From an optimization exercise on the open Yosys and OpenROAD flow, aimed at small area and a short achievable clock period; shortcuts taken in it are not production practice. RTL that was checked went through simulation tests only; none was proved equivalent to the original. The series may have gaps, and a smaller design here may also do less where the tests do not look. No functional check of the RTL was part of runs 1 to 3.

**Run 1: cell outlines without signal wires**

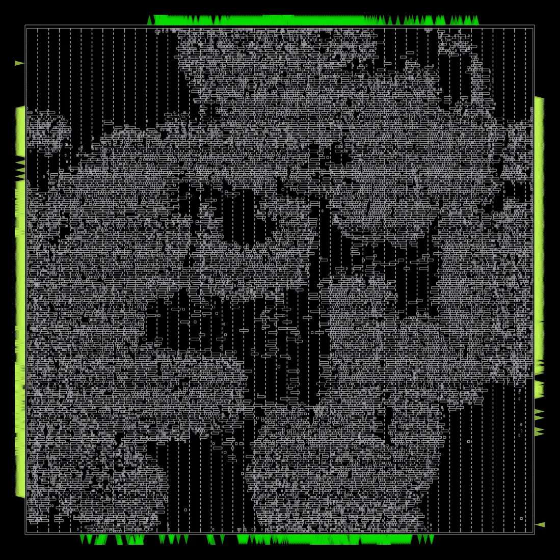
**Run 1: routed metal, one color a layer**

(1 px per um)
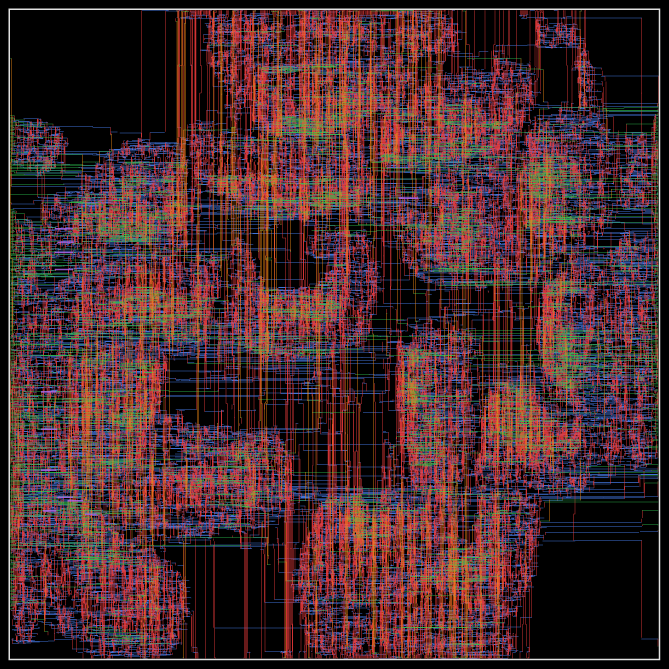
**Run 1: cell classes on the final placement**

(1 px per um) Fill, decap, tap and diode cells in gray.
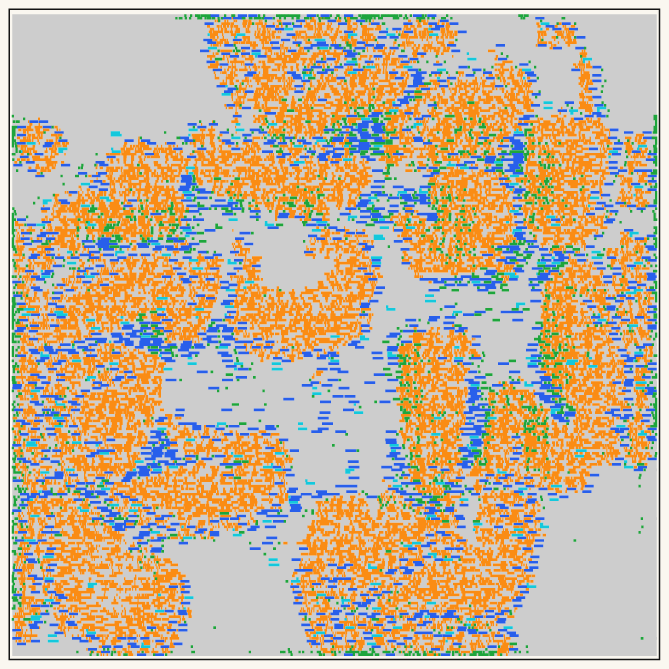
==> flow/design.v, too long to show whole: its modules and the start of the top module <==
// module mac_corner: 2192 lines
// module mac_edge: 1673 lines
// module mac_inner: 1529 lines
// module fa_x: 10 lines
// module ha_x: 9 lines
// module pe_os: 17 lines
// module systolic_array_os: 303 lines
module systolic_array_os #(
    DATA_WIDTH = 16,
    ACC_WIDTH = 64
    )(
    input logic clk,
    input logic rstn,
    input logic acc_en,
    input logic signed [DATA_WIDTH-1:0] data_0_i,
    input logic signed [DATA_WIDTH-1:0] data_1_i,
    input logic signed [DATA_WIDTH-1:0] data_2_i,
    input logic signed [DATA_WIDTH-1:0] data_3_i,
    input logic signed [DATA_WIDTH-1:0] weight_0_i,
    input logic signed [DATA_WIDTH-1:0] weight_1_i,
    input logic signed [DATA_WIDTH-1:0] weight_2_i,
    input logic signed [DATA_WIDTH-1:0] weight_3_i,
    output logic signed [ACC_WIDTH-1:0] acc_res_pe0_o,
    output logic signed [ACC_WIDTH-1:0] acc_res_pe1_o,
    output logic signed [ACC_WIDTH-1:0] acc_res_pe2_o,
    output logic signed [ACC_WIDTH-1:0] acc_res_pe3_o,
    output logic signed [ACC_WIDTH-1:0] acc_res_pe4_o,
    output logic signed [ACC_WIDTH-1:0] acc_res_pe5_o,
    output logic signed [ACC_WIDTH-1:0] acc_res_pe6_o,
    output logic signed [ACC_WIDTH-1:0] acc_res_pe7_o,
    output logic signed [ACC_WIDTH-1:0] acc_res_pe8_o,
    output logic signed [ACC_WIDTH-1:0] acc_res_pe9_o,
    output logic signed [ACC_WIDTH-1:0] acc_res_pe10_o,
    output logic signed [ACC_WIDTH-1:0] acc_res_pe11_o,
    output logic signed [ACC_WIDTH-1:0] acc_res_pe12_o,
    output logic signed [ACC_WIDTH-1:0] acc_res_pe13_o,
    output logic signed [ACC_WIDTH-1:0] acc_res_pe14_o,
    output logic signed [ACC_WIDTH-1:0] acc_res_pe15_o
    );
  // ...
==> flow/flow/run.sh <==
#!/bin/bash
# Layout flow: the standard flow (standard.sh) with these changes.
#  1. Synthesis maps the RTL's one-bit adder modules (fa_x, ha_x) straight
#     onto the library's full and half adder cells (fa_map.v), before Yosys's
#     "synth" runs, and skips the quick ABC pass inside "synth" (-noabc).
#     The compressor trees then come out exactly as the RTL writes them, and
#     extract_fa only looks for further full adders (-fa): the half adders
#     are all written out, and the ones it would find are parts of other
#     logic that it could only build with inverters around them.
#  3. Every input and output port still gets its own buffer, but a plain
#     buffer cell (BUF_CELL) rather than the delay buffer buffer_ports picks
#     by itself; timing repair resizes them as needed.
# Each tool's output goes to synth.log and layout.log here (and ORFS's own
# logs under orfs/logs).
set -euo pipefail
BUF_CELL=sky130_fd_sc_hd__buf_1
HERE=$PWD
cp flow/abc.script abc.script
cp flow/fa_map.v fa_map.v
{
  echo 'proc synth {args} {'
  echo '  if {[lsearch -exact $args ":fine"] >= 0 && ![info exists ::adders_mapped]} {'
  echo '    set ::adders_mapped 1'
  echo "    yosys techmap -map $HERE/fa_map.v"
  echo '  }'
  echo '  yosys synth -nofsm -noshare -noabc {*}$args'
  echo '}'
  echo 'proc extract_fa {args} { yosys extract_fa -fa {*}$args }'
  echo 'proc abc {args} {'
  echo '  set i [lsearch -exact $args -script]'
  echo "  if {\$i >= 0} { set args [lreplace \$args \$i [expr {\$i+1}] -script $HERE/abc.script] }"
  echo '  yosys abc {*}$args'
  echo '}'
  tail -n +2 synth_recipe.tcl
} > my_synth.tcl
head -1 synth_recipe.tcl | grep -q 'proc synth'
sed "s#SYNTH_SCRIPT=[^ ]*#SYNTH_SCRIPT=$HERE/my_synth.tcl#" standard.sh > my_standard.sh
grep -q 'my_synth.tcl' my_standard.sh
bash my_standard.sh synth > synth.log 2>&1
export BUFFER_PORTS_ARGS="-buffer_cell $BUF_CELL"
bash standard.sh > layout.log 2>&1
==> flow/flow/abc.script <==
strash
dch
map -D 1500
topo
stime -c
buffer -c
upsize -c
dnsize -c
==> flow/flow/fa_map.v <==
// Maps the RTL's one-bit adders (fa_x, ha_x) onto the library's adder cells.
module fa_x (input a, input b, input c, output s, output co);
  sky130_fd_sc_hd__fa_1 _TECHMAP_REPLACE_ (.A(a), .B(b), .CIN(c), .SUM(s), .COUT(co));
endmodule

module ha_x (input a, input b, output s, output co);
  sky130_fd_sc_hd__ha_1 _TECHMAP_REPLACE_ (.A(a), .B(b), .SUM(s), .COUT(co));
endmodule
==> flow/standard.sh <==
#!/bin/bash
# synth_recipe.tcl (not shown) runs the flow's synth.tcl, then flattens the netlist and writes it again
# the make line also repeats each setting of config.mk as NAME=value (left out here)
make -C /OpenROAD-flow-scripts/flow DESIGN_CONFIG=/design/flow/config.mk WORK_HOME=/design/flow/orfs CLKGATE_MAP_FILE= SYNTH_SCRIPT=/design/flow/synth_recipe.tcl "${@:-finish}"
==> flow/config.mk <==
export PLATFORM = sky130hd
export DESIGN_NAME = systolic_array_os
export DESIGN_NICKNAME = systolic_array_os
export VERILOG_FILES = /design/flow/design.v
export SDC_FILE = /design/flow/constraint.sdc
export NUM_CORES = 8
export LEC_CHECK = 0
export CAP_MARGIN = 20
export CORE_MARGIN = 2
export CORE_UTILIZATION = 40
export SETUP_SLACK_MARGIN = 4.0
export SLEW_MARGIN = 20
==> flow/constraint.sdc <==
create_clock -name core_clock -period 10.0 [get_ports {clk}]
set_input_delay 2.0000 -clock core_clock [delete_from_list [all_inputs] [get_ports {clk}]]
set_output_delay 2.0000 -clock core_clock [all_outputs]
set_load 0.01 [all_outputs]
==> impl_metrics.json, run 1 <==
{
  "dp.cells": 22100,
  "clkSinkCount": 1476,
  "area_growth_pct": 12.0,
  "route.antenna.remaining_nets": 0,
  "min_delay_path_depth": 2,
  "instances_no_fill": 23300,
  "fillCellCount": 39000,
  "cts_tree": "built",
  "synth_most_common_cell": "xor2_1",
  "ys_seq_elements": 1476,
  "ff2ff_path_depth": 17,
  "synth_edf_count": 504,
  "crit_path_cell_trace": "a21oi_2 > nor4_2 > nor2_1 > inv_2 > a31oi_4 > nor4_4 > nor2_2 > buf_12 > buf_4 > nor3_1 > a31oi_1 > xor2_1 > buf_1",
  "inverters": 975,
  "grt_pass1_wl_mm": 855,
  "cp-end-kind": "output pin",
  "pin_count": 1155,
  "clk_share_pct": 3.83,
  "crit_slowest_cell": "dfrtp_1",
  "synthAdderAreaFrac_pct": 33.3,
  "yosys.area.top_type": "fa_1",
  "status": "no timing/DRC/antenna violations",
  "slowest_delay_ns": 0.43,
  "cts_buffers": 201,
  "fmax_mhz": 172,
  "multi_input_gates": 12800,
  "timing.slew.headroom_pct": 23.9,
  "setup_tns_ns": 0,
  "synthXorXnorAreaFrac_pct": 13.7,
  "dominant_cells": "multi-input gates",
  "post_cts_resized": 41,
  "nonClkBufAreaFrac_pct": 7.88,
  "clock_buffers": 255,
  "ys_warn_count": 8,
  "hp-class": "reg -> reg",
  "drt-initial-drc-count": 13100,
  "hpwlAfterDp_mm": 412,
  "rsz0062_at_grt": "true",
  "drtPass1Iterations": 6,
  "ys_types": 72,
  "regArea_mm2": 0.0395
}
## Picture notes: 'cell outlines without signal wires'
Seq area share: 21.2%
FFs & Latches: 1476
n_taps: 5474

## Picture notes: 'routed metal, one color a layer'
layer	color	wire length
met2	red	259 mm
met4	orange	41.7 mm
met3	green	50.5 mm
met1	blue	221 mm
met5	purple	174 um
total track usage: 26.6%
Total Wirelength: 573 mm
drt wl/cell: 24.5 um
vias: 131000

## Picture notes: 'cell classes on the final placement'
class	color	cells
all other logic	orange	13769
flip-flops	blue	1476
other buffers and delay cells	green	2205
clock drivers and dummy loads	cyan	375
number of cell rows: 236
core area: 0.414 mm^2
design area: 0.186 mm^2

run 1: layer usage:
| layer | vias up | part of all wire [%] | track usage [%] |
|---|---|---|---|
| met3 | 1351 | 8.8 | 5.89 |
| li1 | 57600 | - | - |
| met2 | 6628 | 45 | 41.2 |
| met4 | 24 | 7.3 | 16.8 |
| met1 | 65300 | 39 | 33.6 |
| met5 | - | 0.030 | 0 |
run 1: through the flow:
| step | hold WS (ns) | utilization, % |
|---|---|---|
| detailed placement | 0.473 | 41.1 |
| floorplan | 0.423 | - |
| global placement | 0.465 | 41.1 |
| finish | 0.491 | 45.0 |
| CTS | 0.489 | 44.4 |
| global route | 0.517 | 45.0 |
run 1: layout by cell type (no fill, tap or decap), types with 852 or more instances in the layout:
| cell type | count |
|---|---|
| buf_4 | 852 |
| inv_1 | 862 |
| o21ai_0 | 963 |
| nor2_1 | 996 |
| nand2_1 | 2165 |
| fa_1 | 2350 |
| dfrtp_1 | 972 |
| o22ai_1 | 1809 |
| xor2_1 | 2395 |
| buf_1 | 1151 |
**Run 1: full-chip view from the flow's report step**

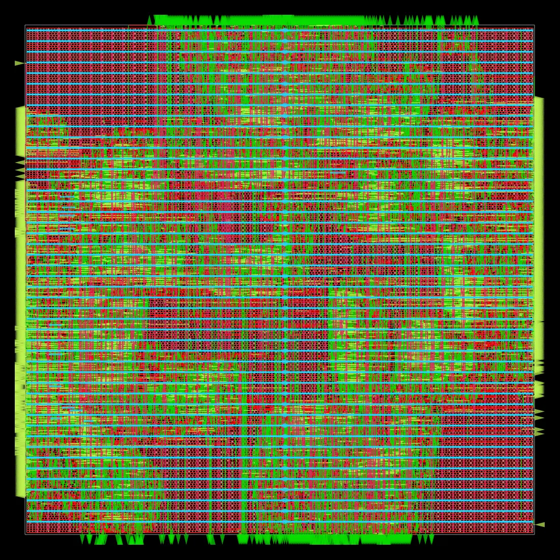

==> run 2: changes to the inputs <==
--- a/flow/config.mk
+++ b/flow/config.mk
@@ -10,2 +10,3 @@
 export CORE_UTILIZATION = 40
+export CTS_BUF_LIST = sky130_fd_sc_hd__clkbuf_4 sky130_fd_sc_hd__clkbuf_8
 export SETUP_SLACK_MARGIN = 4.0
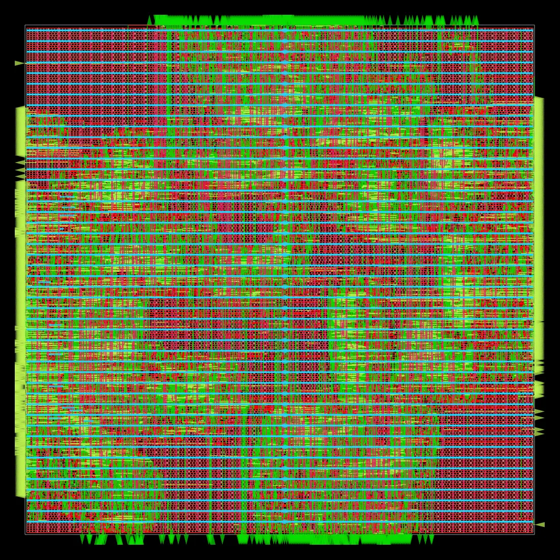
**Above:** run 2 (full-chip view from the flow's report step).
design area: 0.187 mm^2
final non-filler cell total: 23600
I/O pins: 1155
Die W: 649 um

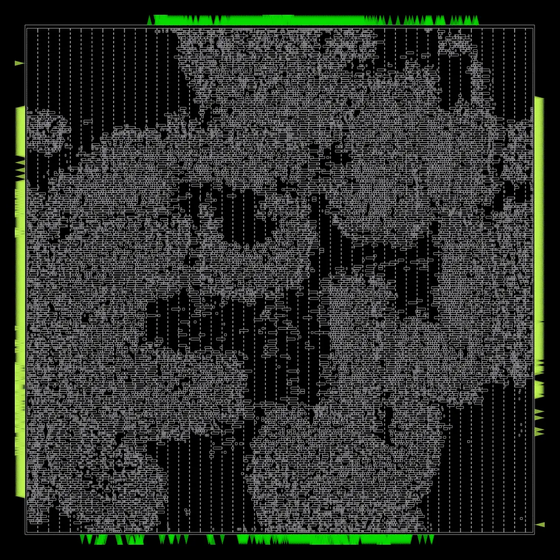
**Above:** run 2 (cell outlines without signal wires).
fill cell count: 39200
Core Util, Final: 45.1%

==> run 2 against run 1 <==
Wire length is 0.43% higher. Sequential cell count unchanged. Fmax fell by 1.4%. Worst hold slack worse by 0.00075 ns. Still clean. Non-clock buffer count grew 29. Clock skew is 0.014 ns lower. Largest cell class unchanged. Count of clock-buffer cells in the layout up 201. Die area is the same. Critical path depth is 4 lower. Register-to-register slack lost 0.09 ns.
==> impl_metrics.json, run 2 <==
{
  "status": "no timing/DRC/antenna violations",
  "n_tap_cell": 5474,
  "post_cts_resized": 93,
  "crit_path_cell_trace": "a21oi_2 > nor4_1 > nor2_1 > inv_2 > a21oi_1 > o31ai_1 > a21oi_1 > xor2_1 > buf_1",
  "wl_met2_mm": 260,
  "drtPass1Iterations": 9,
  "ys_seq_elements": 1476,
  "seq_cells": 1476,
  "met2_usage_pct": 41.4,
  "layout_common_cells": "xor2_1, fa_1, nand2_1",
  "synthXorXnorAreaFrac_pct": 13.7,
  "ff2ff_path_depth": 19,
  "timing.slew.headroom_pct": 14.2,
  "wl_met1_mm": 222,
  "slowest_delay_ns": 0.74,
  "hp-class": "reg -> reg",
  "synthAdderAreaFrac_pct": 33.3,
  "ys_warn_count": 8,
  "fmax_mhz": 169,
  "synth_edf_count": 504,
  "crit_slowest_cell": "xor2_1",
  "cts_buffers": 311,
  "grt.busiest_layer": "met2",
  "yosys.area.top_type": "fa_1",
  "inverters": 975,
  "grt_pass1_wl_mm": 858,
  "holdWs_ns": 0.490,
  "multi_input_gates": 12800,
  "highest_layer": "met5",
  "rsz0062_at_grt": "true",
  "route.antenna.remaining_nets": 0,
  "ys_types": 72,
  "fp.coreArea_mm2": 0.414,
  "clkSinkCount": 1476,
  "mostFrequentLayoutCell": "xor2_1",
  "nonClkBufAreaFrac_pct": 7.99,
  "drt-initial-drc-count": 12900,
  "fp-row-count": 236,
  "min_delay_path_depth": 2
}
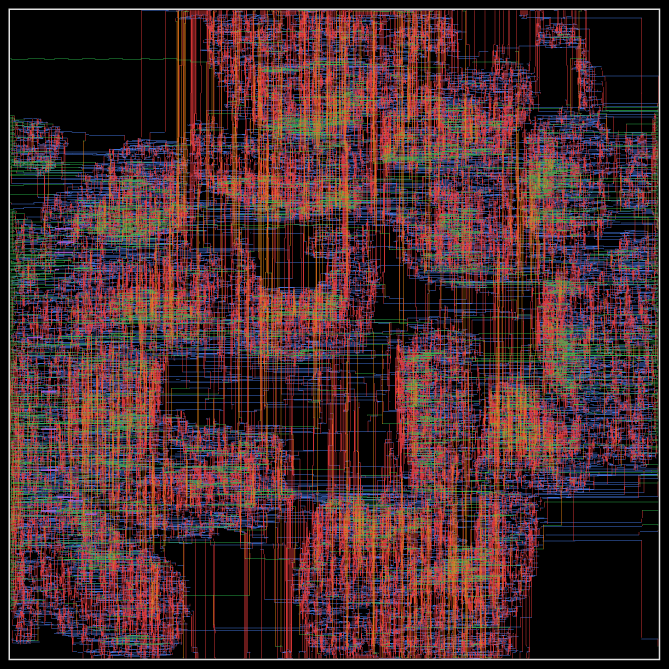
**Above:** run 2 (routed metal, one color a layer).
(1 px per um)
layer	color	wire length
met3	green	51.3 mm
met2	red	260 mm
met4	orange	42.4 mm
met5	purple	159 um
met1	blue	222 mm
total track usage: 26.7%
drt wl/cell: 24.4 um

## run 2: cell types whose count changed in the layout (fill, tap and decap cells not counted), sizes merged
cell,delta
inv,-1
nand3,-1
clkbuf,+208
bufinv,-5
clkinv,+6
buf,+22
clkinvlp,-7
## run 2: worst register-to-register path, stage by stage (launching register included)
cell and delay, ns:
edfxtp_1 0.41, buf_12 0.17, o22ai_1 0.22, xor2_1 0.30, fa_1 0.53, fa_1 0.46, fa_1 0.54, fa_1 0.42
fa_1 0.47, ha_1 0.37, nand2_1 0.10, nor3_1 0.19, inv_1 0.07, nor4_1 0.40, nand2_1 0.19, nand3_4 0.22
inv_1 0.13, o31ai_1 0.26, xor2_1 0.16, o21ai_0 0.08
## run 2: through the flow
step	cells	setup WS, ns
after floorplan	17200	4.07
after CTS	23300	3.99
after global routing	23500	3.80
after global placement	22100	3.24
after detailed placement	22100	3.21
final	23600	4.09
**Run 2: cell area per tile**

(0.5 px per um) 32 x 32 tiles, from white (low) to dark blue (high), 0 to 100% covered.
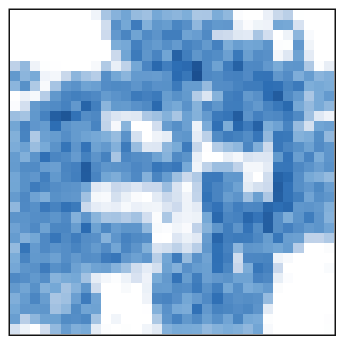

==> run 3: changes to the inputs <==
--- a/flow/config.mk
+++ b/flow/config.mk
@@ -10,3 +10,4 @@
 export CORE_UTILIZATION = 40
-export CTS_BUF_LIST = sky130_fd_sc_hd__clkbuf_4 sky130_fd_sc_hd__clkbuf_8
+export CTS_CLUSTER_DIAMETER = 120
+export CTS_CLUSTER_SIZE = 24
 export SETUP_SLACK_MARGIN = 4.0
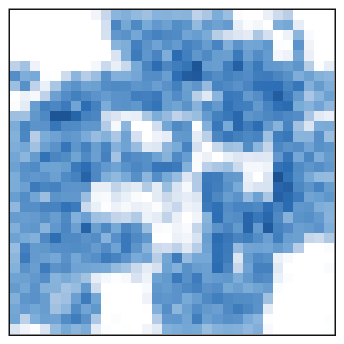
**Above:** run 3 (cell area per tile).
(0.5 px per um) 32 x 32 tiles, from white (low) to dark blue (high), 0 to 100% covered.
mean over tiles	42%
fullest tile	87%
tiles over 75% full	3.2%
Core Util, Final: 44.1%
Initial Utilization: 40.2%

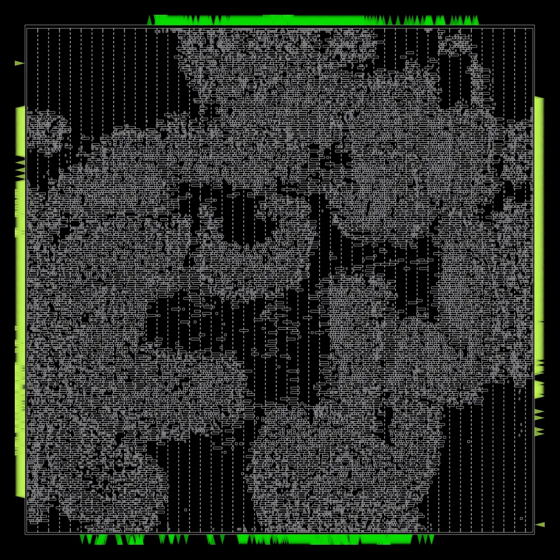
**Above:** run 3 (cell outlines without signal wires).
final non-filler cell total: 23100
Seq area share: 21.6%
fill cell count: 39400

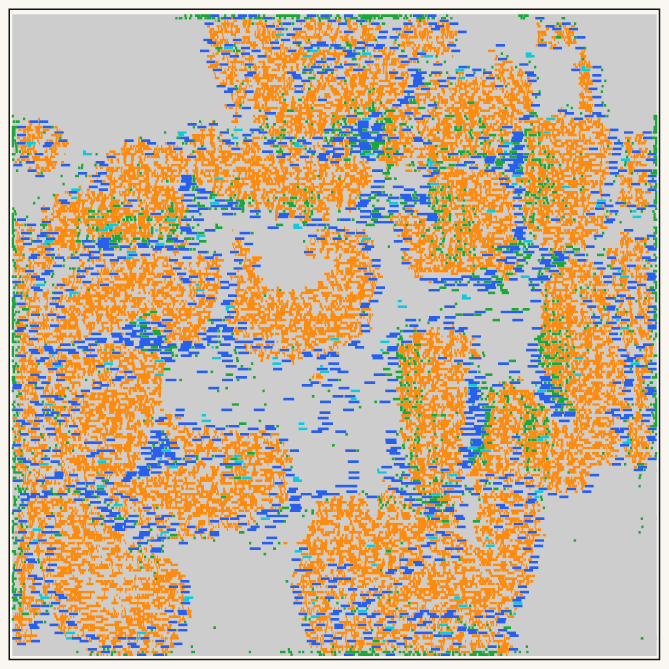
**Above:** run 3 (cell classes on the final placement).
(1 px per um) Fill, decap, tap and diode cells in gray.
class	color	cells
all other logic	orange	13767
flip-flops	blue	1476
clock drivers and dummy loads	cyan	180
other buffers and delay cells	green	2205
design area: 0.183 mm^2

==> run 3 against run 2 <==
Still clean on timing, DRC and antenna. Die area is the same. Synthesized cell count is the same. Wire length shrank 1.3%. Critical endpoint is now acc_res_pe0_o[35].
==> impl_metrics.json, run 3 <==
{
  "layout_common_cells": "xor2_1, fa_1, nand2_1",
  "clkSinkCount": 1476,
  "crit_required_ns": 8.00,
  "cp_max_fo": 8,
  "cts_hold_buffers": 0,
  "fmax_mhz": 171,
  "synthXorXnorAreaFrac_pct": 13.7,
  "fp-row-count": 236,
  "dp.cells": 22100,
  "dpl_worst_slack_ns": 3.21,
  "seq_cells": 1476,
  "multi_input_gates": 12800,
  "status": "no timing/DRC/antenna violations",
  "ys_warn_count": 8,
  "mostFrequentLayoutCell": "xor2_1",
  "ys_types": 72,
  "inverters": 975,
  "holdWs_ns": 0.504,
  "synth_flop_cell": "dfrtp_1",
  "route.antenna.remaining_nets": 0,
  "worst_pin_slew_ns": 1.14,
  "portBuffers": 1154,
  "cts_buffers": 99,
  "fp.dieW_um": 649,
  "viasPerCell": 5.62,
  "drive_gt1_share_pct": 8.21,
  "nonClkBufAreaFrac_pct": 8.04,
  "n_tap_cell": 5474,
  "ys_seq_elements": 1476,
  "grt_use_total_pct": 26.4,
  "die-area_mm2": 0.421,
  "setup_ws_ns": 4.15,
  "pin_count": 1155,
  "die_h_um": 649,
  "grt_pass1_wl_mm": 849,
  "yosys.area.top_type": "fa_1",
  "timing.slew.headroom_pct": 23.4,
  "routedWlPerCell_um": 24.5,
  "min_delay_path_depth": 2,
  "ff2ff_path_depth": 19,
  "rsz0062_at_grt": "true",
  "synth_edf_count": 504,
  "fp.coreArea_mm2": 0.414,
  "drtPass1Iterations": 6,
  "drt-initial-drc-count": 12500,
  "start_kind": "flop",
  "multi_input_area_mm2": 0.114,
  "drc_errors": 0,
  "hp-class": "reg -> reg"
}
-- run 3: cell counts after synthesis --
No cell type changed its count.
-- run 3: repair_timing --
item / 4_1_cts / 5_1_grt
gates resized for setup: 47 / 68
setup buffers: 608 / 218
pin swaps: 3 / 5
endpoints found under the setup margin: 309 / 303
-- run 3: worst max-delay path, cell delays in order, from the launching register on --
cell     delay [ns]
dfrtp_1        0.46
a21oi_1        0.32
o21ai_2        0.11
nand3_1        0.12
nor3_2         0.06
o21ai_1        0.33
nand2_2        0.20
inv_2          0.17
nor4_4         0.06
nor2_4         0.27
nor2_2         0.08
nor2_1         0.23
xor2_1         0.28
buf_1          0.20
-- run 3: layer usage --
metal	vias to the layer above	part of all wire, %	GRT usage, %	wire length, um
met2	6535	45	41.2	257000
met3	1278	8.6	5.49	49000
met5	-	0.034	0	194
met1	65000	39	33.5	220000
li1	57200	-	-	-
met4	32	7.3	16.3	41200
**Run 3: full-chip view from the flow's report step**

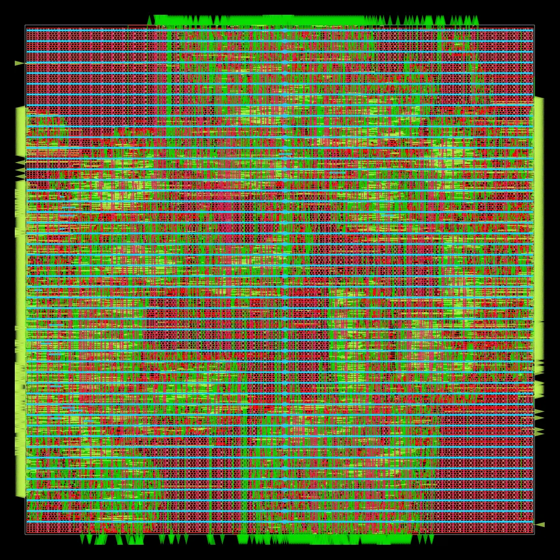

## Run 4: large edit since run 3, in outline
flow/design.v: 5733 -> 5213 lines; modules unchanged: 5
  mac_corner: edited, 2192 -> 1672 lines
  systolic_array_os: edited, 303 -> 303 lines
--- a/flow/config.mk
+++ b/flow/config.mk
@@ -9,6 +9,4 @@
 export CORE_MARGIN = 2
 export CORE_UTILIZATION = 40
-export CTS_CLUSTER_DIAMETER = 120
-export CTS_CLUSTER_SIZE = 24
 export SETUP_SLACK_MARGIN = 4.0
 export SLEW_MARGIN = 20
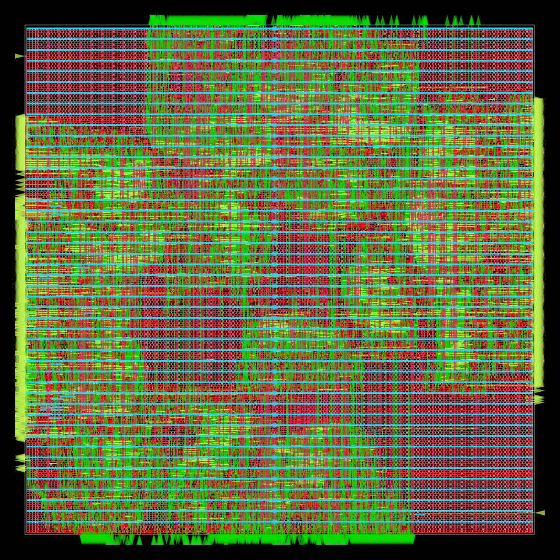
**Above:** run 4 (full-chip view from the flow's report step).
number of cell rows: 235
die area: 0.418 mm^2
die height: 646 um
Die W: 646 um
final non-filler cell total: 23200

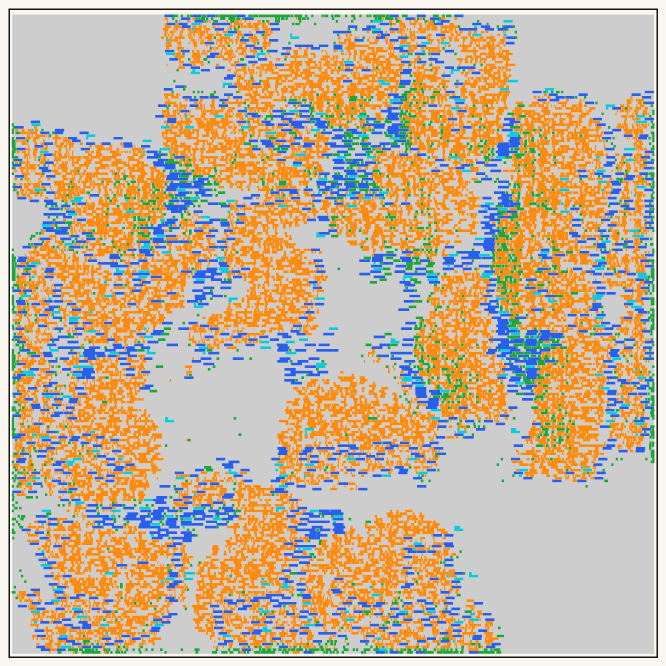
**Above:** run 4 (cell classes on the final placement).
(1 px per um) Fill, decap, tap and diode cells in gray.
class	color	cells
other buffers and delay cells	green	2192
all other logic	orange	13675
clock drivers and dummy loads	cyan	364
flip-flops	blue	1472
core area: 0.410 mm^2
Seq area share: 21.3%
design area: 0.184 mm^2
Core Util, Final: 45.0%

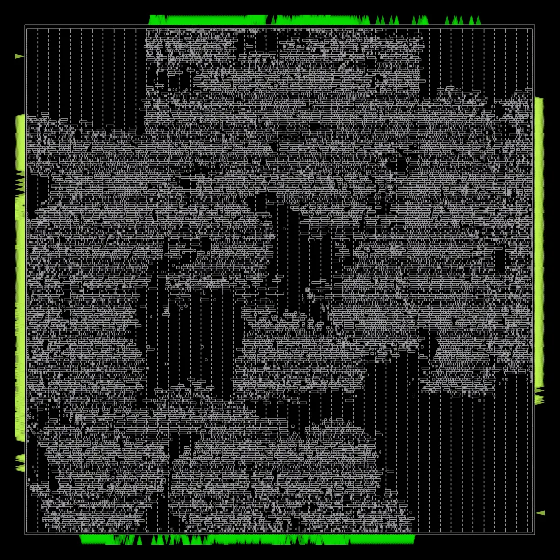
**Above:** run 4 (cell outlines without signal wires).
fill cell count: 38900
n_taps: 5451
FFs & Latches: 1472

==> run 4 against run 3 <==
Still clean on timing, DRC and antenna. Wire length shrank 1.6%. Cell area grew 1.1%. Fmax grew 0.39%. Global-route usage shrank 0.13 points. First-iteration DRC count shrank 2.8%. Sequential cell count shrank 4. Count of clock-buffer cells in the layout grew 111. Synthesized cell count shrank 0.49%. Die area shrank 0.74%. Critical path type unchanged. Critical endpoint is now acc_res_pe2_o[29]. Highest routed layer unchanged.
==> impl_metrics.json, run 4 <==
{
  "status": "no timing/DRC/antenna violations",
  "viasPerCell": 5.60,
  "crit_buf_inv": 3,
  "portBuffers": 1154,
  "inverters": 969,
  "routedWlPerCell_um": 24.1,
  "ys_types": 69,
  "clkSinkCount": 1472,
  "drtPass1Iterations": 6,
  "crit_family": "XOR/XNOR gates",
  "drt-initial-drc-count": 12200,
  "route.antenna.remaining_nets": 0,
  "fmax_mhz": 172,
  "drive_gt1_share_pct": 9.11,
  "grt_use_total_pct": 26.2,
  "cts_buffers": 196,
  "crit_slowest_cell": "xor2_1",
  "hp-class": "reg -> reg",
  "synth_edf_count": 504,
  "crit_path_cell_trace": "a21oi_2 > nor4_2 > nor2_2 > inv_2 > a31oi_1 > buf_4 > nor2_1 > nor2_2 > o21a_1 > xor2_1 > buf_1",
  "dpl_worst_slack_ns": 3.17,
  "drc_errors": 0,
  "layout_common_cells": "xor2_1, fa_1, nand2_1",
  "timing.slew.headroom_pct": 23.4,
  "cp_max_fo": 5,
  "ys_seq_elements": 1472,
  "yosys.area.top_type": "fa_1",
  "crit_required_ns": 8.00
}
==> run 4: changes by cell type after synthesis, sizes merged, moves of 10 or more <==
cell,previous run,this run
a21oi,434,445
buf,716,731
clkinv,98,114
fa,2350,2242
inv,877,855
nor2,1014,774
o21ai,1013,1003
o22ai,1810,1936
xor2,2408,2548
==> run 4: kinds of logic (layout without fill, tap and decap cells) <==
logic type	after synthesis	count (layout)	share of synthesized area [%]
buf+inv	2937	3525	8.04
flops	1472	1472	23.8
simple gates	3337	3337	8.10
compound gates	3699	3699	13.3
fa+ha+maj	2905	2905	32.2
other cells	1	66	0.00227
xor+xnor	2737	2737	14.5
==> run 4: what timing repair did <==
action | CTS | global route
endpoints found under the setup margin | 313 | 308
setup buffers | 587 | 216
resized for setup | 39 | 69
hold buffers | 0 | 0
pin swaps | 5 | 8
==> run 4: per-layer routing <==
metal	GRT usage (%)	up-vias	routed length [um]
met5	0	-	170
met4	16.1	28	39000
met3	5.62	1235	47900
met2	41.5	6319	257000
met1	32.9	64800	215000
li1	-	57500	-
**Run 4: cell area per tile**

(0.5 px per um) 32 x 32 tiles, from white (low) to dark blue (high), 0 to 100% covered.
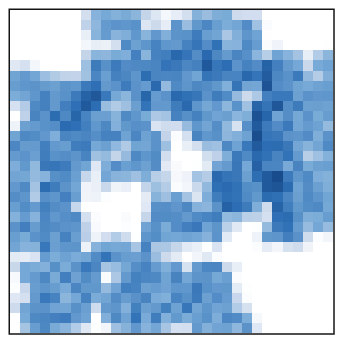

==> run 5: changes to the inputs <==
--- a/flow/config.mk
+++ b/flow/config.mk
@@ -10,3 +10,3 @@
 export CORE_UTILIZATION = 40
-export SETUP_SLACK_MARGIN = 4.0
+export SETUP_SLACK_MARGIN = 4.3
 export SLEW_MARGIN = 20
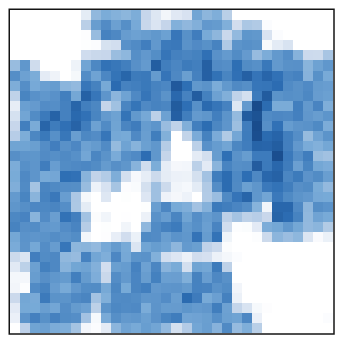
**Above:** run 5 (cell area per tile).
(0.5 px per um) 32 x 32 tiles, from white (low) to dark blue (high), 0 to 100% covered.
nearly empty tiles	18%
tiles over 75% full	4.6%
mean over tiles	43%
fullest tile	89%
emptiest ninth of the die	south-east
Initial Utilization: 40.2%
Core Util, Final: 45.6%

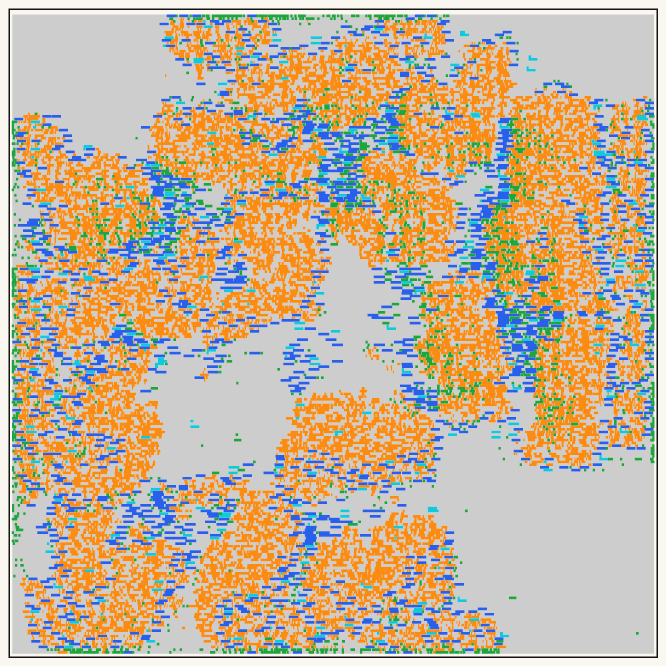
**Above:** run 5 (cell classes on the final placement).
(1 px per um) Fill, decap, tap and diode cells in gray.
class	color	cells
clock drivers and dummy loads	cyan	365
other buffers and delay cells	green	2336
all other logic	orange	13680
flip-flops	blue	1472
Seq area share: 21.1%
design area: 0.187 mm^2

==> run 5 against run 4 <==
Synthesized area stayed put. Fmax is 2.8% higher. Worst hold slack worse by 0.0023 ns. Wire length is 1.9% higher. Clock skew is 0.024 ns higher. Sequential share of layout area is 0.27 points lower. Sequential cell count stayed put. Critical path type is now in -> reg.
==> impl_metrics.json, run 5 <==
{
  "status": "no timing/DRC/antenna violations",
  "yosys.area.top_type": "fa_1",
  "ys_seq_elements": 1472,
  "synthSimpleGateAreaFrac_pct": 8.10,
  "drc_errors": 0,
  "synthXorXnorAreaFrac_pct": 14.5,
  "cts_buffers": 196,
  "grt.busiest_layer": "met2",
  "use_met1_pct": 33.3,
  "portBuffers": 1154,
  "synth_edf_count": 504,
  "hp-class": "reg -> reg",
  "route.antenna.remaining_nets": 0,
  "fp.coreArea_mm2": 0.410,
  "clkSinkCount": 1472,
  "die-area_mm2": 0.418,
  "drt-initial-drc-count": 12400,
  "layout_common_cells": "xor2_1, fa_1, nand2_1",
  "grt.met3_usage_pct": 6.43,
  "yosys-mux-area-fraction_pct": 0,
  "ys_types": 69,
  "viasPerCell": 5.62,
  "instances_no_fill": 23300,
  "drtPass1Iterations": 6,
  "timing.slew.headroom_pct": 25.2,
  "die_h_um": 646
}
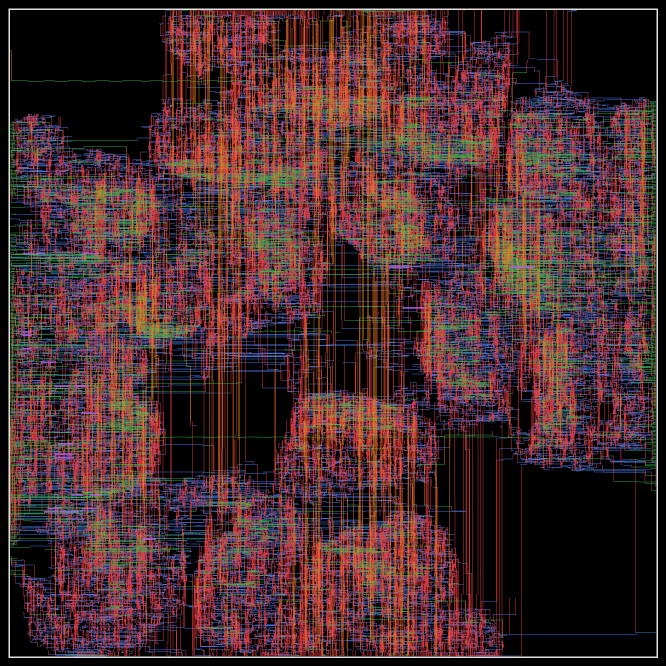
**Above:** run 5 (routed metal, one color a layer).
(1 px per um)
layer	color	wire length
met5	purple	311 um
met1	blue	216 mm
met4	orange	43.5 mm
met3	green	52.7 mm
met2	red	256 mm
vias: 131000
Total Wirelength: 569 mm
total track usage: 26.7%
drt wl/cell: 24.4 um

## run 5: critical path, cell delays in order
cell and delay [ns]:
buf_1 0.14, clkinv_1 0.84, o22ai_1 0.54, xor2_1 0.25
fa_1 0.46, fa_1 0.43, fa_1 0.41, fa_1 0.44
fa_1 0.47, ha_1 0.28, nand2_1 0.06, o21ai_0 0.07
## run 5: area by class of cell
cell class | instances | area, um^2 | area share (%)
multi-input cells | 12700 | 114000 | 61.2
clock inverters | 121 | 1480 | 0.789
diodes | 38 | 95.1 | 0.0509
inverters | 969 | 3670 | 1.96
flip-flops and latches | 1472 | 39400 | 21.1
well taps | 5451 | 6820 | 3.65
repair buffers | 2336 | 15600 | 8.37
clock buffers | 244 | 5410 | 2.90
## run 5: routing by layer
| layer | part of all wire (%) | vias up |
|---|---|---|
| met4 | 7.6 | 48 |
| li1 | - | 57800 |
| met1 | 38 | 65200 |
| met5 | 0.054 | - |
| met3 | 9.3 | 1480 |
| met2 | 45 | 6692 |
## run 5: timing repair
action                                  CTS  global route
endpoints found under the setup margin  433           372
gates cloned                              0             7
pin swaps                                27           111
gates resized for setup                 137           289
setup buffers                           827           108
**Run 5: full-chip view from the flow's report step**

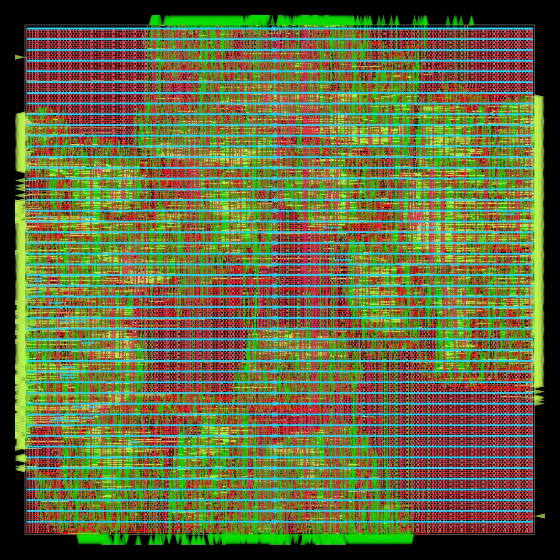

==> run 6: changes to the inputs <==
--- a/flow/config.mk
+++ b/flow/config.mk
@@ -10,3 +10,5 @@
 export CORE_UTILIZATION = 40
-export SETUP_SLACK_MARGIN = 4.3
+export CTS_CLUSTER_DIAMETER = 120
+export CTS_CLUSTER_SIZE = 24
+export SETUP_SLACK_MARGIN = 4.9
 export SLEW_MARGIN = 20
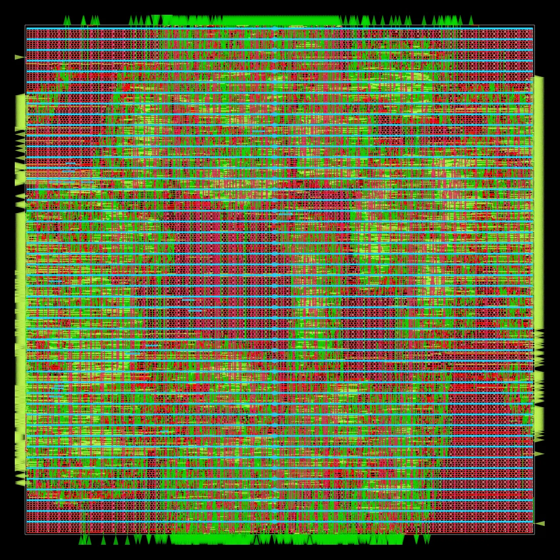
**Above:** run 6 (full-chip view from the flow's report step).
Total Wirelength: 599 mm
final non-filler cell total: 24000
design area: 0.206 mm^2
Core Util, Final: 50.1%

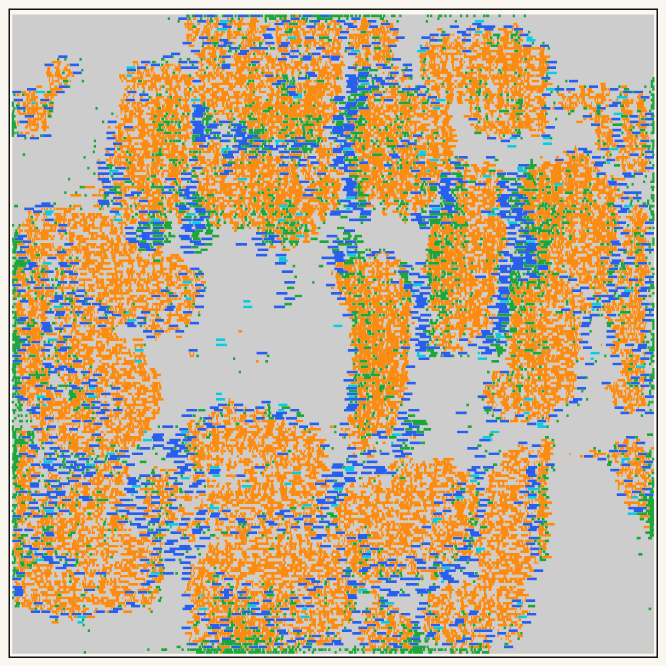
**Above:** run 6 (cell classes on the final placement).
(1 px per um) Fill, decap, tap and diode cells in gray.
class	color	cells
clock drivers and dummy loads	cyan	191
all other logic	orange	13679
other buffers and delay cells	green	3176
flip-flops	blue	1472
Seq area share: 19.2%

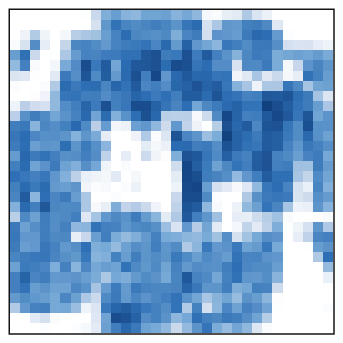
**Above:** run 6 (cell area per tile).
(0.5 px per um) 32 x 32 tiles, from white (low) to dark blue (high), 0 to 100% covered.
nearly empty tiles	14%
emptiest ninth of the die	south-east
mean over tiles	48%
densest ninth of the die	north

==> run 6 against run 5 <==
Highest routed layer unchanged. Worst hold slack better by 0.030 ns. Largest cell class unchanged. Via count is 4.2% higher. Still clean on timing, DRC and antenna. Count of clock-buffer cells in the layout down 112.
==> impl_metrics.json, run 6 <==
{
  "status": "no timing/DRC/antenna violations",
  "ys_types": 69,
  "start_util_pct": 40.2,
  "viasPerCell": 5.70,
  "ys_warn_count": 8,
  "post_cts_resized": 1829,
  "cts_buffers": 105,
  "timing.slew.headroom_pct": 20.4,
  "synthXorXnorAreaFrac_pct": 14.5,
  "slew_viol_final": 0,
  "die_h_um": 646,
  "cts_setup_buffers": 1413,
  "drt-initial-drc-count": 13200,
  "fp.coreArea_mm2": 0.410,
  "route.antenna.remaining_nets": 0,
  "rsz0062_at_grt": "true",
  "synth_top_family_by_area": "adder cells",
  "vias": 137000,
  "ys_seq_elements": 1472,
  "synth_edf_count": 504,
  "drc_errors": 0,
  "synthAdderAreaFrac_pct": 32.2,
  "yosys.area.top_type": "fa_1",
  "drtPass1Iterations": 8,
  "place_area_mm2": 0.170,
  "synthSimpleGateAreaFrac_pct": 8.10,
  "drive_gt1_share_pct": 26.9,
  "setup_tns_ns": 0,
  "cts_hold_buffers": 0,
  "nets": 21500,
  "layout_common_cells": "xor2_1, nand2_1, fa_1",
  "synthDominantCellAreaShare_pct": 27.2,
  "die-area_mm2": 0.418,
  "hp-class": "reg -> reg",
  "antenna_found_initial": 55,
  "yosys-mux-area-fraction_pct": 0,
  "crit_required_ns": 8.00,
  "portBuffers": 1154,
  "avgSynthCellArea_um2": 9.66,
  "min_period_ns": 5.62,
  "grt.overflow.total": 0,
  "clkSinkCount": 1472,
  "dp.cells": 22000,
  "routedWlPerCell_um": 25.0,
  "dpl_worst_slack_ns": 3.35,
  "grt_use_total_pct": 27.5
}
[run 6: cell counts after synthesis]
Identical to the previous run, type by type.
[run 6: layer usage]
layer	up-vias	GRT usage (%)	wire length [um]
met5	-	0	210
met4	32	18.0	48000
met3	1603	5.66	53400
met2	7200	43.2	273000
met1	68700	34.4	224000
li1	59100	-	-
[run 6: critical path, cell delays in order (launching register included)]
cell and delay, ns:
dfrtp_2 0.45, nand2_1 0.10, nor3_2 0.32, nand2_2 0.21, nor4_4 0.37, nor2_4 0.06
buf_12 0.15, o21ai_4 0.14, buf_4 0.16, a21oi_1 0.06, nor2_1 0.43, buf_1 0.23
[run 6: layout make-up]
| type | instances | area (um^2) |
|---|---|---|
| Sequential cell | 1472 | 39500 |
| Multi-Input combinational cell | 12700 | 126000 |
| Inverter | 969 | 4240 |
| Clock inverter | 59 | 921 |
| Clock buffer | 132 | 2790 |
| Antenna cell | 27 | 67.6 |
| Tap cell | 5451 | 6820 |
| Timing Repair Buffer | 3176 | 25800 |
| Fill cell | 36400 | 205000 |
**Run 6: routed metal, one color a layer**

(1 px per um)
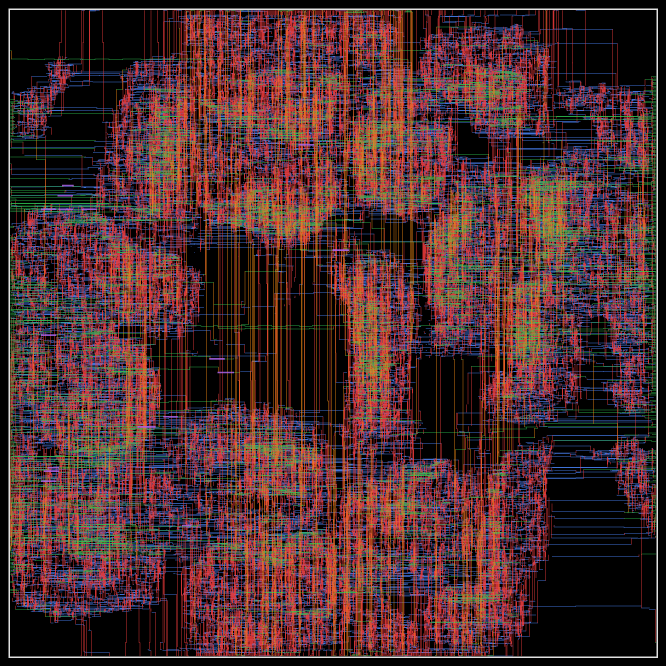

==> run 7: changes to the inputs <==
--- a/flow/config.mk
+++ b/flow/config.mk
@@ -12,3 +12,3 @@
 export CTS_CLUSTER_SIZE = 24
-export SETUP_SLACK_MARGIN = 4.9
+export SETUP_SLACK_MARGIN = 4.0
 export SLEW_MARGIN = 20
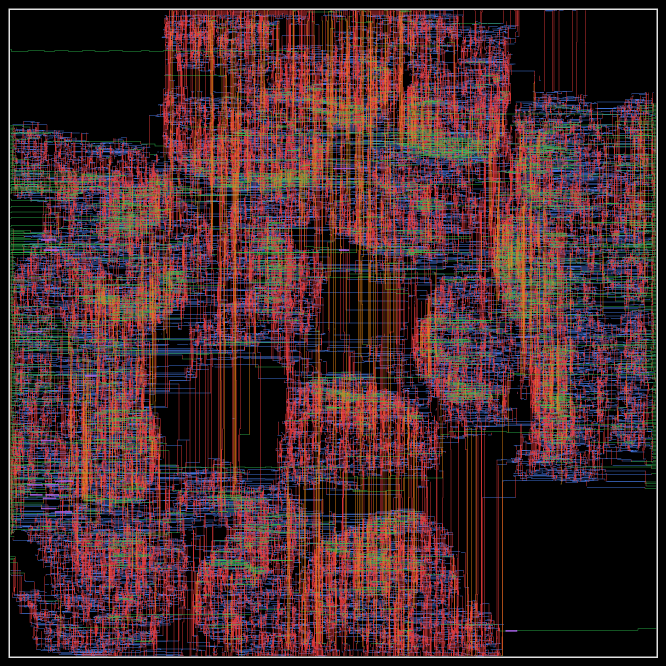
**Above:** run 7 (routed metal, one color a layer).
(1 px per um)
layer	color	wire length
met5	purple	211 um
met3	green	47.4 mm
met4	orange	38.1 mm
met2	red	255 mm
met1	blue	214 mm
total track usage: 26.1%
Total Wirelength: 555 mm

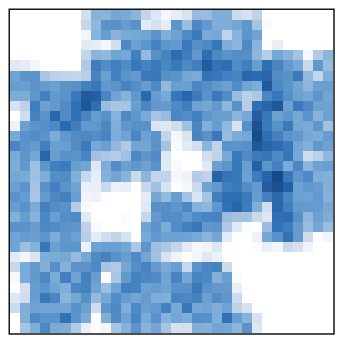
**Above:** run 7 (cell area per tile).
(0.5 px per um) 32 x 32 tiles, from white (low) to dark blue (high), 0 to 100% covered.
tiles over 75% full	3.6%
mean over tiles	42%
fullest tile	90%
Core Util, Final: 44.1%

==> run 7 against run 6 <==
Fmax down 3.6%. Cell count down 4.1%. First-iteration DRC count down 6.4%. Clock skew down 0.011 ns. Non-clock buffer count down 979. Wire length down 7.4%. Critical path type unchanged. Highest routed layer unchanged.
==> impl_metrics.json, run 7 <==
{
  "die_h_um": 646,
  "drive_gt1_share_pct": 8.33,
  "status": "no timing/DRC/antenna violations",
  "crit_path_cell_trace": "a21oi_2 > nor4_2 > nor2_2 > inv_2 > a31oi_1 > buf_4 > inv_1 > a21oi_2 > o21ai_0 > xor2_2 > buf_1",
  "drt-initial-drc-count": 12300,
  "ys_types": 69,
  "fin_area_mm2": 0.181,
  "path_depth": 11,
  "yosys.area.top_type": "fa_1",
  "slowest_delay_ns": 0.65,
  "synth_edf_count": 504,
  "crit_buf_inv": 4,
  "place_area_mm2": 0.169,
  "route.antenna.remaining_nets": 0,
  "cts_hold_buffers": 0,
  "dp.cells": 22000,
  "setup_ws_ns": 4.17,
  "start_util_pct": 40.2,
  "timing.slew.headroom_pct": 25.5,
  "clkSinkCount": 1472,
  "nets": 20500,
  "avgSynthCellArea_um2": 9.66,
  "crit_required_ns": 8.00,
  "fp.coreArea_mm2": 0.410,
  "vias": 129000,
  "die-area_mm2": 0.418,
  "ys_warn_count": 8,
  "layout_common_cells": "xor2_1, fa_1, nand2_1",
  "synthDominantCellAreaShare_pct": 27.2,
  "ys_seq_elements": 1472,
  "crit_slowest_cell": "xor2_2",
  "drtPass1Iterations": 8,
  "crit_top_cell": "a21oi_2",
  "routedWlPerCell_um": 24.1,
  "rsz0062_at_grt": "true",
  "viasPerCell": 5.60,
  "drc_errors": 0,
  "grt.overflow.total": 0
}
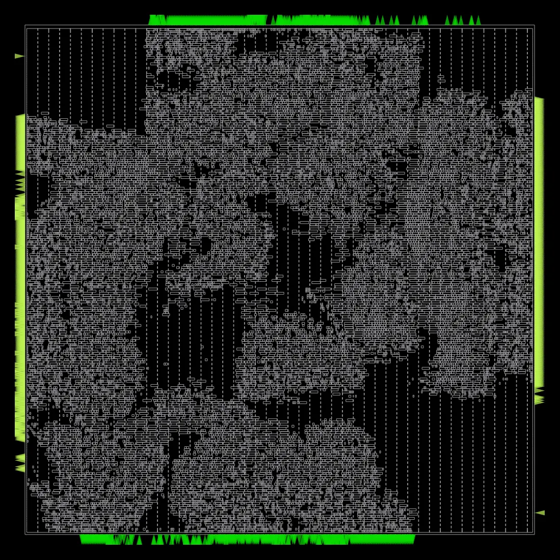
**Above:** run 7 (cell outlines without signal wires).
final non-filler cell total: 23000
Seq area share: 21.7%

[run 7: cells by family after synthesis]
kind of cell	synth area share [%]
and+or+nand+nor	8.10
buffers and inverters	8.04
xor gates and xnor gates	14.5
other	0.00227
adders and majority gates	32.2
DFF	23.8
AOI/OAI and AO/OA	13.3
[run 7: repair_timing]
action / CTS / global route
setup buffers: 596 / 212
setup endpoints to repair: 319 / 309
gates cloned: 0 / 0
gates resized for setup: 44 / 76
pin swaps: 6 / 5
[run 7: metal layers]
layer | vias to the layer above | track usage [%] | part of all wire, %
met1 | 64400 | 32.7 | 39
met5 | - | 0 | 0.038
met4 | 32 | 15.7 | 6.9
li1 | 57100 | - | -
met3 | 1151 | 5.53 | 8.5
met2 | 6135 | 41.3 | 46
[run 7: final cells by class]
class                      count  area [um^2]  share of cell area [%]
antenna                       33         82.6                  0.0456
clock buffer                 121         2710                    1.49
clock inverter                59          907                   0.501
inverter                     969         3650                    2.02
multi-input combinational  12700       113000                    62.6
sequential                  1472        39400                    21.7
tap                         5451         6820                    3.77
timing repair buffer        2197        14200                    7.87
**Run 7: full-chip view from the flow's report step**

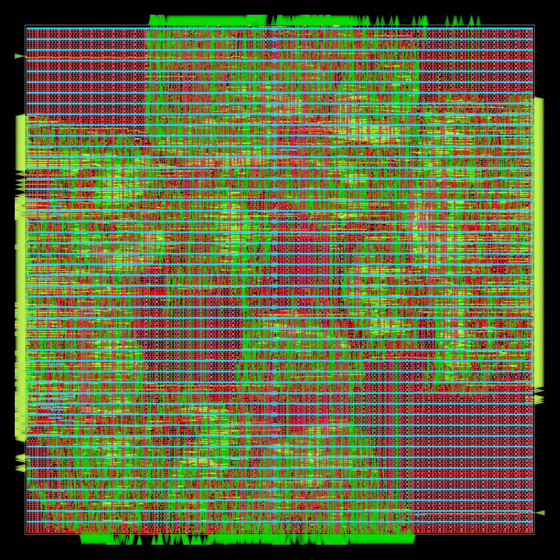

==> run 8: changes to the inputs <==
--- a/flow/config.mk
+++ b/flow/config.mk
@@ -12,3 +12,3 @@
 export CTS_CLUSTER_SIZE = 24
-export SETUP_SLACK_MARGIN = 4.0
+export SETUP_SLACK_MARGIN = 4.5
 export SLEW_MARGIN = 20
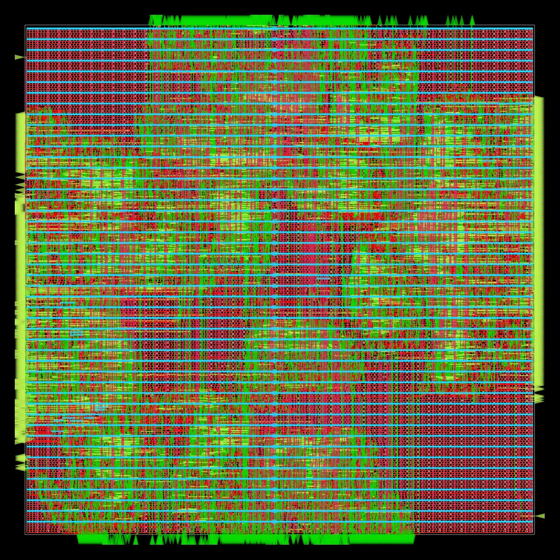
**Above:** run 8 (full-chip view from the flow's report step).
Core Util, Final: 46.0%
Total Wirelength: 574 mm
final non-filler cell total: 23400

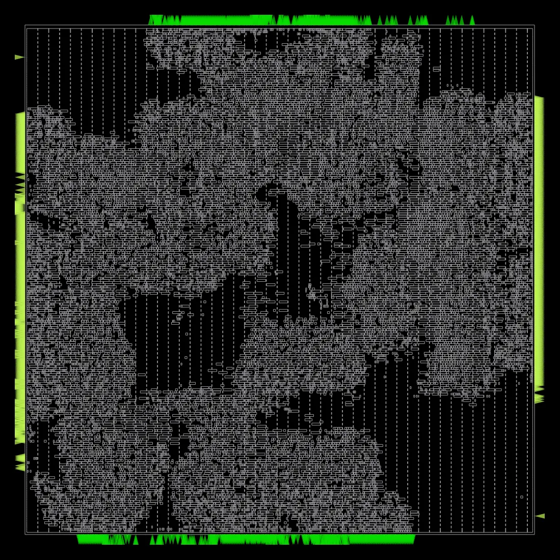
**Above:** run 8 (cell outlines without signal wires).
fill cell count: 38700
Seq area share: 20.9%

==> run 8 against run 7 <==
Still clean on timing, DRC and antenna. Sequential share of layout area fell by 0.86 points. Clock skew fell by 0.011 ns. Register-to-register slack improved by 0.30 ns. Critical path depth rose by 9. Cell count rose by 1.5%. Wire length rose by 3.4%. Setup slack improved by 0.31 ns. Fmax rose by 5.7%. Largest cell class unchanged.
==> impl_metrics.json, run 8 <==
{
  "cts_setup_buffers": 936,
  "fp.coreArea_mm2": 0.410,
  "multi_input_area_mm2": 0.117,
  "place_area_mm2": 0.169,
  "ys_types": 69,
  "regArea_mm2": 0.0394,
  "synth_edf_count": 504,
  "crit_buf_inv": 4,
  "drtPass1Iterations": 8,
  "clkSinkCount": 1472,
  "use_met1_pct": 33.6,
  "grt.met3_usage_pct": 5.89,
  "grt_use_total_pct": 26.7,
  "met3_length_mm": 51.6,
  "dp.cells": 22000,
  "synthDominantCellAreaShare_pct": 27.2,
  "ys_warn_count": 8,
  "crit_top_cell": "fa_1",
  "status": "no timing/DRC/antenna violations"
}
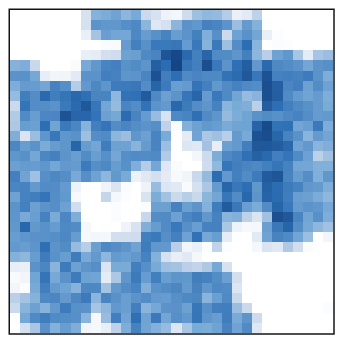
**Above:** run 8 (cell area per tile).
(0.5 px per um) 32 x 32 tiles, from white (low) to dark blue (high), 0 to 100% covered.
emptiest ninth of the die	south-east
fullest tile	92%
nearly empty tiles	18%

==> run 8: final cells by class <==
type / count / share of cell area [%]
diodes: 46 / 0.0610
multi-input cells: 12700 / 62.2
inverters: 969 / 2.03
repair buffers: 2534 / 9.42
clock buffers: 122 / 1.39
clock inverters: 54 / 0.431
flip-flops and latches: 1472 / 20.9
well taps: 5451 / 3.61
==> run 8: tightest hold or removal path: cells and delay by family (launching register included) <==
family | cells | cell delay, ns
flip-flops | 1 | 0.34
buffers and inverters | 1 | 0.07
AND/OR/NAND/NOR | 1 | 0.06
==> run 8: logic make-up after synthesis <==
| family | after synthesis | synth area share, % |
|---|---|---|
| AOI/OAI and AO/OA | 3699 | 13.3 |
| DFF | 1472 | 23.8 |
| xor gates and xnor gates | 2737 | 14.5 |
| and+or+nand+nor | 3337 | 8.10 |
| other | 1 | 0.00227 |
| buffers and inverters | 2937 | 8.04 |
| adders and majority gates | 2905 | 32.2 |
**Run 8: cell classes on the final placement**

(1 px per um) Fill, decap, tap and diode cells in gray.
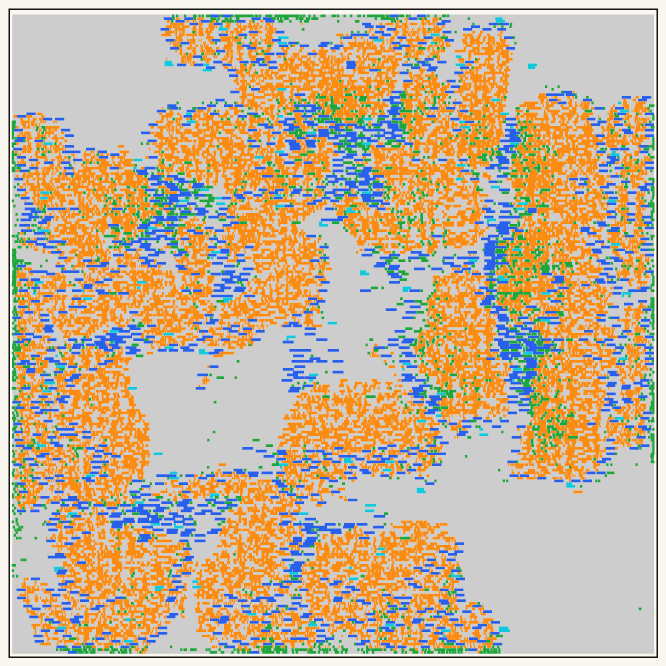

==> run 9: changes to the inputs <==
--- a/flow/config.mk
+++ b/flow/config.mk
@@ -12,2 +12,4 @@
 export CTS_CLUSTER_SIZE = 24
+export GPL_ROUTABILITY_DRIVEN = 0
+export PLACE_DENSITY = 0.7
 export SETUP_SLACK_MARGIN = 4.5
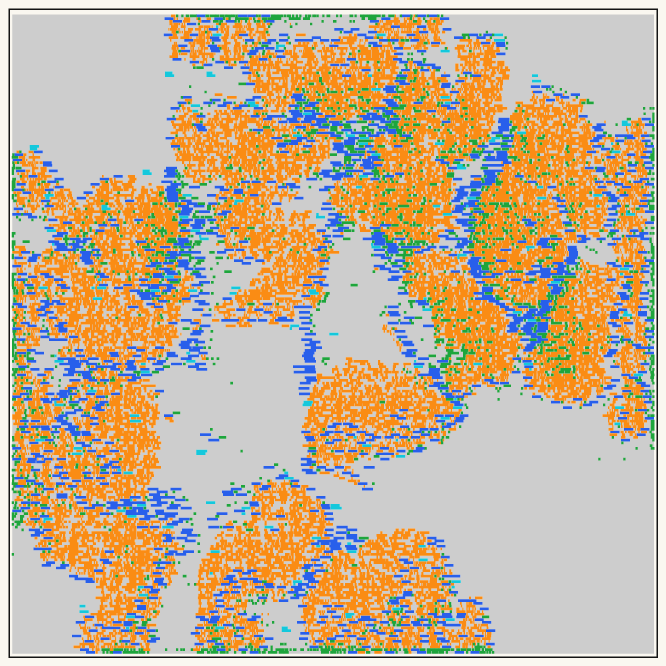
**Above:** run 9 (cell classes on the final placement).
(1 px per um) Fill, decap, tap and diode cells in gray.
class	color	cells
clock drivers and dummy loads	cyan	183
other buffers and delay cells	green	2623
flip-flops	blue	1472
all other logic	orange	13679
Seq area share: 20.8%
Core Util, Final: 46.3%
design area: 0.190 mm^2

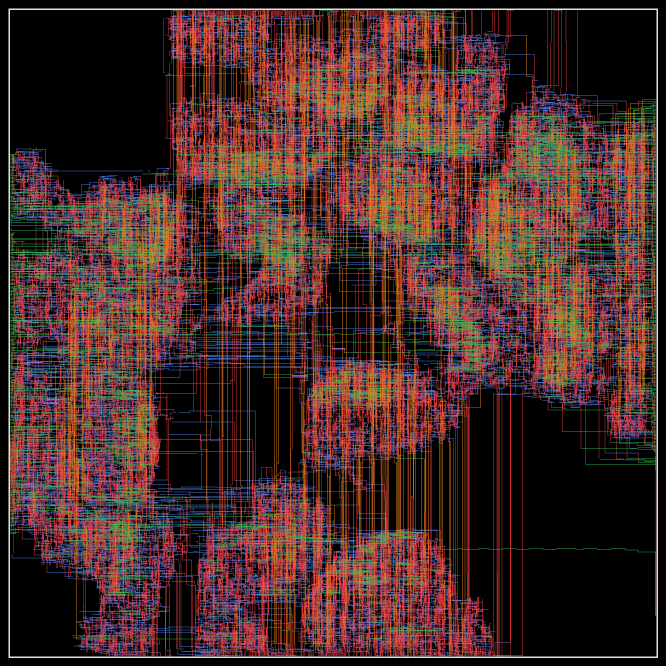
**Above:** run 9 (routed metal, one color a layer).
(1 px per um)
layer	color	wire length
met5	purple	148 um
met4	orange	56.9 mm
met2	red	259 mm
met1	blue	202 mm
met3	green	64.9 mm
total track usage: 26.7%
Total Wirelength: 583 mm
drt wl/cell: 24.9 um

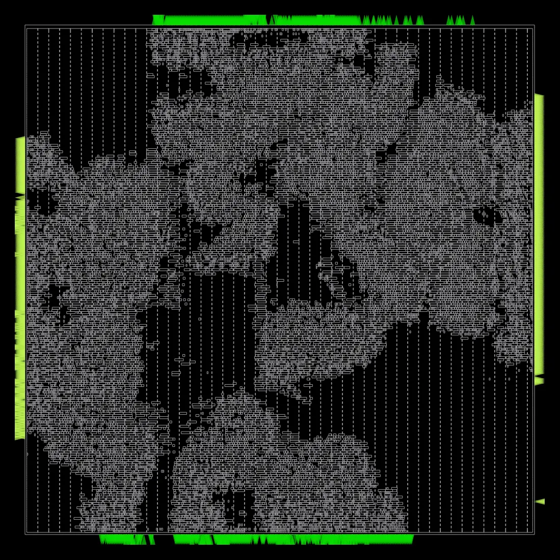
**Above:** run 9 (cell outlines without signal wires).
fill cell count: 37000
final non-filler cell total: 23400

==> run 9 against run 8 <==
Sequential cell count did not move. Global-route usage barely moved. Fmax fell by 4.6%. Highest routed layer unchanged. Via count rose by 3.6%. Clock skew rose by 0.00050 ns. Register-to-register slack got worse by 0.27 ns. Synthesized cell count did not move. Still clean on timing, DRC and antenna.
==> impl_metrics.json, run 9 <==
{
  "dp.cells": 22000,
  "seq_cells": 1472,
  "synth-compound-area-share_pct": 13.3,
  "buffers": 2623,
  "clkSinkCount": 1472,
  "status": "no timing/DRC/antenna violations",
  "drtPass1Iterations": 9,
  "use_met1_pct": 31.4,
  "crit_top_cell": "fa_2",
  "clock_buffers": 126,
  "clk_share_pct": 1.86,
  "synthAdderAreaFrac_pct": 32.2,
  "synthDominantCellAreaShare_pct": 27.2,
  "synthSimpleGateAreaFrac_pct": 8.10,
  "synthXorXnorAreaFrac_pct": 14.5,
  "synth_top_family_by_area": "adder cells",
  "ys_types": 69,
  "inverters": 969,
  "yosys-mux-area-fraction_pct": 0,
  "multi_input_area_share_pct": 62.1,
  "fp.coreArea_mm2": 0.410,
  "num_antenna_cells": 38,
  "regArea_mm2": 0.0394,
  "dominant_cells": "multi-input gates",
  "grt.met3_usage_pct": 7.42,
  "multi_input_area_mm2": 0.118
}
[run 9: per-layer routing]
| layer | routed length (um) | share of wire, % |
|---|---|---|
| met4 | 56900 | 9.8 |
| met1 | 202000 | 35 |
| met5 | 147 | 0.025 |
| met3 | 64900 | 11 |
| met2 | 259000 | 44 |
[run 9: stage by stage]
stage | cell area, um^2 | worst slack [ns] | hold slack [ns]
2_1_floorplan | 165000 | 4.48 | 0.423
3_3_place_gp | 169000 | 3.03 | 0.440
3_5_place_dp | 169000 | 3.03 | 0.438
4_1_cts | 183000 | 4.33 | 0.465
5_1_grt | 190000 | 4.12 | 0.493
6_report | 190000 | 4.21 | 0.465
[run 9: logic make-up after synthesis]
family | Yosys count
AO/OA/AOI/OAI | 3699
adder cells (fa/ha/maj) | 2905
flip-flops | 1472
other | 1
AND/OR/NAND/NOR | 3337
XOR/XNOR | 2737
buffers and inverters | 2937
[run 9: timing repair]
| action | in CTS | in global routing |
|---|---|---|
| pin swaps | 69 | 389 |
| cloned | 4 | 4 |
| gates resized for setup | 338 | 1015 |
| endpoints found under the setup margin | 577 | 506 |
| setup buffers | 985 | 250 |
**Run 9: cell area per tile**

(0.5 px per um) 32 x 32 tiles, from white (low) to dark blue (high), 0 to 100% covered.
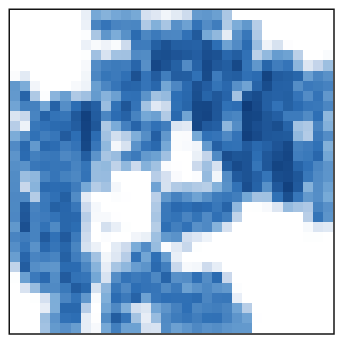

==> run 10: changes to the inputs <==
==> flow/flow/abc.script (replaced) <==
strash
dch
map -D 1500
topo
stime -c
--- a/flow/config.mk
+++ b/flow/config.mk
@@ -12,4 +12,2 @@
 export CTS_CLUSTER_SIZE = 24
-export GPL_ROUTABILITY_DRIVEN = 0
-export PLACE_DENSITY = 0.7
 export SETUP_SLACK_MARGIN = 4.5
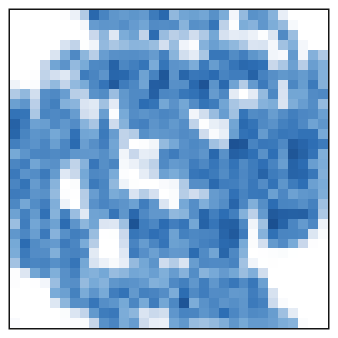
**Above:** run 10 (cell area per tile).
(0.5 px per um) 32 x 32 tiles, from white (low) to dark blue (high), 0 to 100% covered.
tiles over 75% full	6.4%
nearly empty tiles	14%
fullest tile	87%
mean over tiles	46%
Core Util, Final: 48.0%
core area: 0.398 mm^2
Initial Utilization: 40.1%

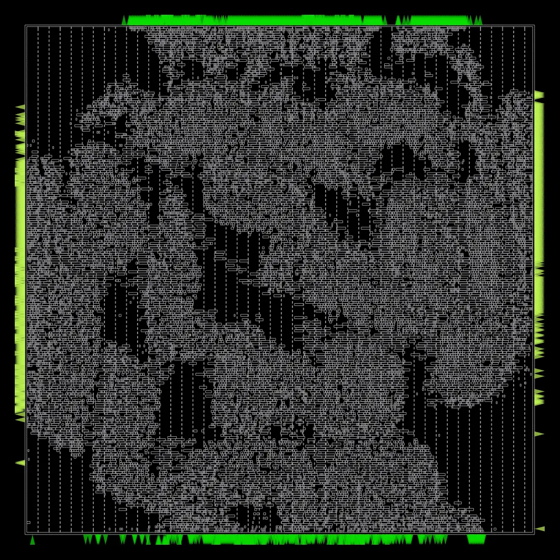
**Above:** run 10 (cell outlines without signal wires).
fill cell count: 36700
Seq area share: 20.6%
final non-filler cell total: 23300
n_taps: 5265
number of cell rows: 232

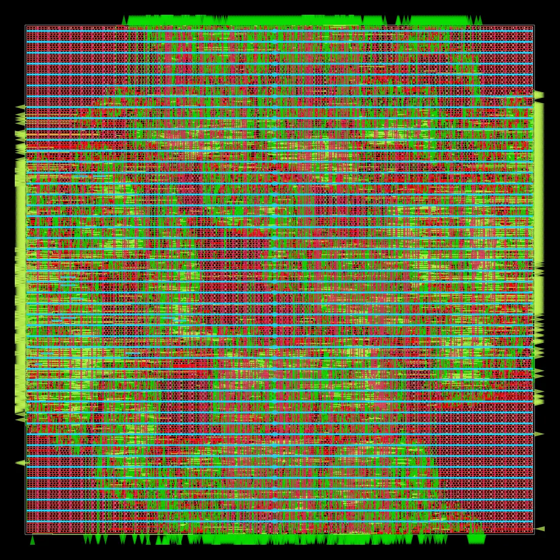
**Above:** run 10 (full-chip view from the flow's report step).
Die W: 636 um
die height: 636 um
Total Wirelength: 572 mm
die area: 0.404 mm^2

==> run 10 against run 9 <==
Count of clock-buffer cells in the layout shrank 2. Global-route usage grew 0.80 points. Sequential cell count is the same. Core utilization grew 1.7 points. Wire length shrank 1.9%. Die area shrank 3.3%.
==> impl_metrics.json, run 10 <==
{
  "status": "no timing/DRC/antenna violations",
  "regArea_mm2": 0.0394,
  "holdWs_ns": 0.520,
  "cts_buffers": 100,
  "cts_setup_buffers": 1027,
  "fin_area_mm2": 0.191,
  "post_cts_resized": 771,
  "ys_types": 44,
  "buffers": 2712,
  "multi_input_area_mm2": 0.118,
  "synthDominantCellAreaShare_pct": 28.1,
  "grt_use_total_pct": 27.5,
  "drt-initial-drc-count": 12700,
  "drtPass1Iterations": 8,
  "pin_count": 1155,
  "crit_family": "buffers and inverters",
  "nonClkBufAreaFrac_pct": 10.2,
  "clock_buffers": 124,
  "grt_pass1_vias": 135000,
  "clkSinkCount": 1472,
  "dominant_cells": "multi-input gates",
  "setup_ws_ns": 4.38,
  "place_area_mm2": 0.169,
  "avgSynthCellArea_um2": 10.2,
  "cts_hold_buffers": 0,
  "seq_cells": 1472,
  "num_antenna_cells": 36,
  "routedWlPerCell_um": 24.5,
  "clk_share_pct": 1.82,
  "inverters": 969,
  "cts_tree": "built",
  "multi_input_area_share_pct": 61.8,
  "dpl_worst_slack_ns": 3.10,
  "fmax_mhz": 178,
  "dp.cells": 21800,
  "ff2ff_setup_slack_ns": 4.42,
  "cp-end-kind": "output pin",
  "cts_max_level": 3
}
run 10: changes by cell type in the layout (fill, tap and decap cells not counted), moves of 28 or more:
cell | previous run | this run
inv_1 | 784 | 0
clkinv_1 | 76 | 829
buf_1 | 1049 | 984
buf_4 | 1204 | 1268
buf_6 | 84 | 141
buf_2 | 23 | 75
clkbuf_2 | 66 | 36
o21ai_1 | 110 | 81
inv_2 | 60 | 32
nor2_1 | 696 | 668
run 10: layer usage:
metal	track usage, %	part of all wire [%]
met1	33.7	37
met2	43.2	45
met3	5.47	8.3
met4	20.2	8.8
met5	0	0.029
run 10: cell families (layout without fill, tap and decap cells):
family	after synthesis	count (layout)	synth area share, %
other	1	64	0.00235
buffers and inverters	1561	3862	5.06
AOI/OAI and AO/OA	3699	3699	13.7
DFF	1472	1472	24.7
and+or+nand+nor	3337	3339	8.29
xor gates and xnor gates	2737	2737	15.0
adders and majority gates	2905	2905	33.3
**Run 10: routed metal, one color a layer**

(1 px per um)
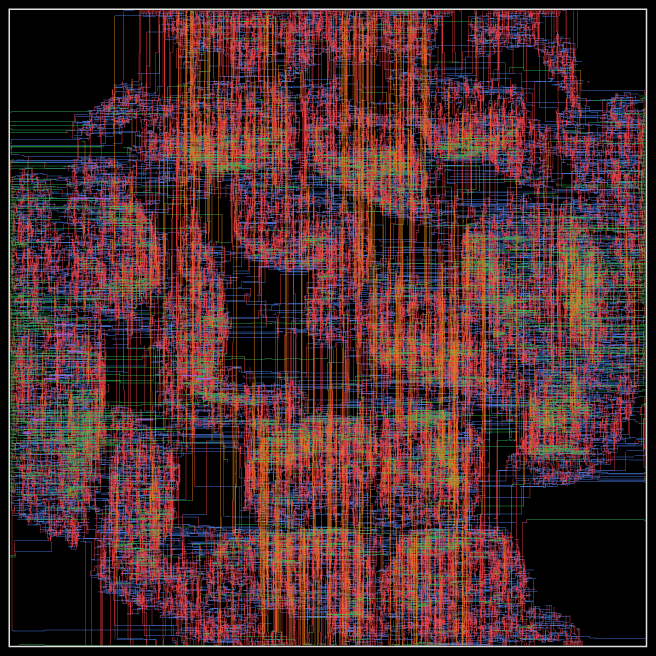

==> run 11: changes to the inputs <==
==> flow/flow/abc.script (replaced) <==
strash
dch
map -D 1200
topo
stime -c
buffer -c
upsize -c
dnsize -c
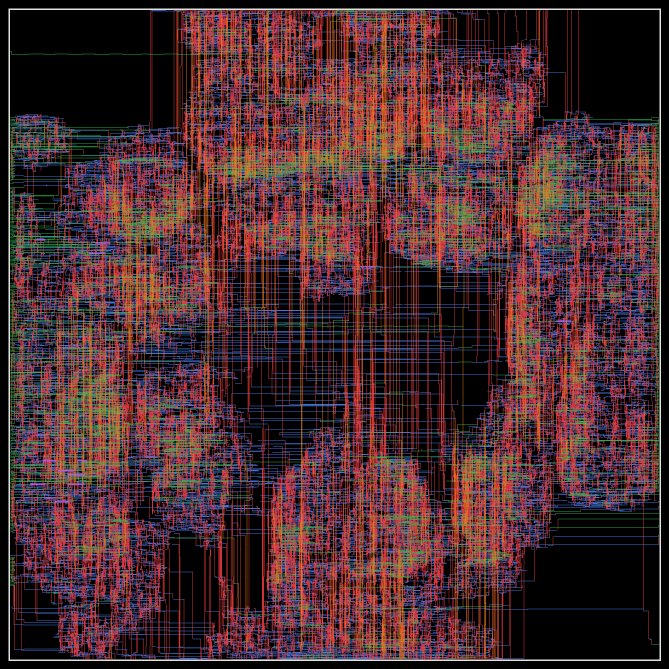
**Above:** run 11 (routed metal, one color a layer).
(1 px per um)
layer	color	wire length
met5	purple	178 um
met1	blue	228 mm
met4	orange	40.1 mm
met3	green	49.6 mm
met2	red	266 mm
vias: 134000
drt wl/cell: 24.9 um
total track usage: 26.9%

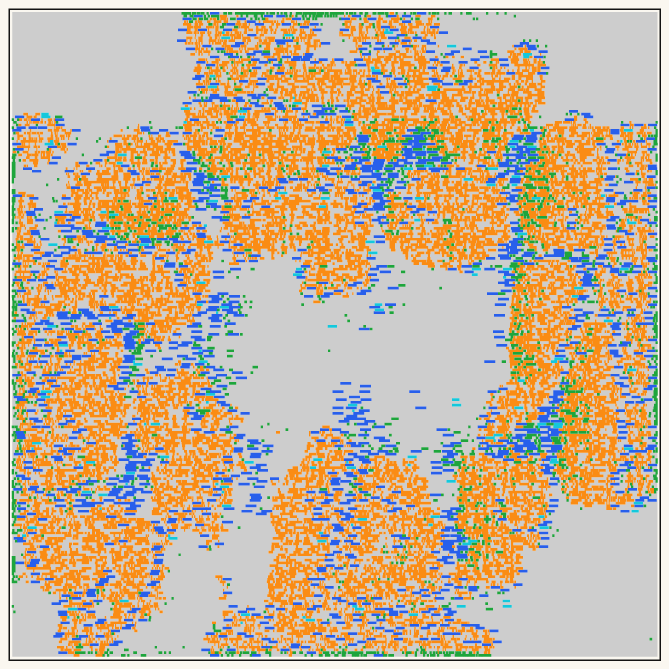
**Above:** run 11 (cell classes on the final placement).
(1 px per um) Fill, decap, tap and diode cells in gray.
class	color	cells
all other logic	orange	14002
clock drivers and dummy loads	cyan	182
flip-flops	blue	1472
other buffers and delay cells	green	2311
core area: 0.416 mm^2
Seq area share: 21.2%

==> run 11 against run 10 <==
Non-clock buffer count is 401 lower. Sequential cell count unchanged. Fmax grew 2.0%. Register-to-register slack better by 0.18 ns. Die area increased by 4.4%. Setup slack gained 0.11 ns. Wire length rose by 2.2%. Still clean. Clock skew fell by 0.021 ns. Worst hold slack got worse by 0.027 ns. Highest routed layer unchanged. Cell area shrank 2.7%.
==> impl_metrics.json, run 11 <==
{
  "grt.busiest_layer": "met2",
  "cts_hold_buffers": 0,
  "grt_pass1_vias": 134000,
  "ys_types": 72,
  "fin_area_mm2": 0.186,
  "die_h_um": 649,
  "nonClkBufAreaFrac_pct": 8.27,
  "start_util_pct": 40.1,
  "die-area_mm2": 0.422,
  "fmax_mhz": 181,
  "wl_met2_mm": 266,
  "setup_ws_ns": 4.49,
  "pin_count": 1155,
  "use_met1_pct": 34.2,
  "ff2ff_setup_slack_ns": 4.60,
  "inverters": 1046,
  "cts_tree": "built",
  "grt.met3_usage_pct": 5.35,
  "dpl_worst_slack_ns": 3.20,
  "drt_wl_total_mm": 584,
  "multi_input_area_mm2": 0.117,
  "status": "no timing/DRC/antenna violations",
  "met3_length_mm": 49.6,
  "cp-end-kind": "flop",
  "drt-initial-drc-count": 12900,
  "place_area_mm2": 0.171,
  "holdWs_ns": 0.493
}
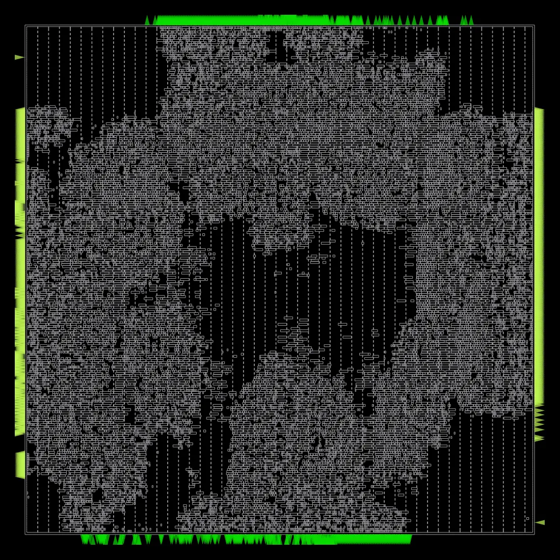
**Above:** run 11 (cell outlines without signal wires).
Core Util, Final: 44.8%
n_taps: 5497
fill cell count: 39400
final non-filler cell total: 23500

run 11: changes by cell type after synthesis, sizes merged, moves of 47 or more:
cell | before | now
clkbuf | 0 | 1224
inv | 0 | 933
clkinv | 969 | 113
xor2 | 2548 | 2389
buf | 592 | 745
a31oi | 67 | 196
nand2 | 2183 | 2284
nand3 | 82 | 171
or2 | 68 | 133
nor3 | 135 | 82
nand4 | 36 | 83
run 11: what timing repair did:
item                                    4_1_cts  5_1_grt
cloned                                        9       10
resized for setup                           215      567
endpoints found under the setup margin      504      499
buffers inserted                            731      157
pin swaps                                    48      127
run 11: worst max-delay path, delay by kind of cell:
kind            cells  cell delay [ns]
fa+ha+maj           6             2.57
buf+inv             2             0.82
compound gates      2             0.61
xor+xnor            1             0.14
simple gates        1             0.06
run 11: cells by family (layout without fill, tap and decap cells):
logic type / Yosys count / in the layout / synth area share (%)
AO/OA/AOI/OAI: 3892 / 3893 / 14.1
XOR/XNOR: 2577 / 2577 / 13.5
adder cells (fa/ha/maj): 2905 / 2905 / 31.9
buffers and inverters: 3015 / 3539 / 8.18
flip-flops: 1472 / 1472 / 23.6
other: 1 / 61 / 0.00225
AND/OR/NAND/NOR: 3536 / 3553 / 8.67
**Run 11: cell area per tile**

(0.5 px per um) 32 x 32 tiles, from white (low) to dark blue (high), 0 to 100% covered.
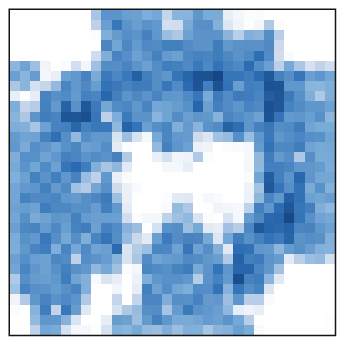

==> run 12: changes to the inputs <==
--- a/flow/config.mk
+++ b/flow/config.mk
@@ -12,3 +12,3 @@
 export CTS_CLUSTER_SIZE = 24
-export SETUP_SLACK_MARGIN = 4.5
+export SETUP_SLACK_MARGIN = 4.65
 export SLEW_MARGIN = 20
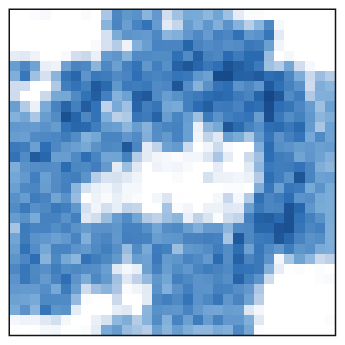
**Above:** run 12 (cell area per tile).
(0.5 px per um) 32 x 32 tiles, from white (low) to dark blue (high), 0 to 100% covered.
densest ninth of the die	north
fullest tile	91%
emptiest ninth of the die	center
nearly empty tiles	16%
tiles over 75% full	7.5%
Core Util, Final: 46.5%
Initial Utilization: 40.1%

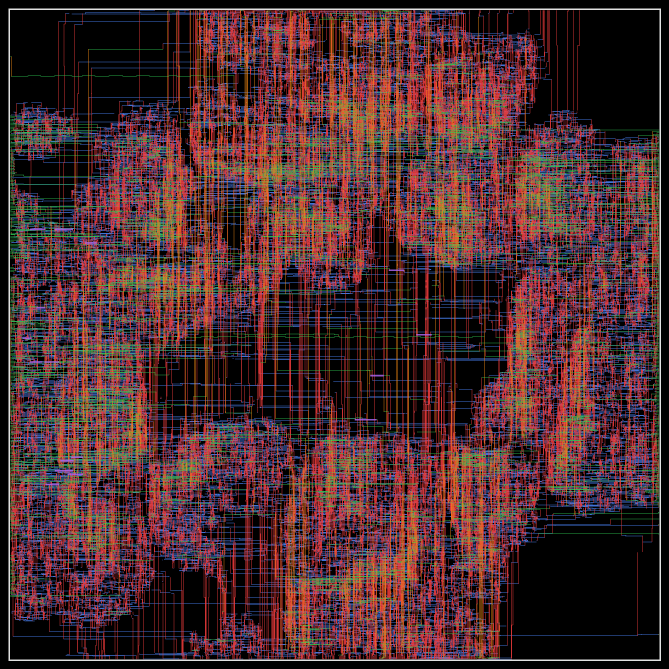
**Above:** run 12 (routed metal, one color a layer).
(1 px per um)
layer	color	wire length
met2	red	276 mm
met4	orange	41.6 mm
met5	purple	203 um
met3	green	52.4 mm
met1	blue	226 mm
drt wl/cell: 25.0 um
total track usage: 27.1%
vias: 136000
Total Wirelength: 596 mm

==> run 12 against run 11 <==
Sequential cell count is the same. Global-route usage rose by 0.28 points. Via count increased by 1.4%. Still clean. Sequential share of layout area fell by 0.75 points. Wire length is 1.9% higher. Largest cell class unchanged.
==> impl_metrics.json, run 12 <==
{
  "syn_area_mm2": 0.167,
  "wl_met2_mm": 276,
  "grt.busiest_layer": "met2",
  "status": "no timing/DRC/antenna violations",
  "fin_area_mm2": 0.193,
  "setup_ws_ns": 4.54,
  "grt.met3_usage_pct": 5.66,
  "cp-end-kind": "output pin",
  "fp.coreArea_mm2": 0.416,
  "path_depth": 12,
  "fmax_mhz": 183,
  "ys_types": 72,
  "grt_max_degree": 214,
  "met3_length_mm": 52.4,
  "holdWs_ns": 0.494,
  "ff2ff_setup_slack_ns": 4.62,
  "grt_pass1_vias": 136000,
  "place_area_mm2": 0.171,
  "dpl_worst_slack_ns": 3.46,
  "cts_tree": "built",
  "drt-initial-drc-count": 13400,
  "crit_buf_inv": 5
}
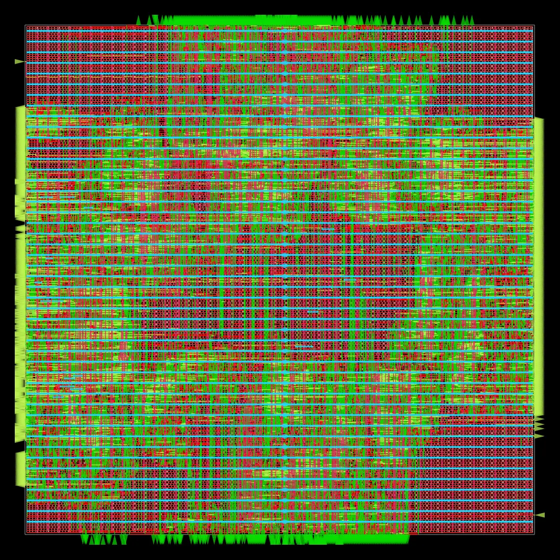
**Above:** run 12 (full-chip view from the flow's report step).
die area: 0.422 mm^2
die height: 649 um
final non-filler cell total: 23800
Die W: 649 um
number of cell rows: 237

[run 12: cell counts after synthesis]
No cell type changed its count.
[run 12: kinds of logic after synthesis]
kind of cell / synth area share, %
other cells: 0.00225
simple gates: 8.67
xor+xnor: 13.5
compound gates: 14.1
flops: 23.6
buf+inv: 8.18
fa+ha+maj: 31.9
[run 12: layout make-up]
class / count / area, um^2
Antenna cell: 38 / 95.1
Clock buffer: 125 / 2620
Clock inverter: 53 / 742
Fill cell: 38700 / 223000
Inverter: 1046 / 4200
Multi-Input combinational cell: 13000 / 120000
Sequential cell: 1472 / 39500
Tap cell: 5497 / 6880
Timing Repair Buffer: 2641 / 19200
[run 12: repair_timing]
| action | in CTS | in global routing |
|---|---|---|
| hold buffers | 0 | 0 |
| setup endpoints to repair | 617 | 613 |
| setup buffers | 975 | 258 |
| gates cloned | 13 | 18 |
| gates resized for setup | 579 | 1078 |
| pin swaps | 130 | 302 |
**Run 12: cell outlines without signal wires**

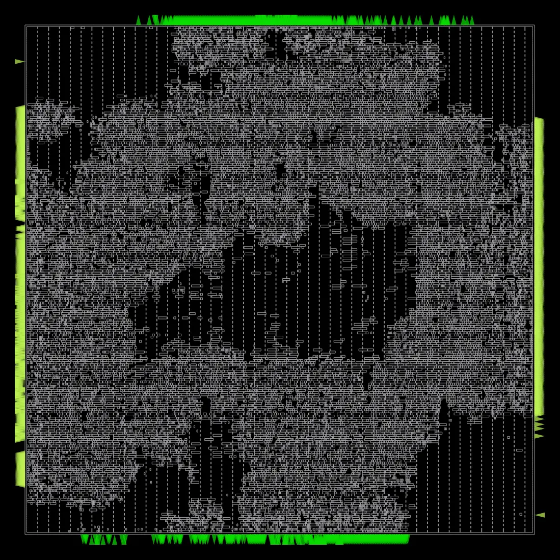

==> run 13: changes to the inputs <==
--- a/flow/config.mk
+++ b/flow/config.mk
@@ -10,5 +10,5 @@
 export CORE_UTILIZATION = 40
-export CTS_CLUSTER_DIAMETER = 120
-export CTS_CLUSTER_SIZE = 24
-export SETUP_SLACK_MARGIN = 4.65
+export CTS_CLUSTER_DIAMETER = 100
+export CTS_CLUSTER_SIZE = 30
+export SETUP_SLACK_MARGIN = 4.5
 export SLEW_MARGIN = 20
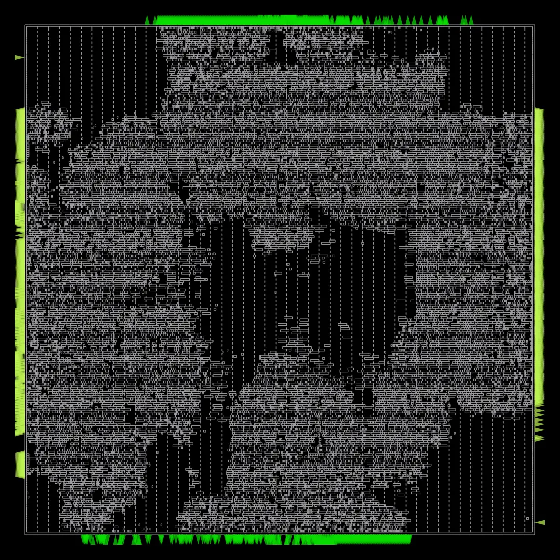
**Above:** run 13 (cell outlines without signal wires).
final non-filler cell total: 23600
Seq area share: 21.1%

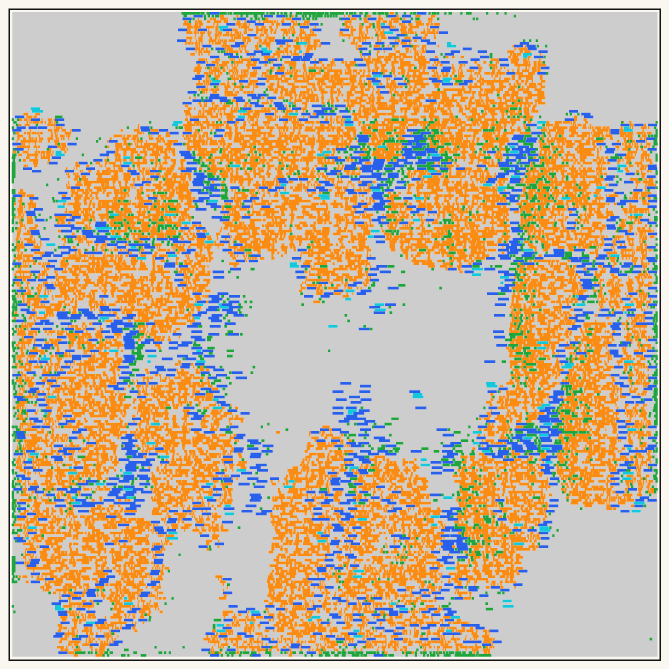
**Above:** run 13 (cell classes on the final placement).
(1 px per um) Fill, decap, tap and diode cells in gray.
class	color	cells
flip-flops	blue	1472
all other logic	orange	14002
other buffers and delay cells	green	2345
clock drivers and dummy loads	cyan	211
Core Util, Final: 45.0%
design area: 0.187 mm^2

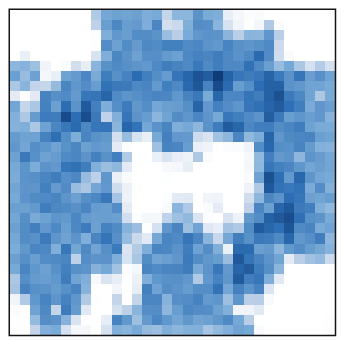
**Above:** run 13 (cell area per tile).
(0.5 px per um) 32 x 32 tiles, from white (low) to dark blue (high), 0 to 100% covered.
emptiest ninth of the die	center
nearly empty tiles	19%
mean over tiles	43%

==> run 13 against run 12 <==
First-iteration DRC count is 1.6% lower. Synthesized cell count stayed put. Non-clock buffer count is 296 lower. Synthesized area stayed put. Worst hold slack worse by 0.0018 ns. Critical path type is now in -> reg. Die area stayed put. Setup slack worse by 0.028 ns.
==> impl_metrics.json, run 13 <==
{
  "status": "no timing/DRC/antenna violations",
  "fmax_mhz": 182,
  "setup_ws_ns": 4.51,
  "cts_tree": "built",
  "grt_max_degree": 214,
  "start_util_pct": 40.1,
  "grt_use_total_pct": 26.8,
  "multi_input_area_mm2": 0.117,
  "path_depth": 12,
  "grt_pass1_vias": 134000,
  "die_h_um": 649,
  "ff2ff_setup_slack_ns": 4.54,
  "drt_wl_total_mm": 584,
  "fillCellCount": 39400,
  "fp.coreArea_mm2": 0.416,
  "cp-end-kind": "flop",
  "crit_buf_inv": 2,
  "vias": 134000,
  "routedWlPerCell_um": 24.8,
  "die-area_mm2": 0.422,
  "drt-initial-drc-count": 13200
}
==> run 13: cell counts after synthesis <==
Identical to the previous run, type by type.
==> run 13: area by class of cell <==
class | instances | share of cell area [%]
inverter | 1046 | 2.17
antenna | 29 | 0.0388
tap | 5497 | 3.68
clock inverter | 85 | 0.779
timing repair buffer | 2345 | 8.33
sequential | 1472 | 21.1
multi-input combinational | 13000 | 62.3
clock buffer | 126 | 1.60
==> run 13: routing by layer <==
layer / GRT usage [%] / routed length (um)
met5: 0 / 236
met4: 15.9 / 40400
met3: 5.34 / 49100
met2: 42.4 / 266000
met1: 34.1 / 228000
==> run 13: repair_timing <==
action	4_1_cts	5_1_grt
pin swaps	40	126
buffers inserted	749	173
gates resized for setup	212	510
endpoints found under the setup margin	523	495
gates cloned	8	11
==> run 13: metrics by stage <==
step / hold slack (ns) / instance area [um^2]
4_1_cts: 0.501 / 183000
6_report: 0.493 / 187000
3_5_place_dp: 0.477 / 171000
5_1_grt: 0.533 / 187000
2_1_floorplan: 0.423 / 167000
3_3_place_gp: 0.465 / 171000
**Run 13: routed metal, one color a layer**

(1 px per um)
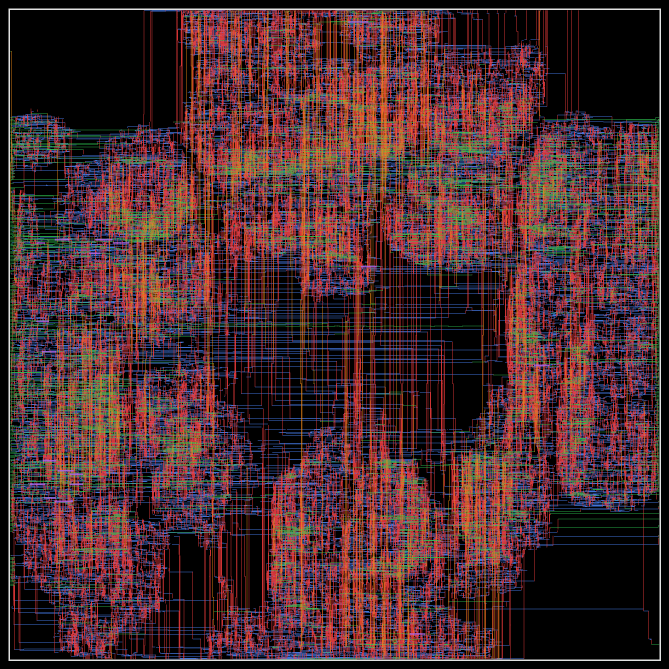

--- run 14: outline of the changes from run 13 ---
flow/design.v: 5213 -> 5213 lines; modules unchanged: 4
  mac_corner: edited, 1672 -> 1672 lines
  mac_edge: edited, 1673 -> 1673 lines
  systolic_array_os: edited, 303 -> 303 lines
==> flow/flow/abc.script (replaced) <==
strash
dch
map -D 1500
topo
stime -c
buffer -c
upsize -c
dnsize -c
--- a/flow/config.mk
+++ b/flow/config.mk
@@ -9,6 +9,6 @@
 export CORE_MARGIN = 2
 export CORE_UTILIZATION = 40
-export CTS_CLUSTER_DIAMETER = 100
-export CTS_CLUSTER_SIZE = 30
+export CTS_CLUSTER_DIAMETER = 120
+export CTS_CLUSTER_SIZE = 24
 export SETUP_SLACK_MARGIN = 4.5
 export SLEW_MARGIN = 20
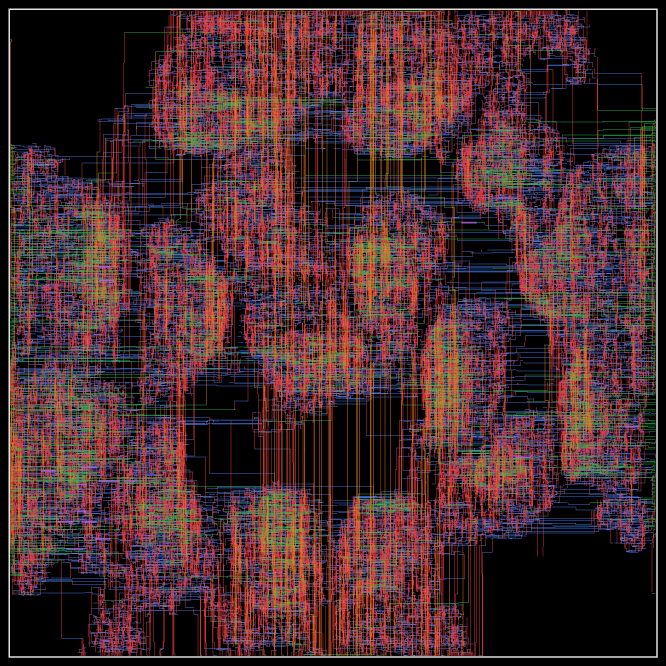
**Above:** run 14 (routed metal, one color a layer).
(1 px per um)
layer	color	wire length
met3	green	49.7 mm
met1	blue	223 mm
met4	orange	40.3 mm
met5	purple	195 um
met2	red	255 mm
total track usage: 26.4%
drt wl/cell: 24.2 um
Total Wirelength: 568 mm
vias: 132000

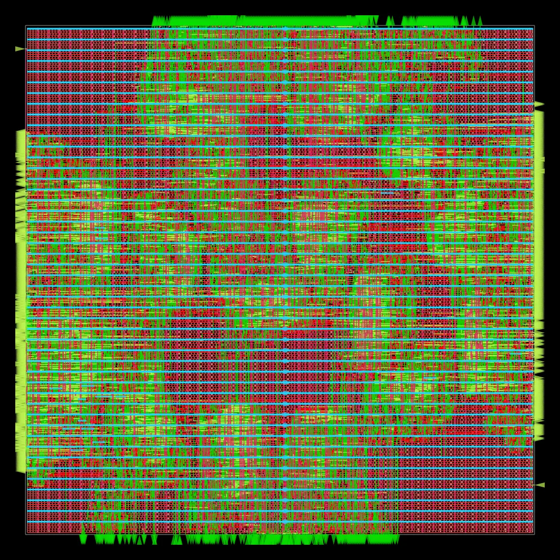
**Above:** run 14 (full-chip view from the flow's report step).
number of cell rows: 235
Core Util, Final: 46.3%
die area: 0.417 mm^2
die height: 646 um

==> run 14 against run 13 <==
Synthesized area fell by 1.0%. Fmax shrank 6.3%. Count of clock-buffer cells in the layout shrank 3. Wire length shrank 2.6%. Global-route usage is 0.44 points lower. Critical path type is now reg -> out.
==> impl_metrics.json, run 14 <==
{
  "status": "no timing/DRC/antenna violations",
  "area_growth_pct": 15.0,
  "drt-initial-drc-count": 13200,
  "dp.cells": 22000,
  "multi_input_area_share_pct": 61.8,
  "drv_cap": 0,
  "crit_buf_inv": 6,
  "min_delay_path_depth": 2,
  "timing.slew.headroom_pct": 18.5,
  "inverters": 1066,
  "num_antenna_cells": 30,
  "synth_most_common_cell": "xor2_1",
  "sh_seq_area_pct": 20.8,
  "ys_seq_elements": 1472,
  "pin_count": 1155,
  "crit_path_cell_trace": "nand4_1 > nand3_2 > a221o_1 > a221oi_2 > a21boi_4 > buf_12 > clkinvlp_4 > a41oi_2 > nor2_2 > nand2_2 > xor2_4 > buf_12 > buf_12 > buf_16 > buf_6",
  "drive_gt1_share_pct": 15.4,
  "clock_buffers": 123,
  "buffers": 2631,
  "n_tap_cell": 5451,
  "path_class": "reg -> out",
  "multi_input_gates": 12700,
  "ff2ff_setup_slack_ns": 4.46,
  "instances_no_fill": 23500,
  "yosysSeqAreaShare_pct": 23.9,
  "multi_input_area_mm2": 0.117,
  "path_depth": 15,
  "regArea_mm2": 0.0394,
  "grt_pass1_vias": 132000,
  "hp-class": "reg -> reg",
  "cp-end-kind": "output pin",
  "min_period_ns": 5.86,
  "cts_max_level": 3,
  "yosys.area.top_type": "fa_1",
  "setup_ws_ns": 4.14,
  "nonClkBufAreaFrac_pct": 9.89,
  "grt.overflow.total": 0,
  "clkLatencyLatePin_ns": 0.94,
  "dominant_cells": "multi-input gates",
  "holdWs_ns": 0.498,
  "hold_viol_final": 0,
  "fin_crit_sh_pct": 58.6,
  "crit_slowest_cell": "dfrtp_1",
  "grt_max_degree": 188,
  "cts_tree": "built",
  "seq_cells": 1472,
  "synthCells": 17100,
  "fillCellCount": 38300,
  "clk_share_pct": 1.63,
  "slowest_delay_ns": 0.44,
  "fmax_mhz": 171,
  "layout_common_cells": "xor2_1, nand2_1, fa_1"
}
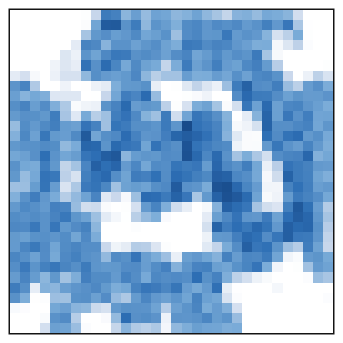
**Above:** run 14 (cell area per tile).
(0.5 px per um) 32 x 32 tiles, from white (low) to dark blue (high), 0 to 100% covered.
tiles over 75% full	6.2%
fullest tile	89%
nearly empty tiles	17%
mean over tiles	44%
core area: 0.410 mm^2
Initial Utilization: 40.2%

## run 14: logic make-up (layout without fill, tap and decap cells)
family                   Yosys count  in the layout  share of synthesized area [%]
flip-flops                      1472           1472                           23.9
AO/OA/AOI/OAI                   3688           3688                           13.3
adder cells (fa/ha/maj)         2905           2905                           32.2
other                              1             58                        0.00227
XOR/XNOR                        2720           2720                           14.4
AND/OR/NAND/NOR                 3366           3370                           8.11
buffers and inverters           2931           3862                           8.03
## run 14: metal layers
layer	vias up	track usage [%]	routed length, um
met4	30	15.6	40300
met3	1264	5.79	49700
li1	58200	-	-
met2	6622	40.9	255000
met5	-	0	195
met1	66200	33.9	223000
## run 14: repair_timing
action,4_1_cts,5_1_grt
cloned,5,7
setup endpoints to repair,527,474
pin swaps,73,370
buffers inserted,1016,253
gates resized for setup,387,1024
## run 14: stage by stage
step / cell area [um^2]
2_1_floorplan: 165000
3_3_place_gp: 169000
3_5_place_dp: 169000
4_1_cts: 183000
5_1_grt: 190000
6_report: 190000
**Run 14: cell outlines without signal wires**

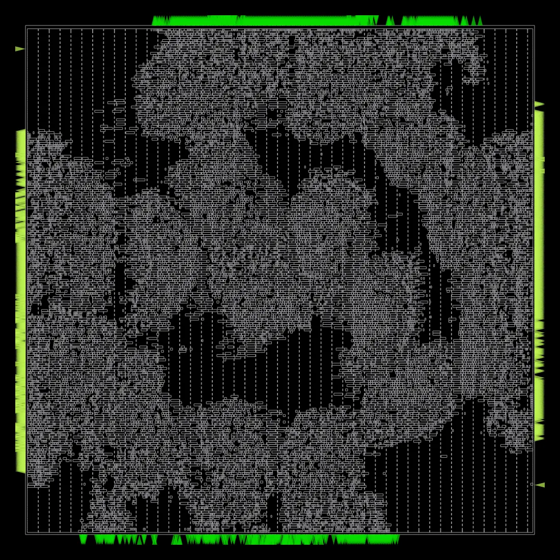

==> run 15: changes to the inputs <==
==> flow/flow/abc.script (replaced) <==
strash
dch
map -D 1000
topo
stime -c
buffer -c
upsize -c
dnsize -c
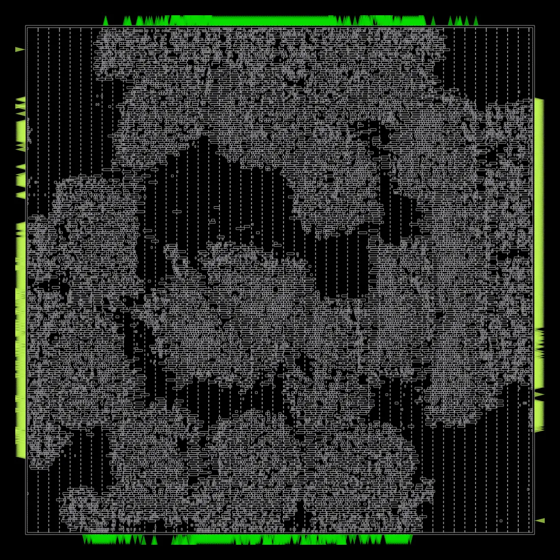
**Above:** run 15 (cell outlines without signal wires).
number of cell rows: 240
core area: 0.427 mm^2
Core Util, Final: 44.4%

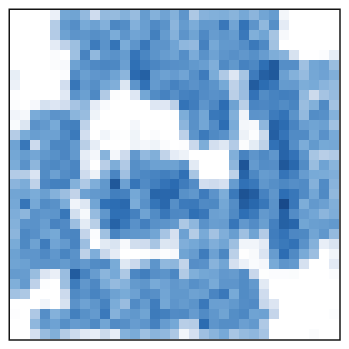
**Above:** run 15 (cell area per tile).
(0.5 px per um) 33 x 33 tiles, from white (low) to dark blue (high), 0 to 100% covered.
nearly empty tiles	17%
tiles over 75% full	3.5%
fullest tile	89%
densest ninth of the die	east
Initial Utilization: 40.1%

==> run 15 against run 14 <==
Synthesized cell count is 8.0% higher. Global-route usage hardly changed. Die area is 3.8% higher. Largest cell class unchanged.
==> impl_metrics.json, run 15 <==
{
  "min_delay_path_depth": 2,
  "drt_wl_total_mm": 588,
  "pin_count": 1155,
  "ff2ff_setup_slack_ns": 4.60,
  "holdWs_ns": 0.497,
  "fin_area_mm2": 0.189,
  "synthXorXnorAreaFrac_pct": 12.2,
  "post_cts_resized": 101,
  "cp-end-kind": "flop",
  "cts_tree": "built",
  "status": "no timing/DRC/antenna violations",
  "path_depth": 12,
  "grt.met3_usage_pct": 5.43,
  "crit_path_cell_trace": "buf_1 > clkinv_1 > o22ai_1 > xor2_1 > fa_1 > fa_1 > fa_1 > fa_1 > fa_1 > ha_1 > nand2_1 > o21ai_0",
  "ys_seq_elements": 1472,
  "fin_crit_sh_pct": 54.5,
  "hold_viol_final": 0,
  "drv_cap": 0,
  "grt_max_degree": 208,
  "layout_common_cells": "nand2_1, xor2_1, fa_1",
  "synth-compound-area-share_pct": 15.3,
  "yosys.area.top_type": "fa_1",
  "cts_max_level": 3,
  "grt_pass1_vias": 141000,
  "routedWlPerCell_um": 23.7,
  "slowest_delay_ns": 0.62,
  "area_growth_pct": 10.6,
  "synthAdderAreaFrac_pct": 31.0,
  "timing.slew.headroom_pct": 13.3,
  "place_area_mm2": 0.175,
  "path_class": "in -> reg",
  "setup_ws_ns": 4.55,
  "synth_most_common_cell": "nand2_1",
  "grt.overflow.total": 0,
  "drt-initial-drc-count": 13800,
  "crit_slowest_cell": "clkinv_1",
  "synthCells": 18500
}
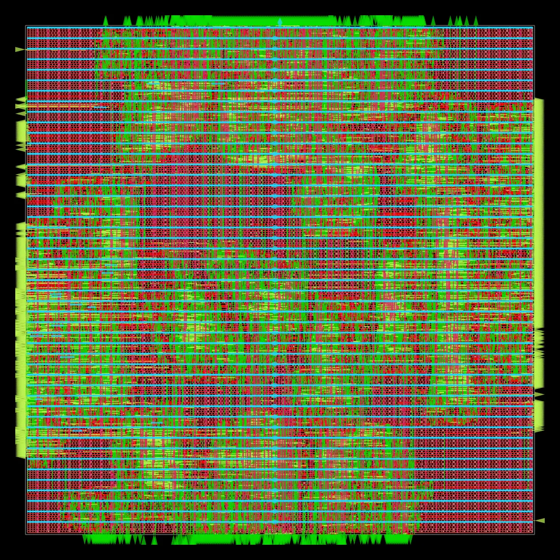
**Above:** run 15 (full-chip view from the flow's report step).
die height: 658 um
die area: 0.433 mm^2
final non-filler cell total: 24800
Die W: 658 um

## run 15: tightest hold or removal path: stages (launching register included)
cell and delay (ns):
dfrtp_1 0.33, inv_1 0.07, nand2_1 0.07
## run 15: metrics by stage
step,instances
2_1_floorplan,18500
3_3_place_gp,23600
3_5_place_dp,23600
4_1_cts,24600
5_1_grt,24800
6_report,24800
## run 15: layer usage
metal  wire (um)  share of wire [%]
met3       49600                8.4
met1      230000                 39
met2      267000                 45
met4       41200                7.0
met5         202              0.034
## run 15: area by class of cell
type                            count  area, um^2
Fill cell                       41000      237000
Multi-Input combinational cell  13800      119000
Sequential cell                  1472       39400
Timing Repair Buffer             2304       15200
Tap cell                         5687        7120
Inverter                         1337        5160
Clock buffer                      117        2640
Clock inverter                     55         658
Antenna cell                       37        92.6
Timing Repair inverter              1        5.00
**Run 15: cell classes on the final placement**

(1 px per um) Fill, decap, tap and diode cells in gray.
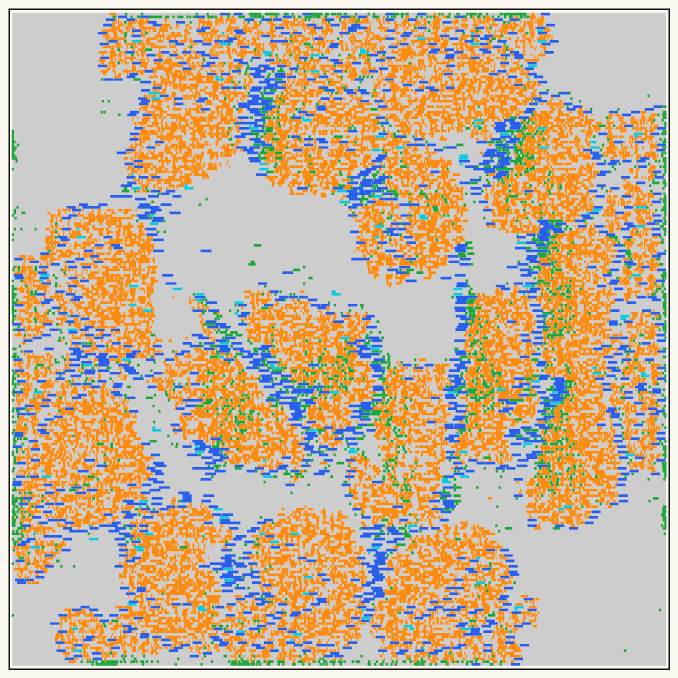

==> run 16: changes to the inputs <==
==> flow/flow/abc.script (replaced) <==
strash
dch
map -D 1200
topo
stime -c
buffer -c
upsize -c
dnsize -c
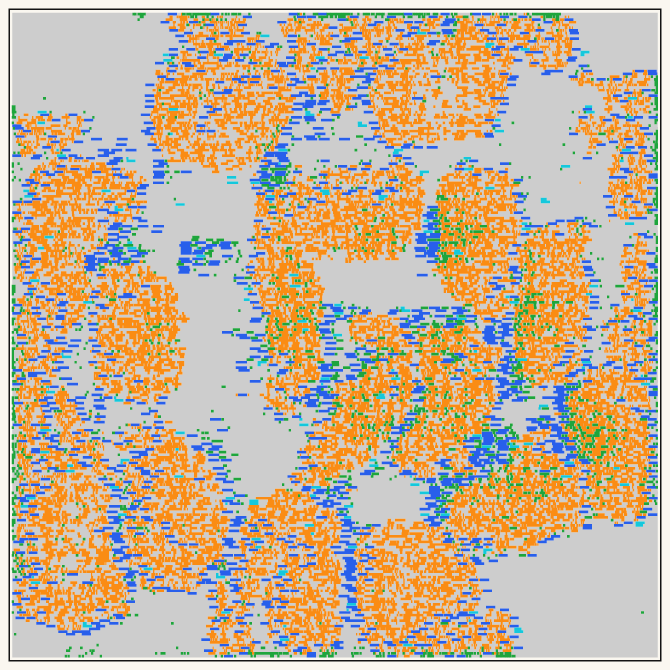
**Above:** run 16 (cell classes on the final placement).
(1 px per um) Fill, decap, tap and diode cells in gray.
class	color	cells
all other logic	orange	14137
flip-flops	blue	1472
clock drivers and dummy loads	cyan	191
other buffers and delay cells	green	2297
Seq area share: 21.2%
design area: 0.186 mm^2
number of cell rows: 237

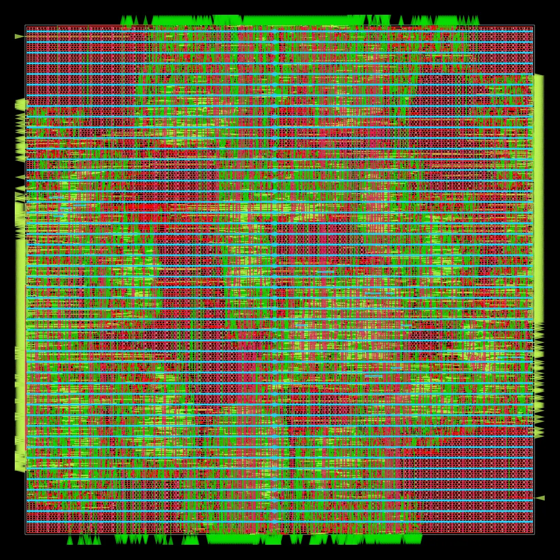
**Above:** run 16 (full-chip view from the flow's report step).
Core Util, Final: 44.6%
Die W: 650 um
final non-filler cell total: 23600
die area: 0.423 mm^2

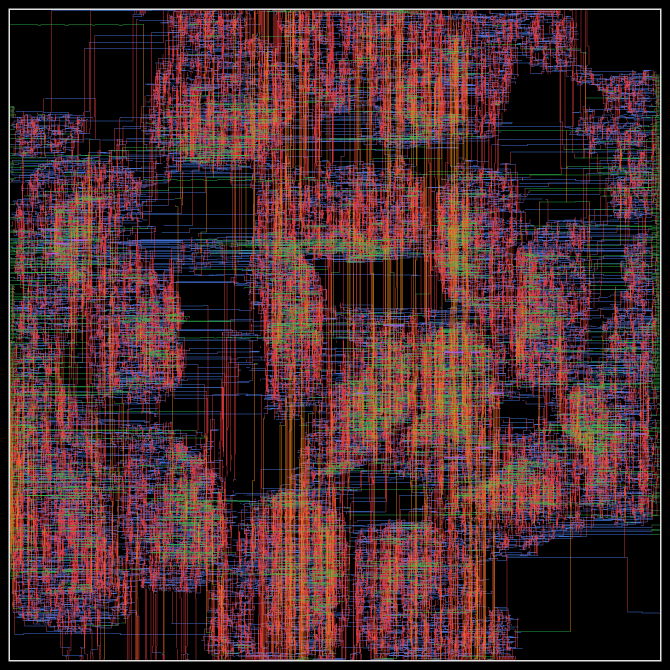
**Above:** run 16 (routed metal, one color a layer).
(1 px per um)
layer	color	wire length
met2	red	269 mm
met4	orange	45.1 mm
met5	purple	182 um
met3	green	49.6 mm
met1	blue	228 mm
Total Wirelength: 592 mm
vias: 134000
total track usage: 27.3%
drt wl/cell: 25.1 um

==> run 16 against run 15 <==
Still clean on timing, DRC and antenna. Register-to-register slack about the same. Non-clock buffer count decreased by 7. Synthesized cell count decreased by 5.5%. Critical path type is now reg -> out. Largest cell class unchanged. First-iteration DRC count decreased by 3.5%. Highest routed layer unchanged. Worst hold slack improved by 0.0027 ns. Setup slack got worse by 0.011 ns. Fmax decreased by 0.21%. Wire length increased by 0.79%.
==> impl_metrics.json, run 16 <==
{
  "status": "no timing/DRC/antenna violations",
  "synth_most_common_cell": "xor2_1",
  "grt_max_degree": 151,
  "slew_viol_final": 0,
  "setup_ws_ns": 4.54,
  "n_tap_cell": 5497,
  "num_antenna_cells": 37,
  "clk_share_pct": 1.99,
  "seq_cells": 1472,
  "holdWs_ns": 0.500,
  "dp.cells": 22500,
  "ys_seq_elements": 1472,
  "buffers": 2297,
  "nonClkBufAreaFrac_pct": 8.12,
  "grt_pass1_vias": 135000,
  "cts_max_level": 3,
  "pin_count": 1155,
  "synthCells": 17400,
  "place_area_mm2": 0.171,
  "cts_tree": "built",
  "regArea_mm2": 0.0394,
  "grt.overflow.total": 0,
  "fin_crit_sh_pct": 54.6,
  "clock_buffers": 122,
  "drv_cap": 0,
  "ff2ff_setup_slack_ns": 4.59,
  "fillCellCount": 39700,
  "fp.coreArea_mm2": 0.416,
  "multi_input_gates": 13000,
  "timing.slew.headroom_pct": 19.5,
  "area_growth_pct": 11.2,
  "yosys.area.top_type": "fa_1",
  "start_util_pct": 40.1,
  "cp-end-kind": "output pin",
  "start_kind": "flop",
  "dominant_cells": "multi-input gates",
  "hold_viol_final": 0,
  "min_delay_path_depth": 2,
  "drt-initial-drc-count": 13300,
  "multi_input_area_share_pct": 62.5
}
[run 16: cell types whose count changed in the layout (fill, tap and decap cells not counted), moves of 53 or more]
cell	before	now
nand3_1	278	180
a21oi_1	427	374
o211ai_1	90	26
o21bai_1	121	34
nand2_1	2541	2282
inv_1	1197	1003
xor2_1	2240	2367
nor2_1	798	703
a31oi_1	316	168
[run 16: per-layer routing]
layer	vias to the layer above	wire [um]	GRT usage, %
met2	6637	269000	43.2
met4	26	45100	17.6
met3	1323	49600	5.46
met1	66700	228000	34.2
met5	-	181	0
li1	59100	-	-
[run 16: worst max-delay path: stages, from the launching register on]
cell and delay, ns:
dfrtp_2 0.44, nand2_1 0.12, nor3_2 0.32, nand2_1 0.08
nor2_1 0.21, nand3_1 0.16, nor2_4 0.16, nor2_4 0.05
buf_12 0.15, o31ai_4 0.31, nand3_4 0.18, nand2_4 0.16
buf_1 0.17
[run 16: kinds of logic after synthesis]
kind of cell / after synthesis / share of synthesized area [%]
buf+inv: 3027 / 8.21
compound gates: 3895 / 14.1
fa+ha+maj: 2905 / 31.8
other cells: 1 / 0.00225
simple gates: 3587 / 8.86
flops: 1472 / 23.6
xor+xnor: 2556 / 13.4

==> layout pictures side by side <==
Routed metal, one color a layer.
(1 px per um)
(a)
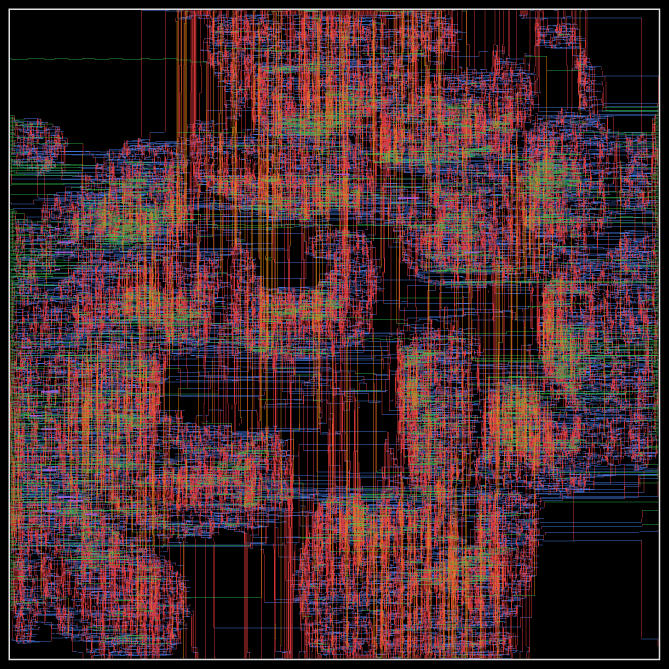
(b)
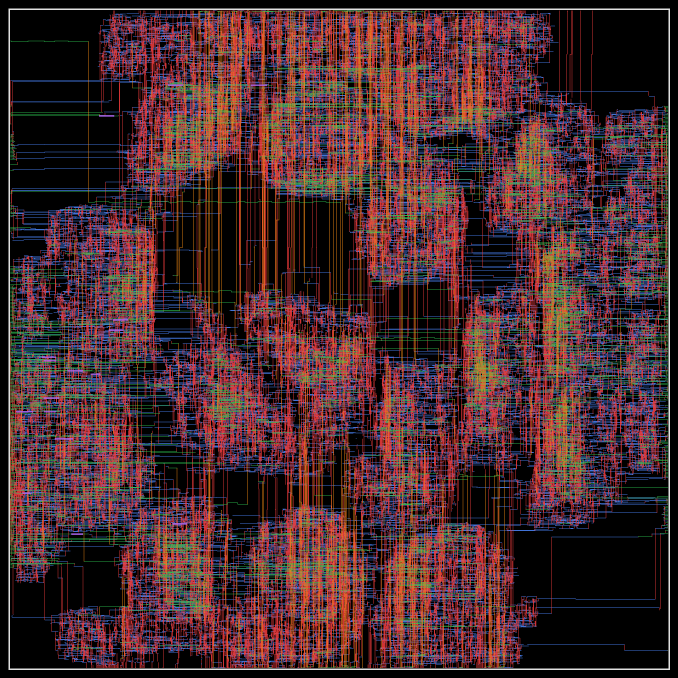
(c)
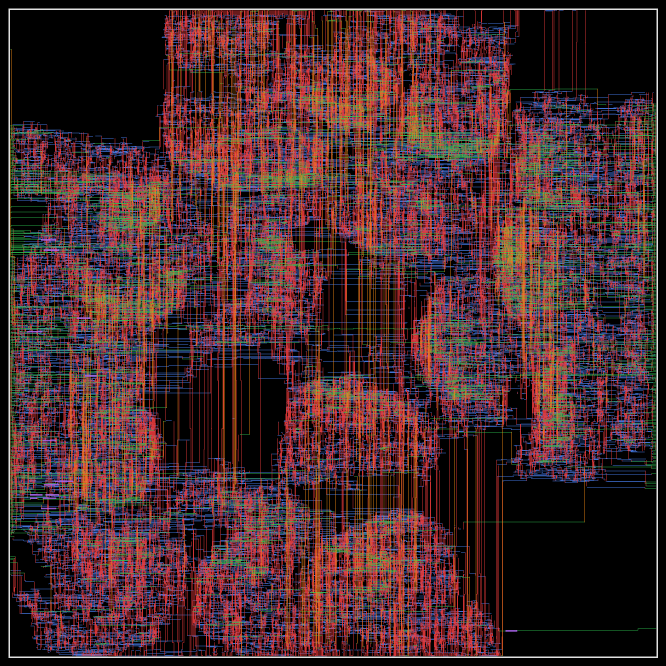
For run 3, see (a).
For run 4, see (c).
For run 15, see (b).

Key to (c):
layer	color	wire length
met1	blue	215 mm
met4	orange	39.0 mm
met3	green	47.9 mm
met5	purple	170 um
met2	red	257 mm

-- afterwards: timing with drivers on the ports --
How much do the figures lean on ideal ports? The routed layouts below were timed once more, with nothing changed but the port constraints. Step 1 (the two cells are an assumption about what drives the block):
set clk [get_ports {clk}]
set_driving_cell -lib_cell sky130_fd_sc_hd__clkbuf_16 $clk
set_driving_cell -lib_cell sky130_fd_sc_hd__buf_2 [delete_from_list [all_inputs] $clk]
Step 2 also shifts input and output timing later by t, the mid clock arrival at the registers, as if the neighbouring blocks saw the same clock. a / b / c = ideal ports / drivers / drivers and shift; a / b = the first two.
| run | t, ns | setup slack, ns | worst setup path at the end | worst slew at a driven data input, ns |
|---|---|---|---|---|
| run 1 | 1.050 | 4.175 / 4.058 / 3.282 | input to register | 0.22 |
| run 2 | 1.211 | 4.095 / 3.986 / 3.075 | input to register | 0.25 |
| run 3 | 1.023 | 4.153 / 4.037 / 3.314 | input to register | 0.21 |
| run 4 | 1.024 | 4.176 / 4.058 / 3.269 | input to register | 0.32 |
| run 5 | 1.031 | 4.336 / 4.236 / 3.378 | input to register | 0.40 |
| run 6 | 1.009 | 4.375 / 4.259 / 3.905 | input to register | 0.23 |
| run 7 | 1.014 | 4.166 / 4.048 / 3.301 | input to register | 0.34 |
| run 8 | 1.019 | 4.481 / 4.385 / 3.523 | input to register | 0.31 |
| run 9 | 1.006 | 4.214 / 4.214 / 3.478 | input to register | 0.31 |
| run 10 | 1.024 | 4.381 / 4.269 / 3.431 | input to register | 0.26 |
| run 11 | 1.014 | 4.490 / 4.416 / 3.550 | input to register | 0.17 |
| run 12 | 0.996 | 4.542 / 4.432 / 3.743 | input to register | 0.22 |
| run 13 | 1.040 | 4.514 / 4.482 / 3.519 | input to register | 0.17 |
| run 14 | 1.028 | 4.143 / 4.021 / 3.577 | input to register | 0.16 |
| run 15 | 1.008 | 4.551 / 4.480 / 3.541 | input to register | 0.29 |
| run 16 | 1.022 | 4.540 / 4.428 / 3.605 | input to register | 0.16 |
After both steps every run listed still meets setup and hold. For run 2, which loses most, drivers alone change the setup slack by -0.109 ns; drivers and shift together by -1.020 ns.
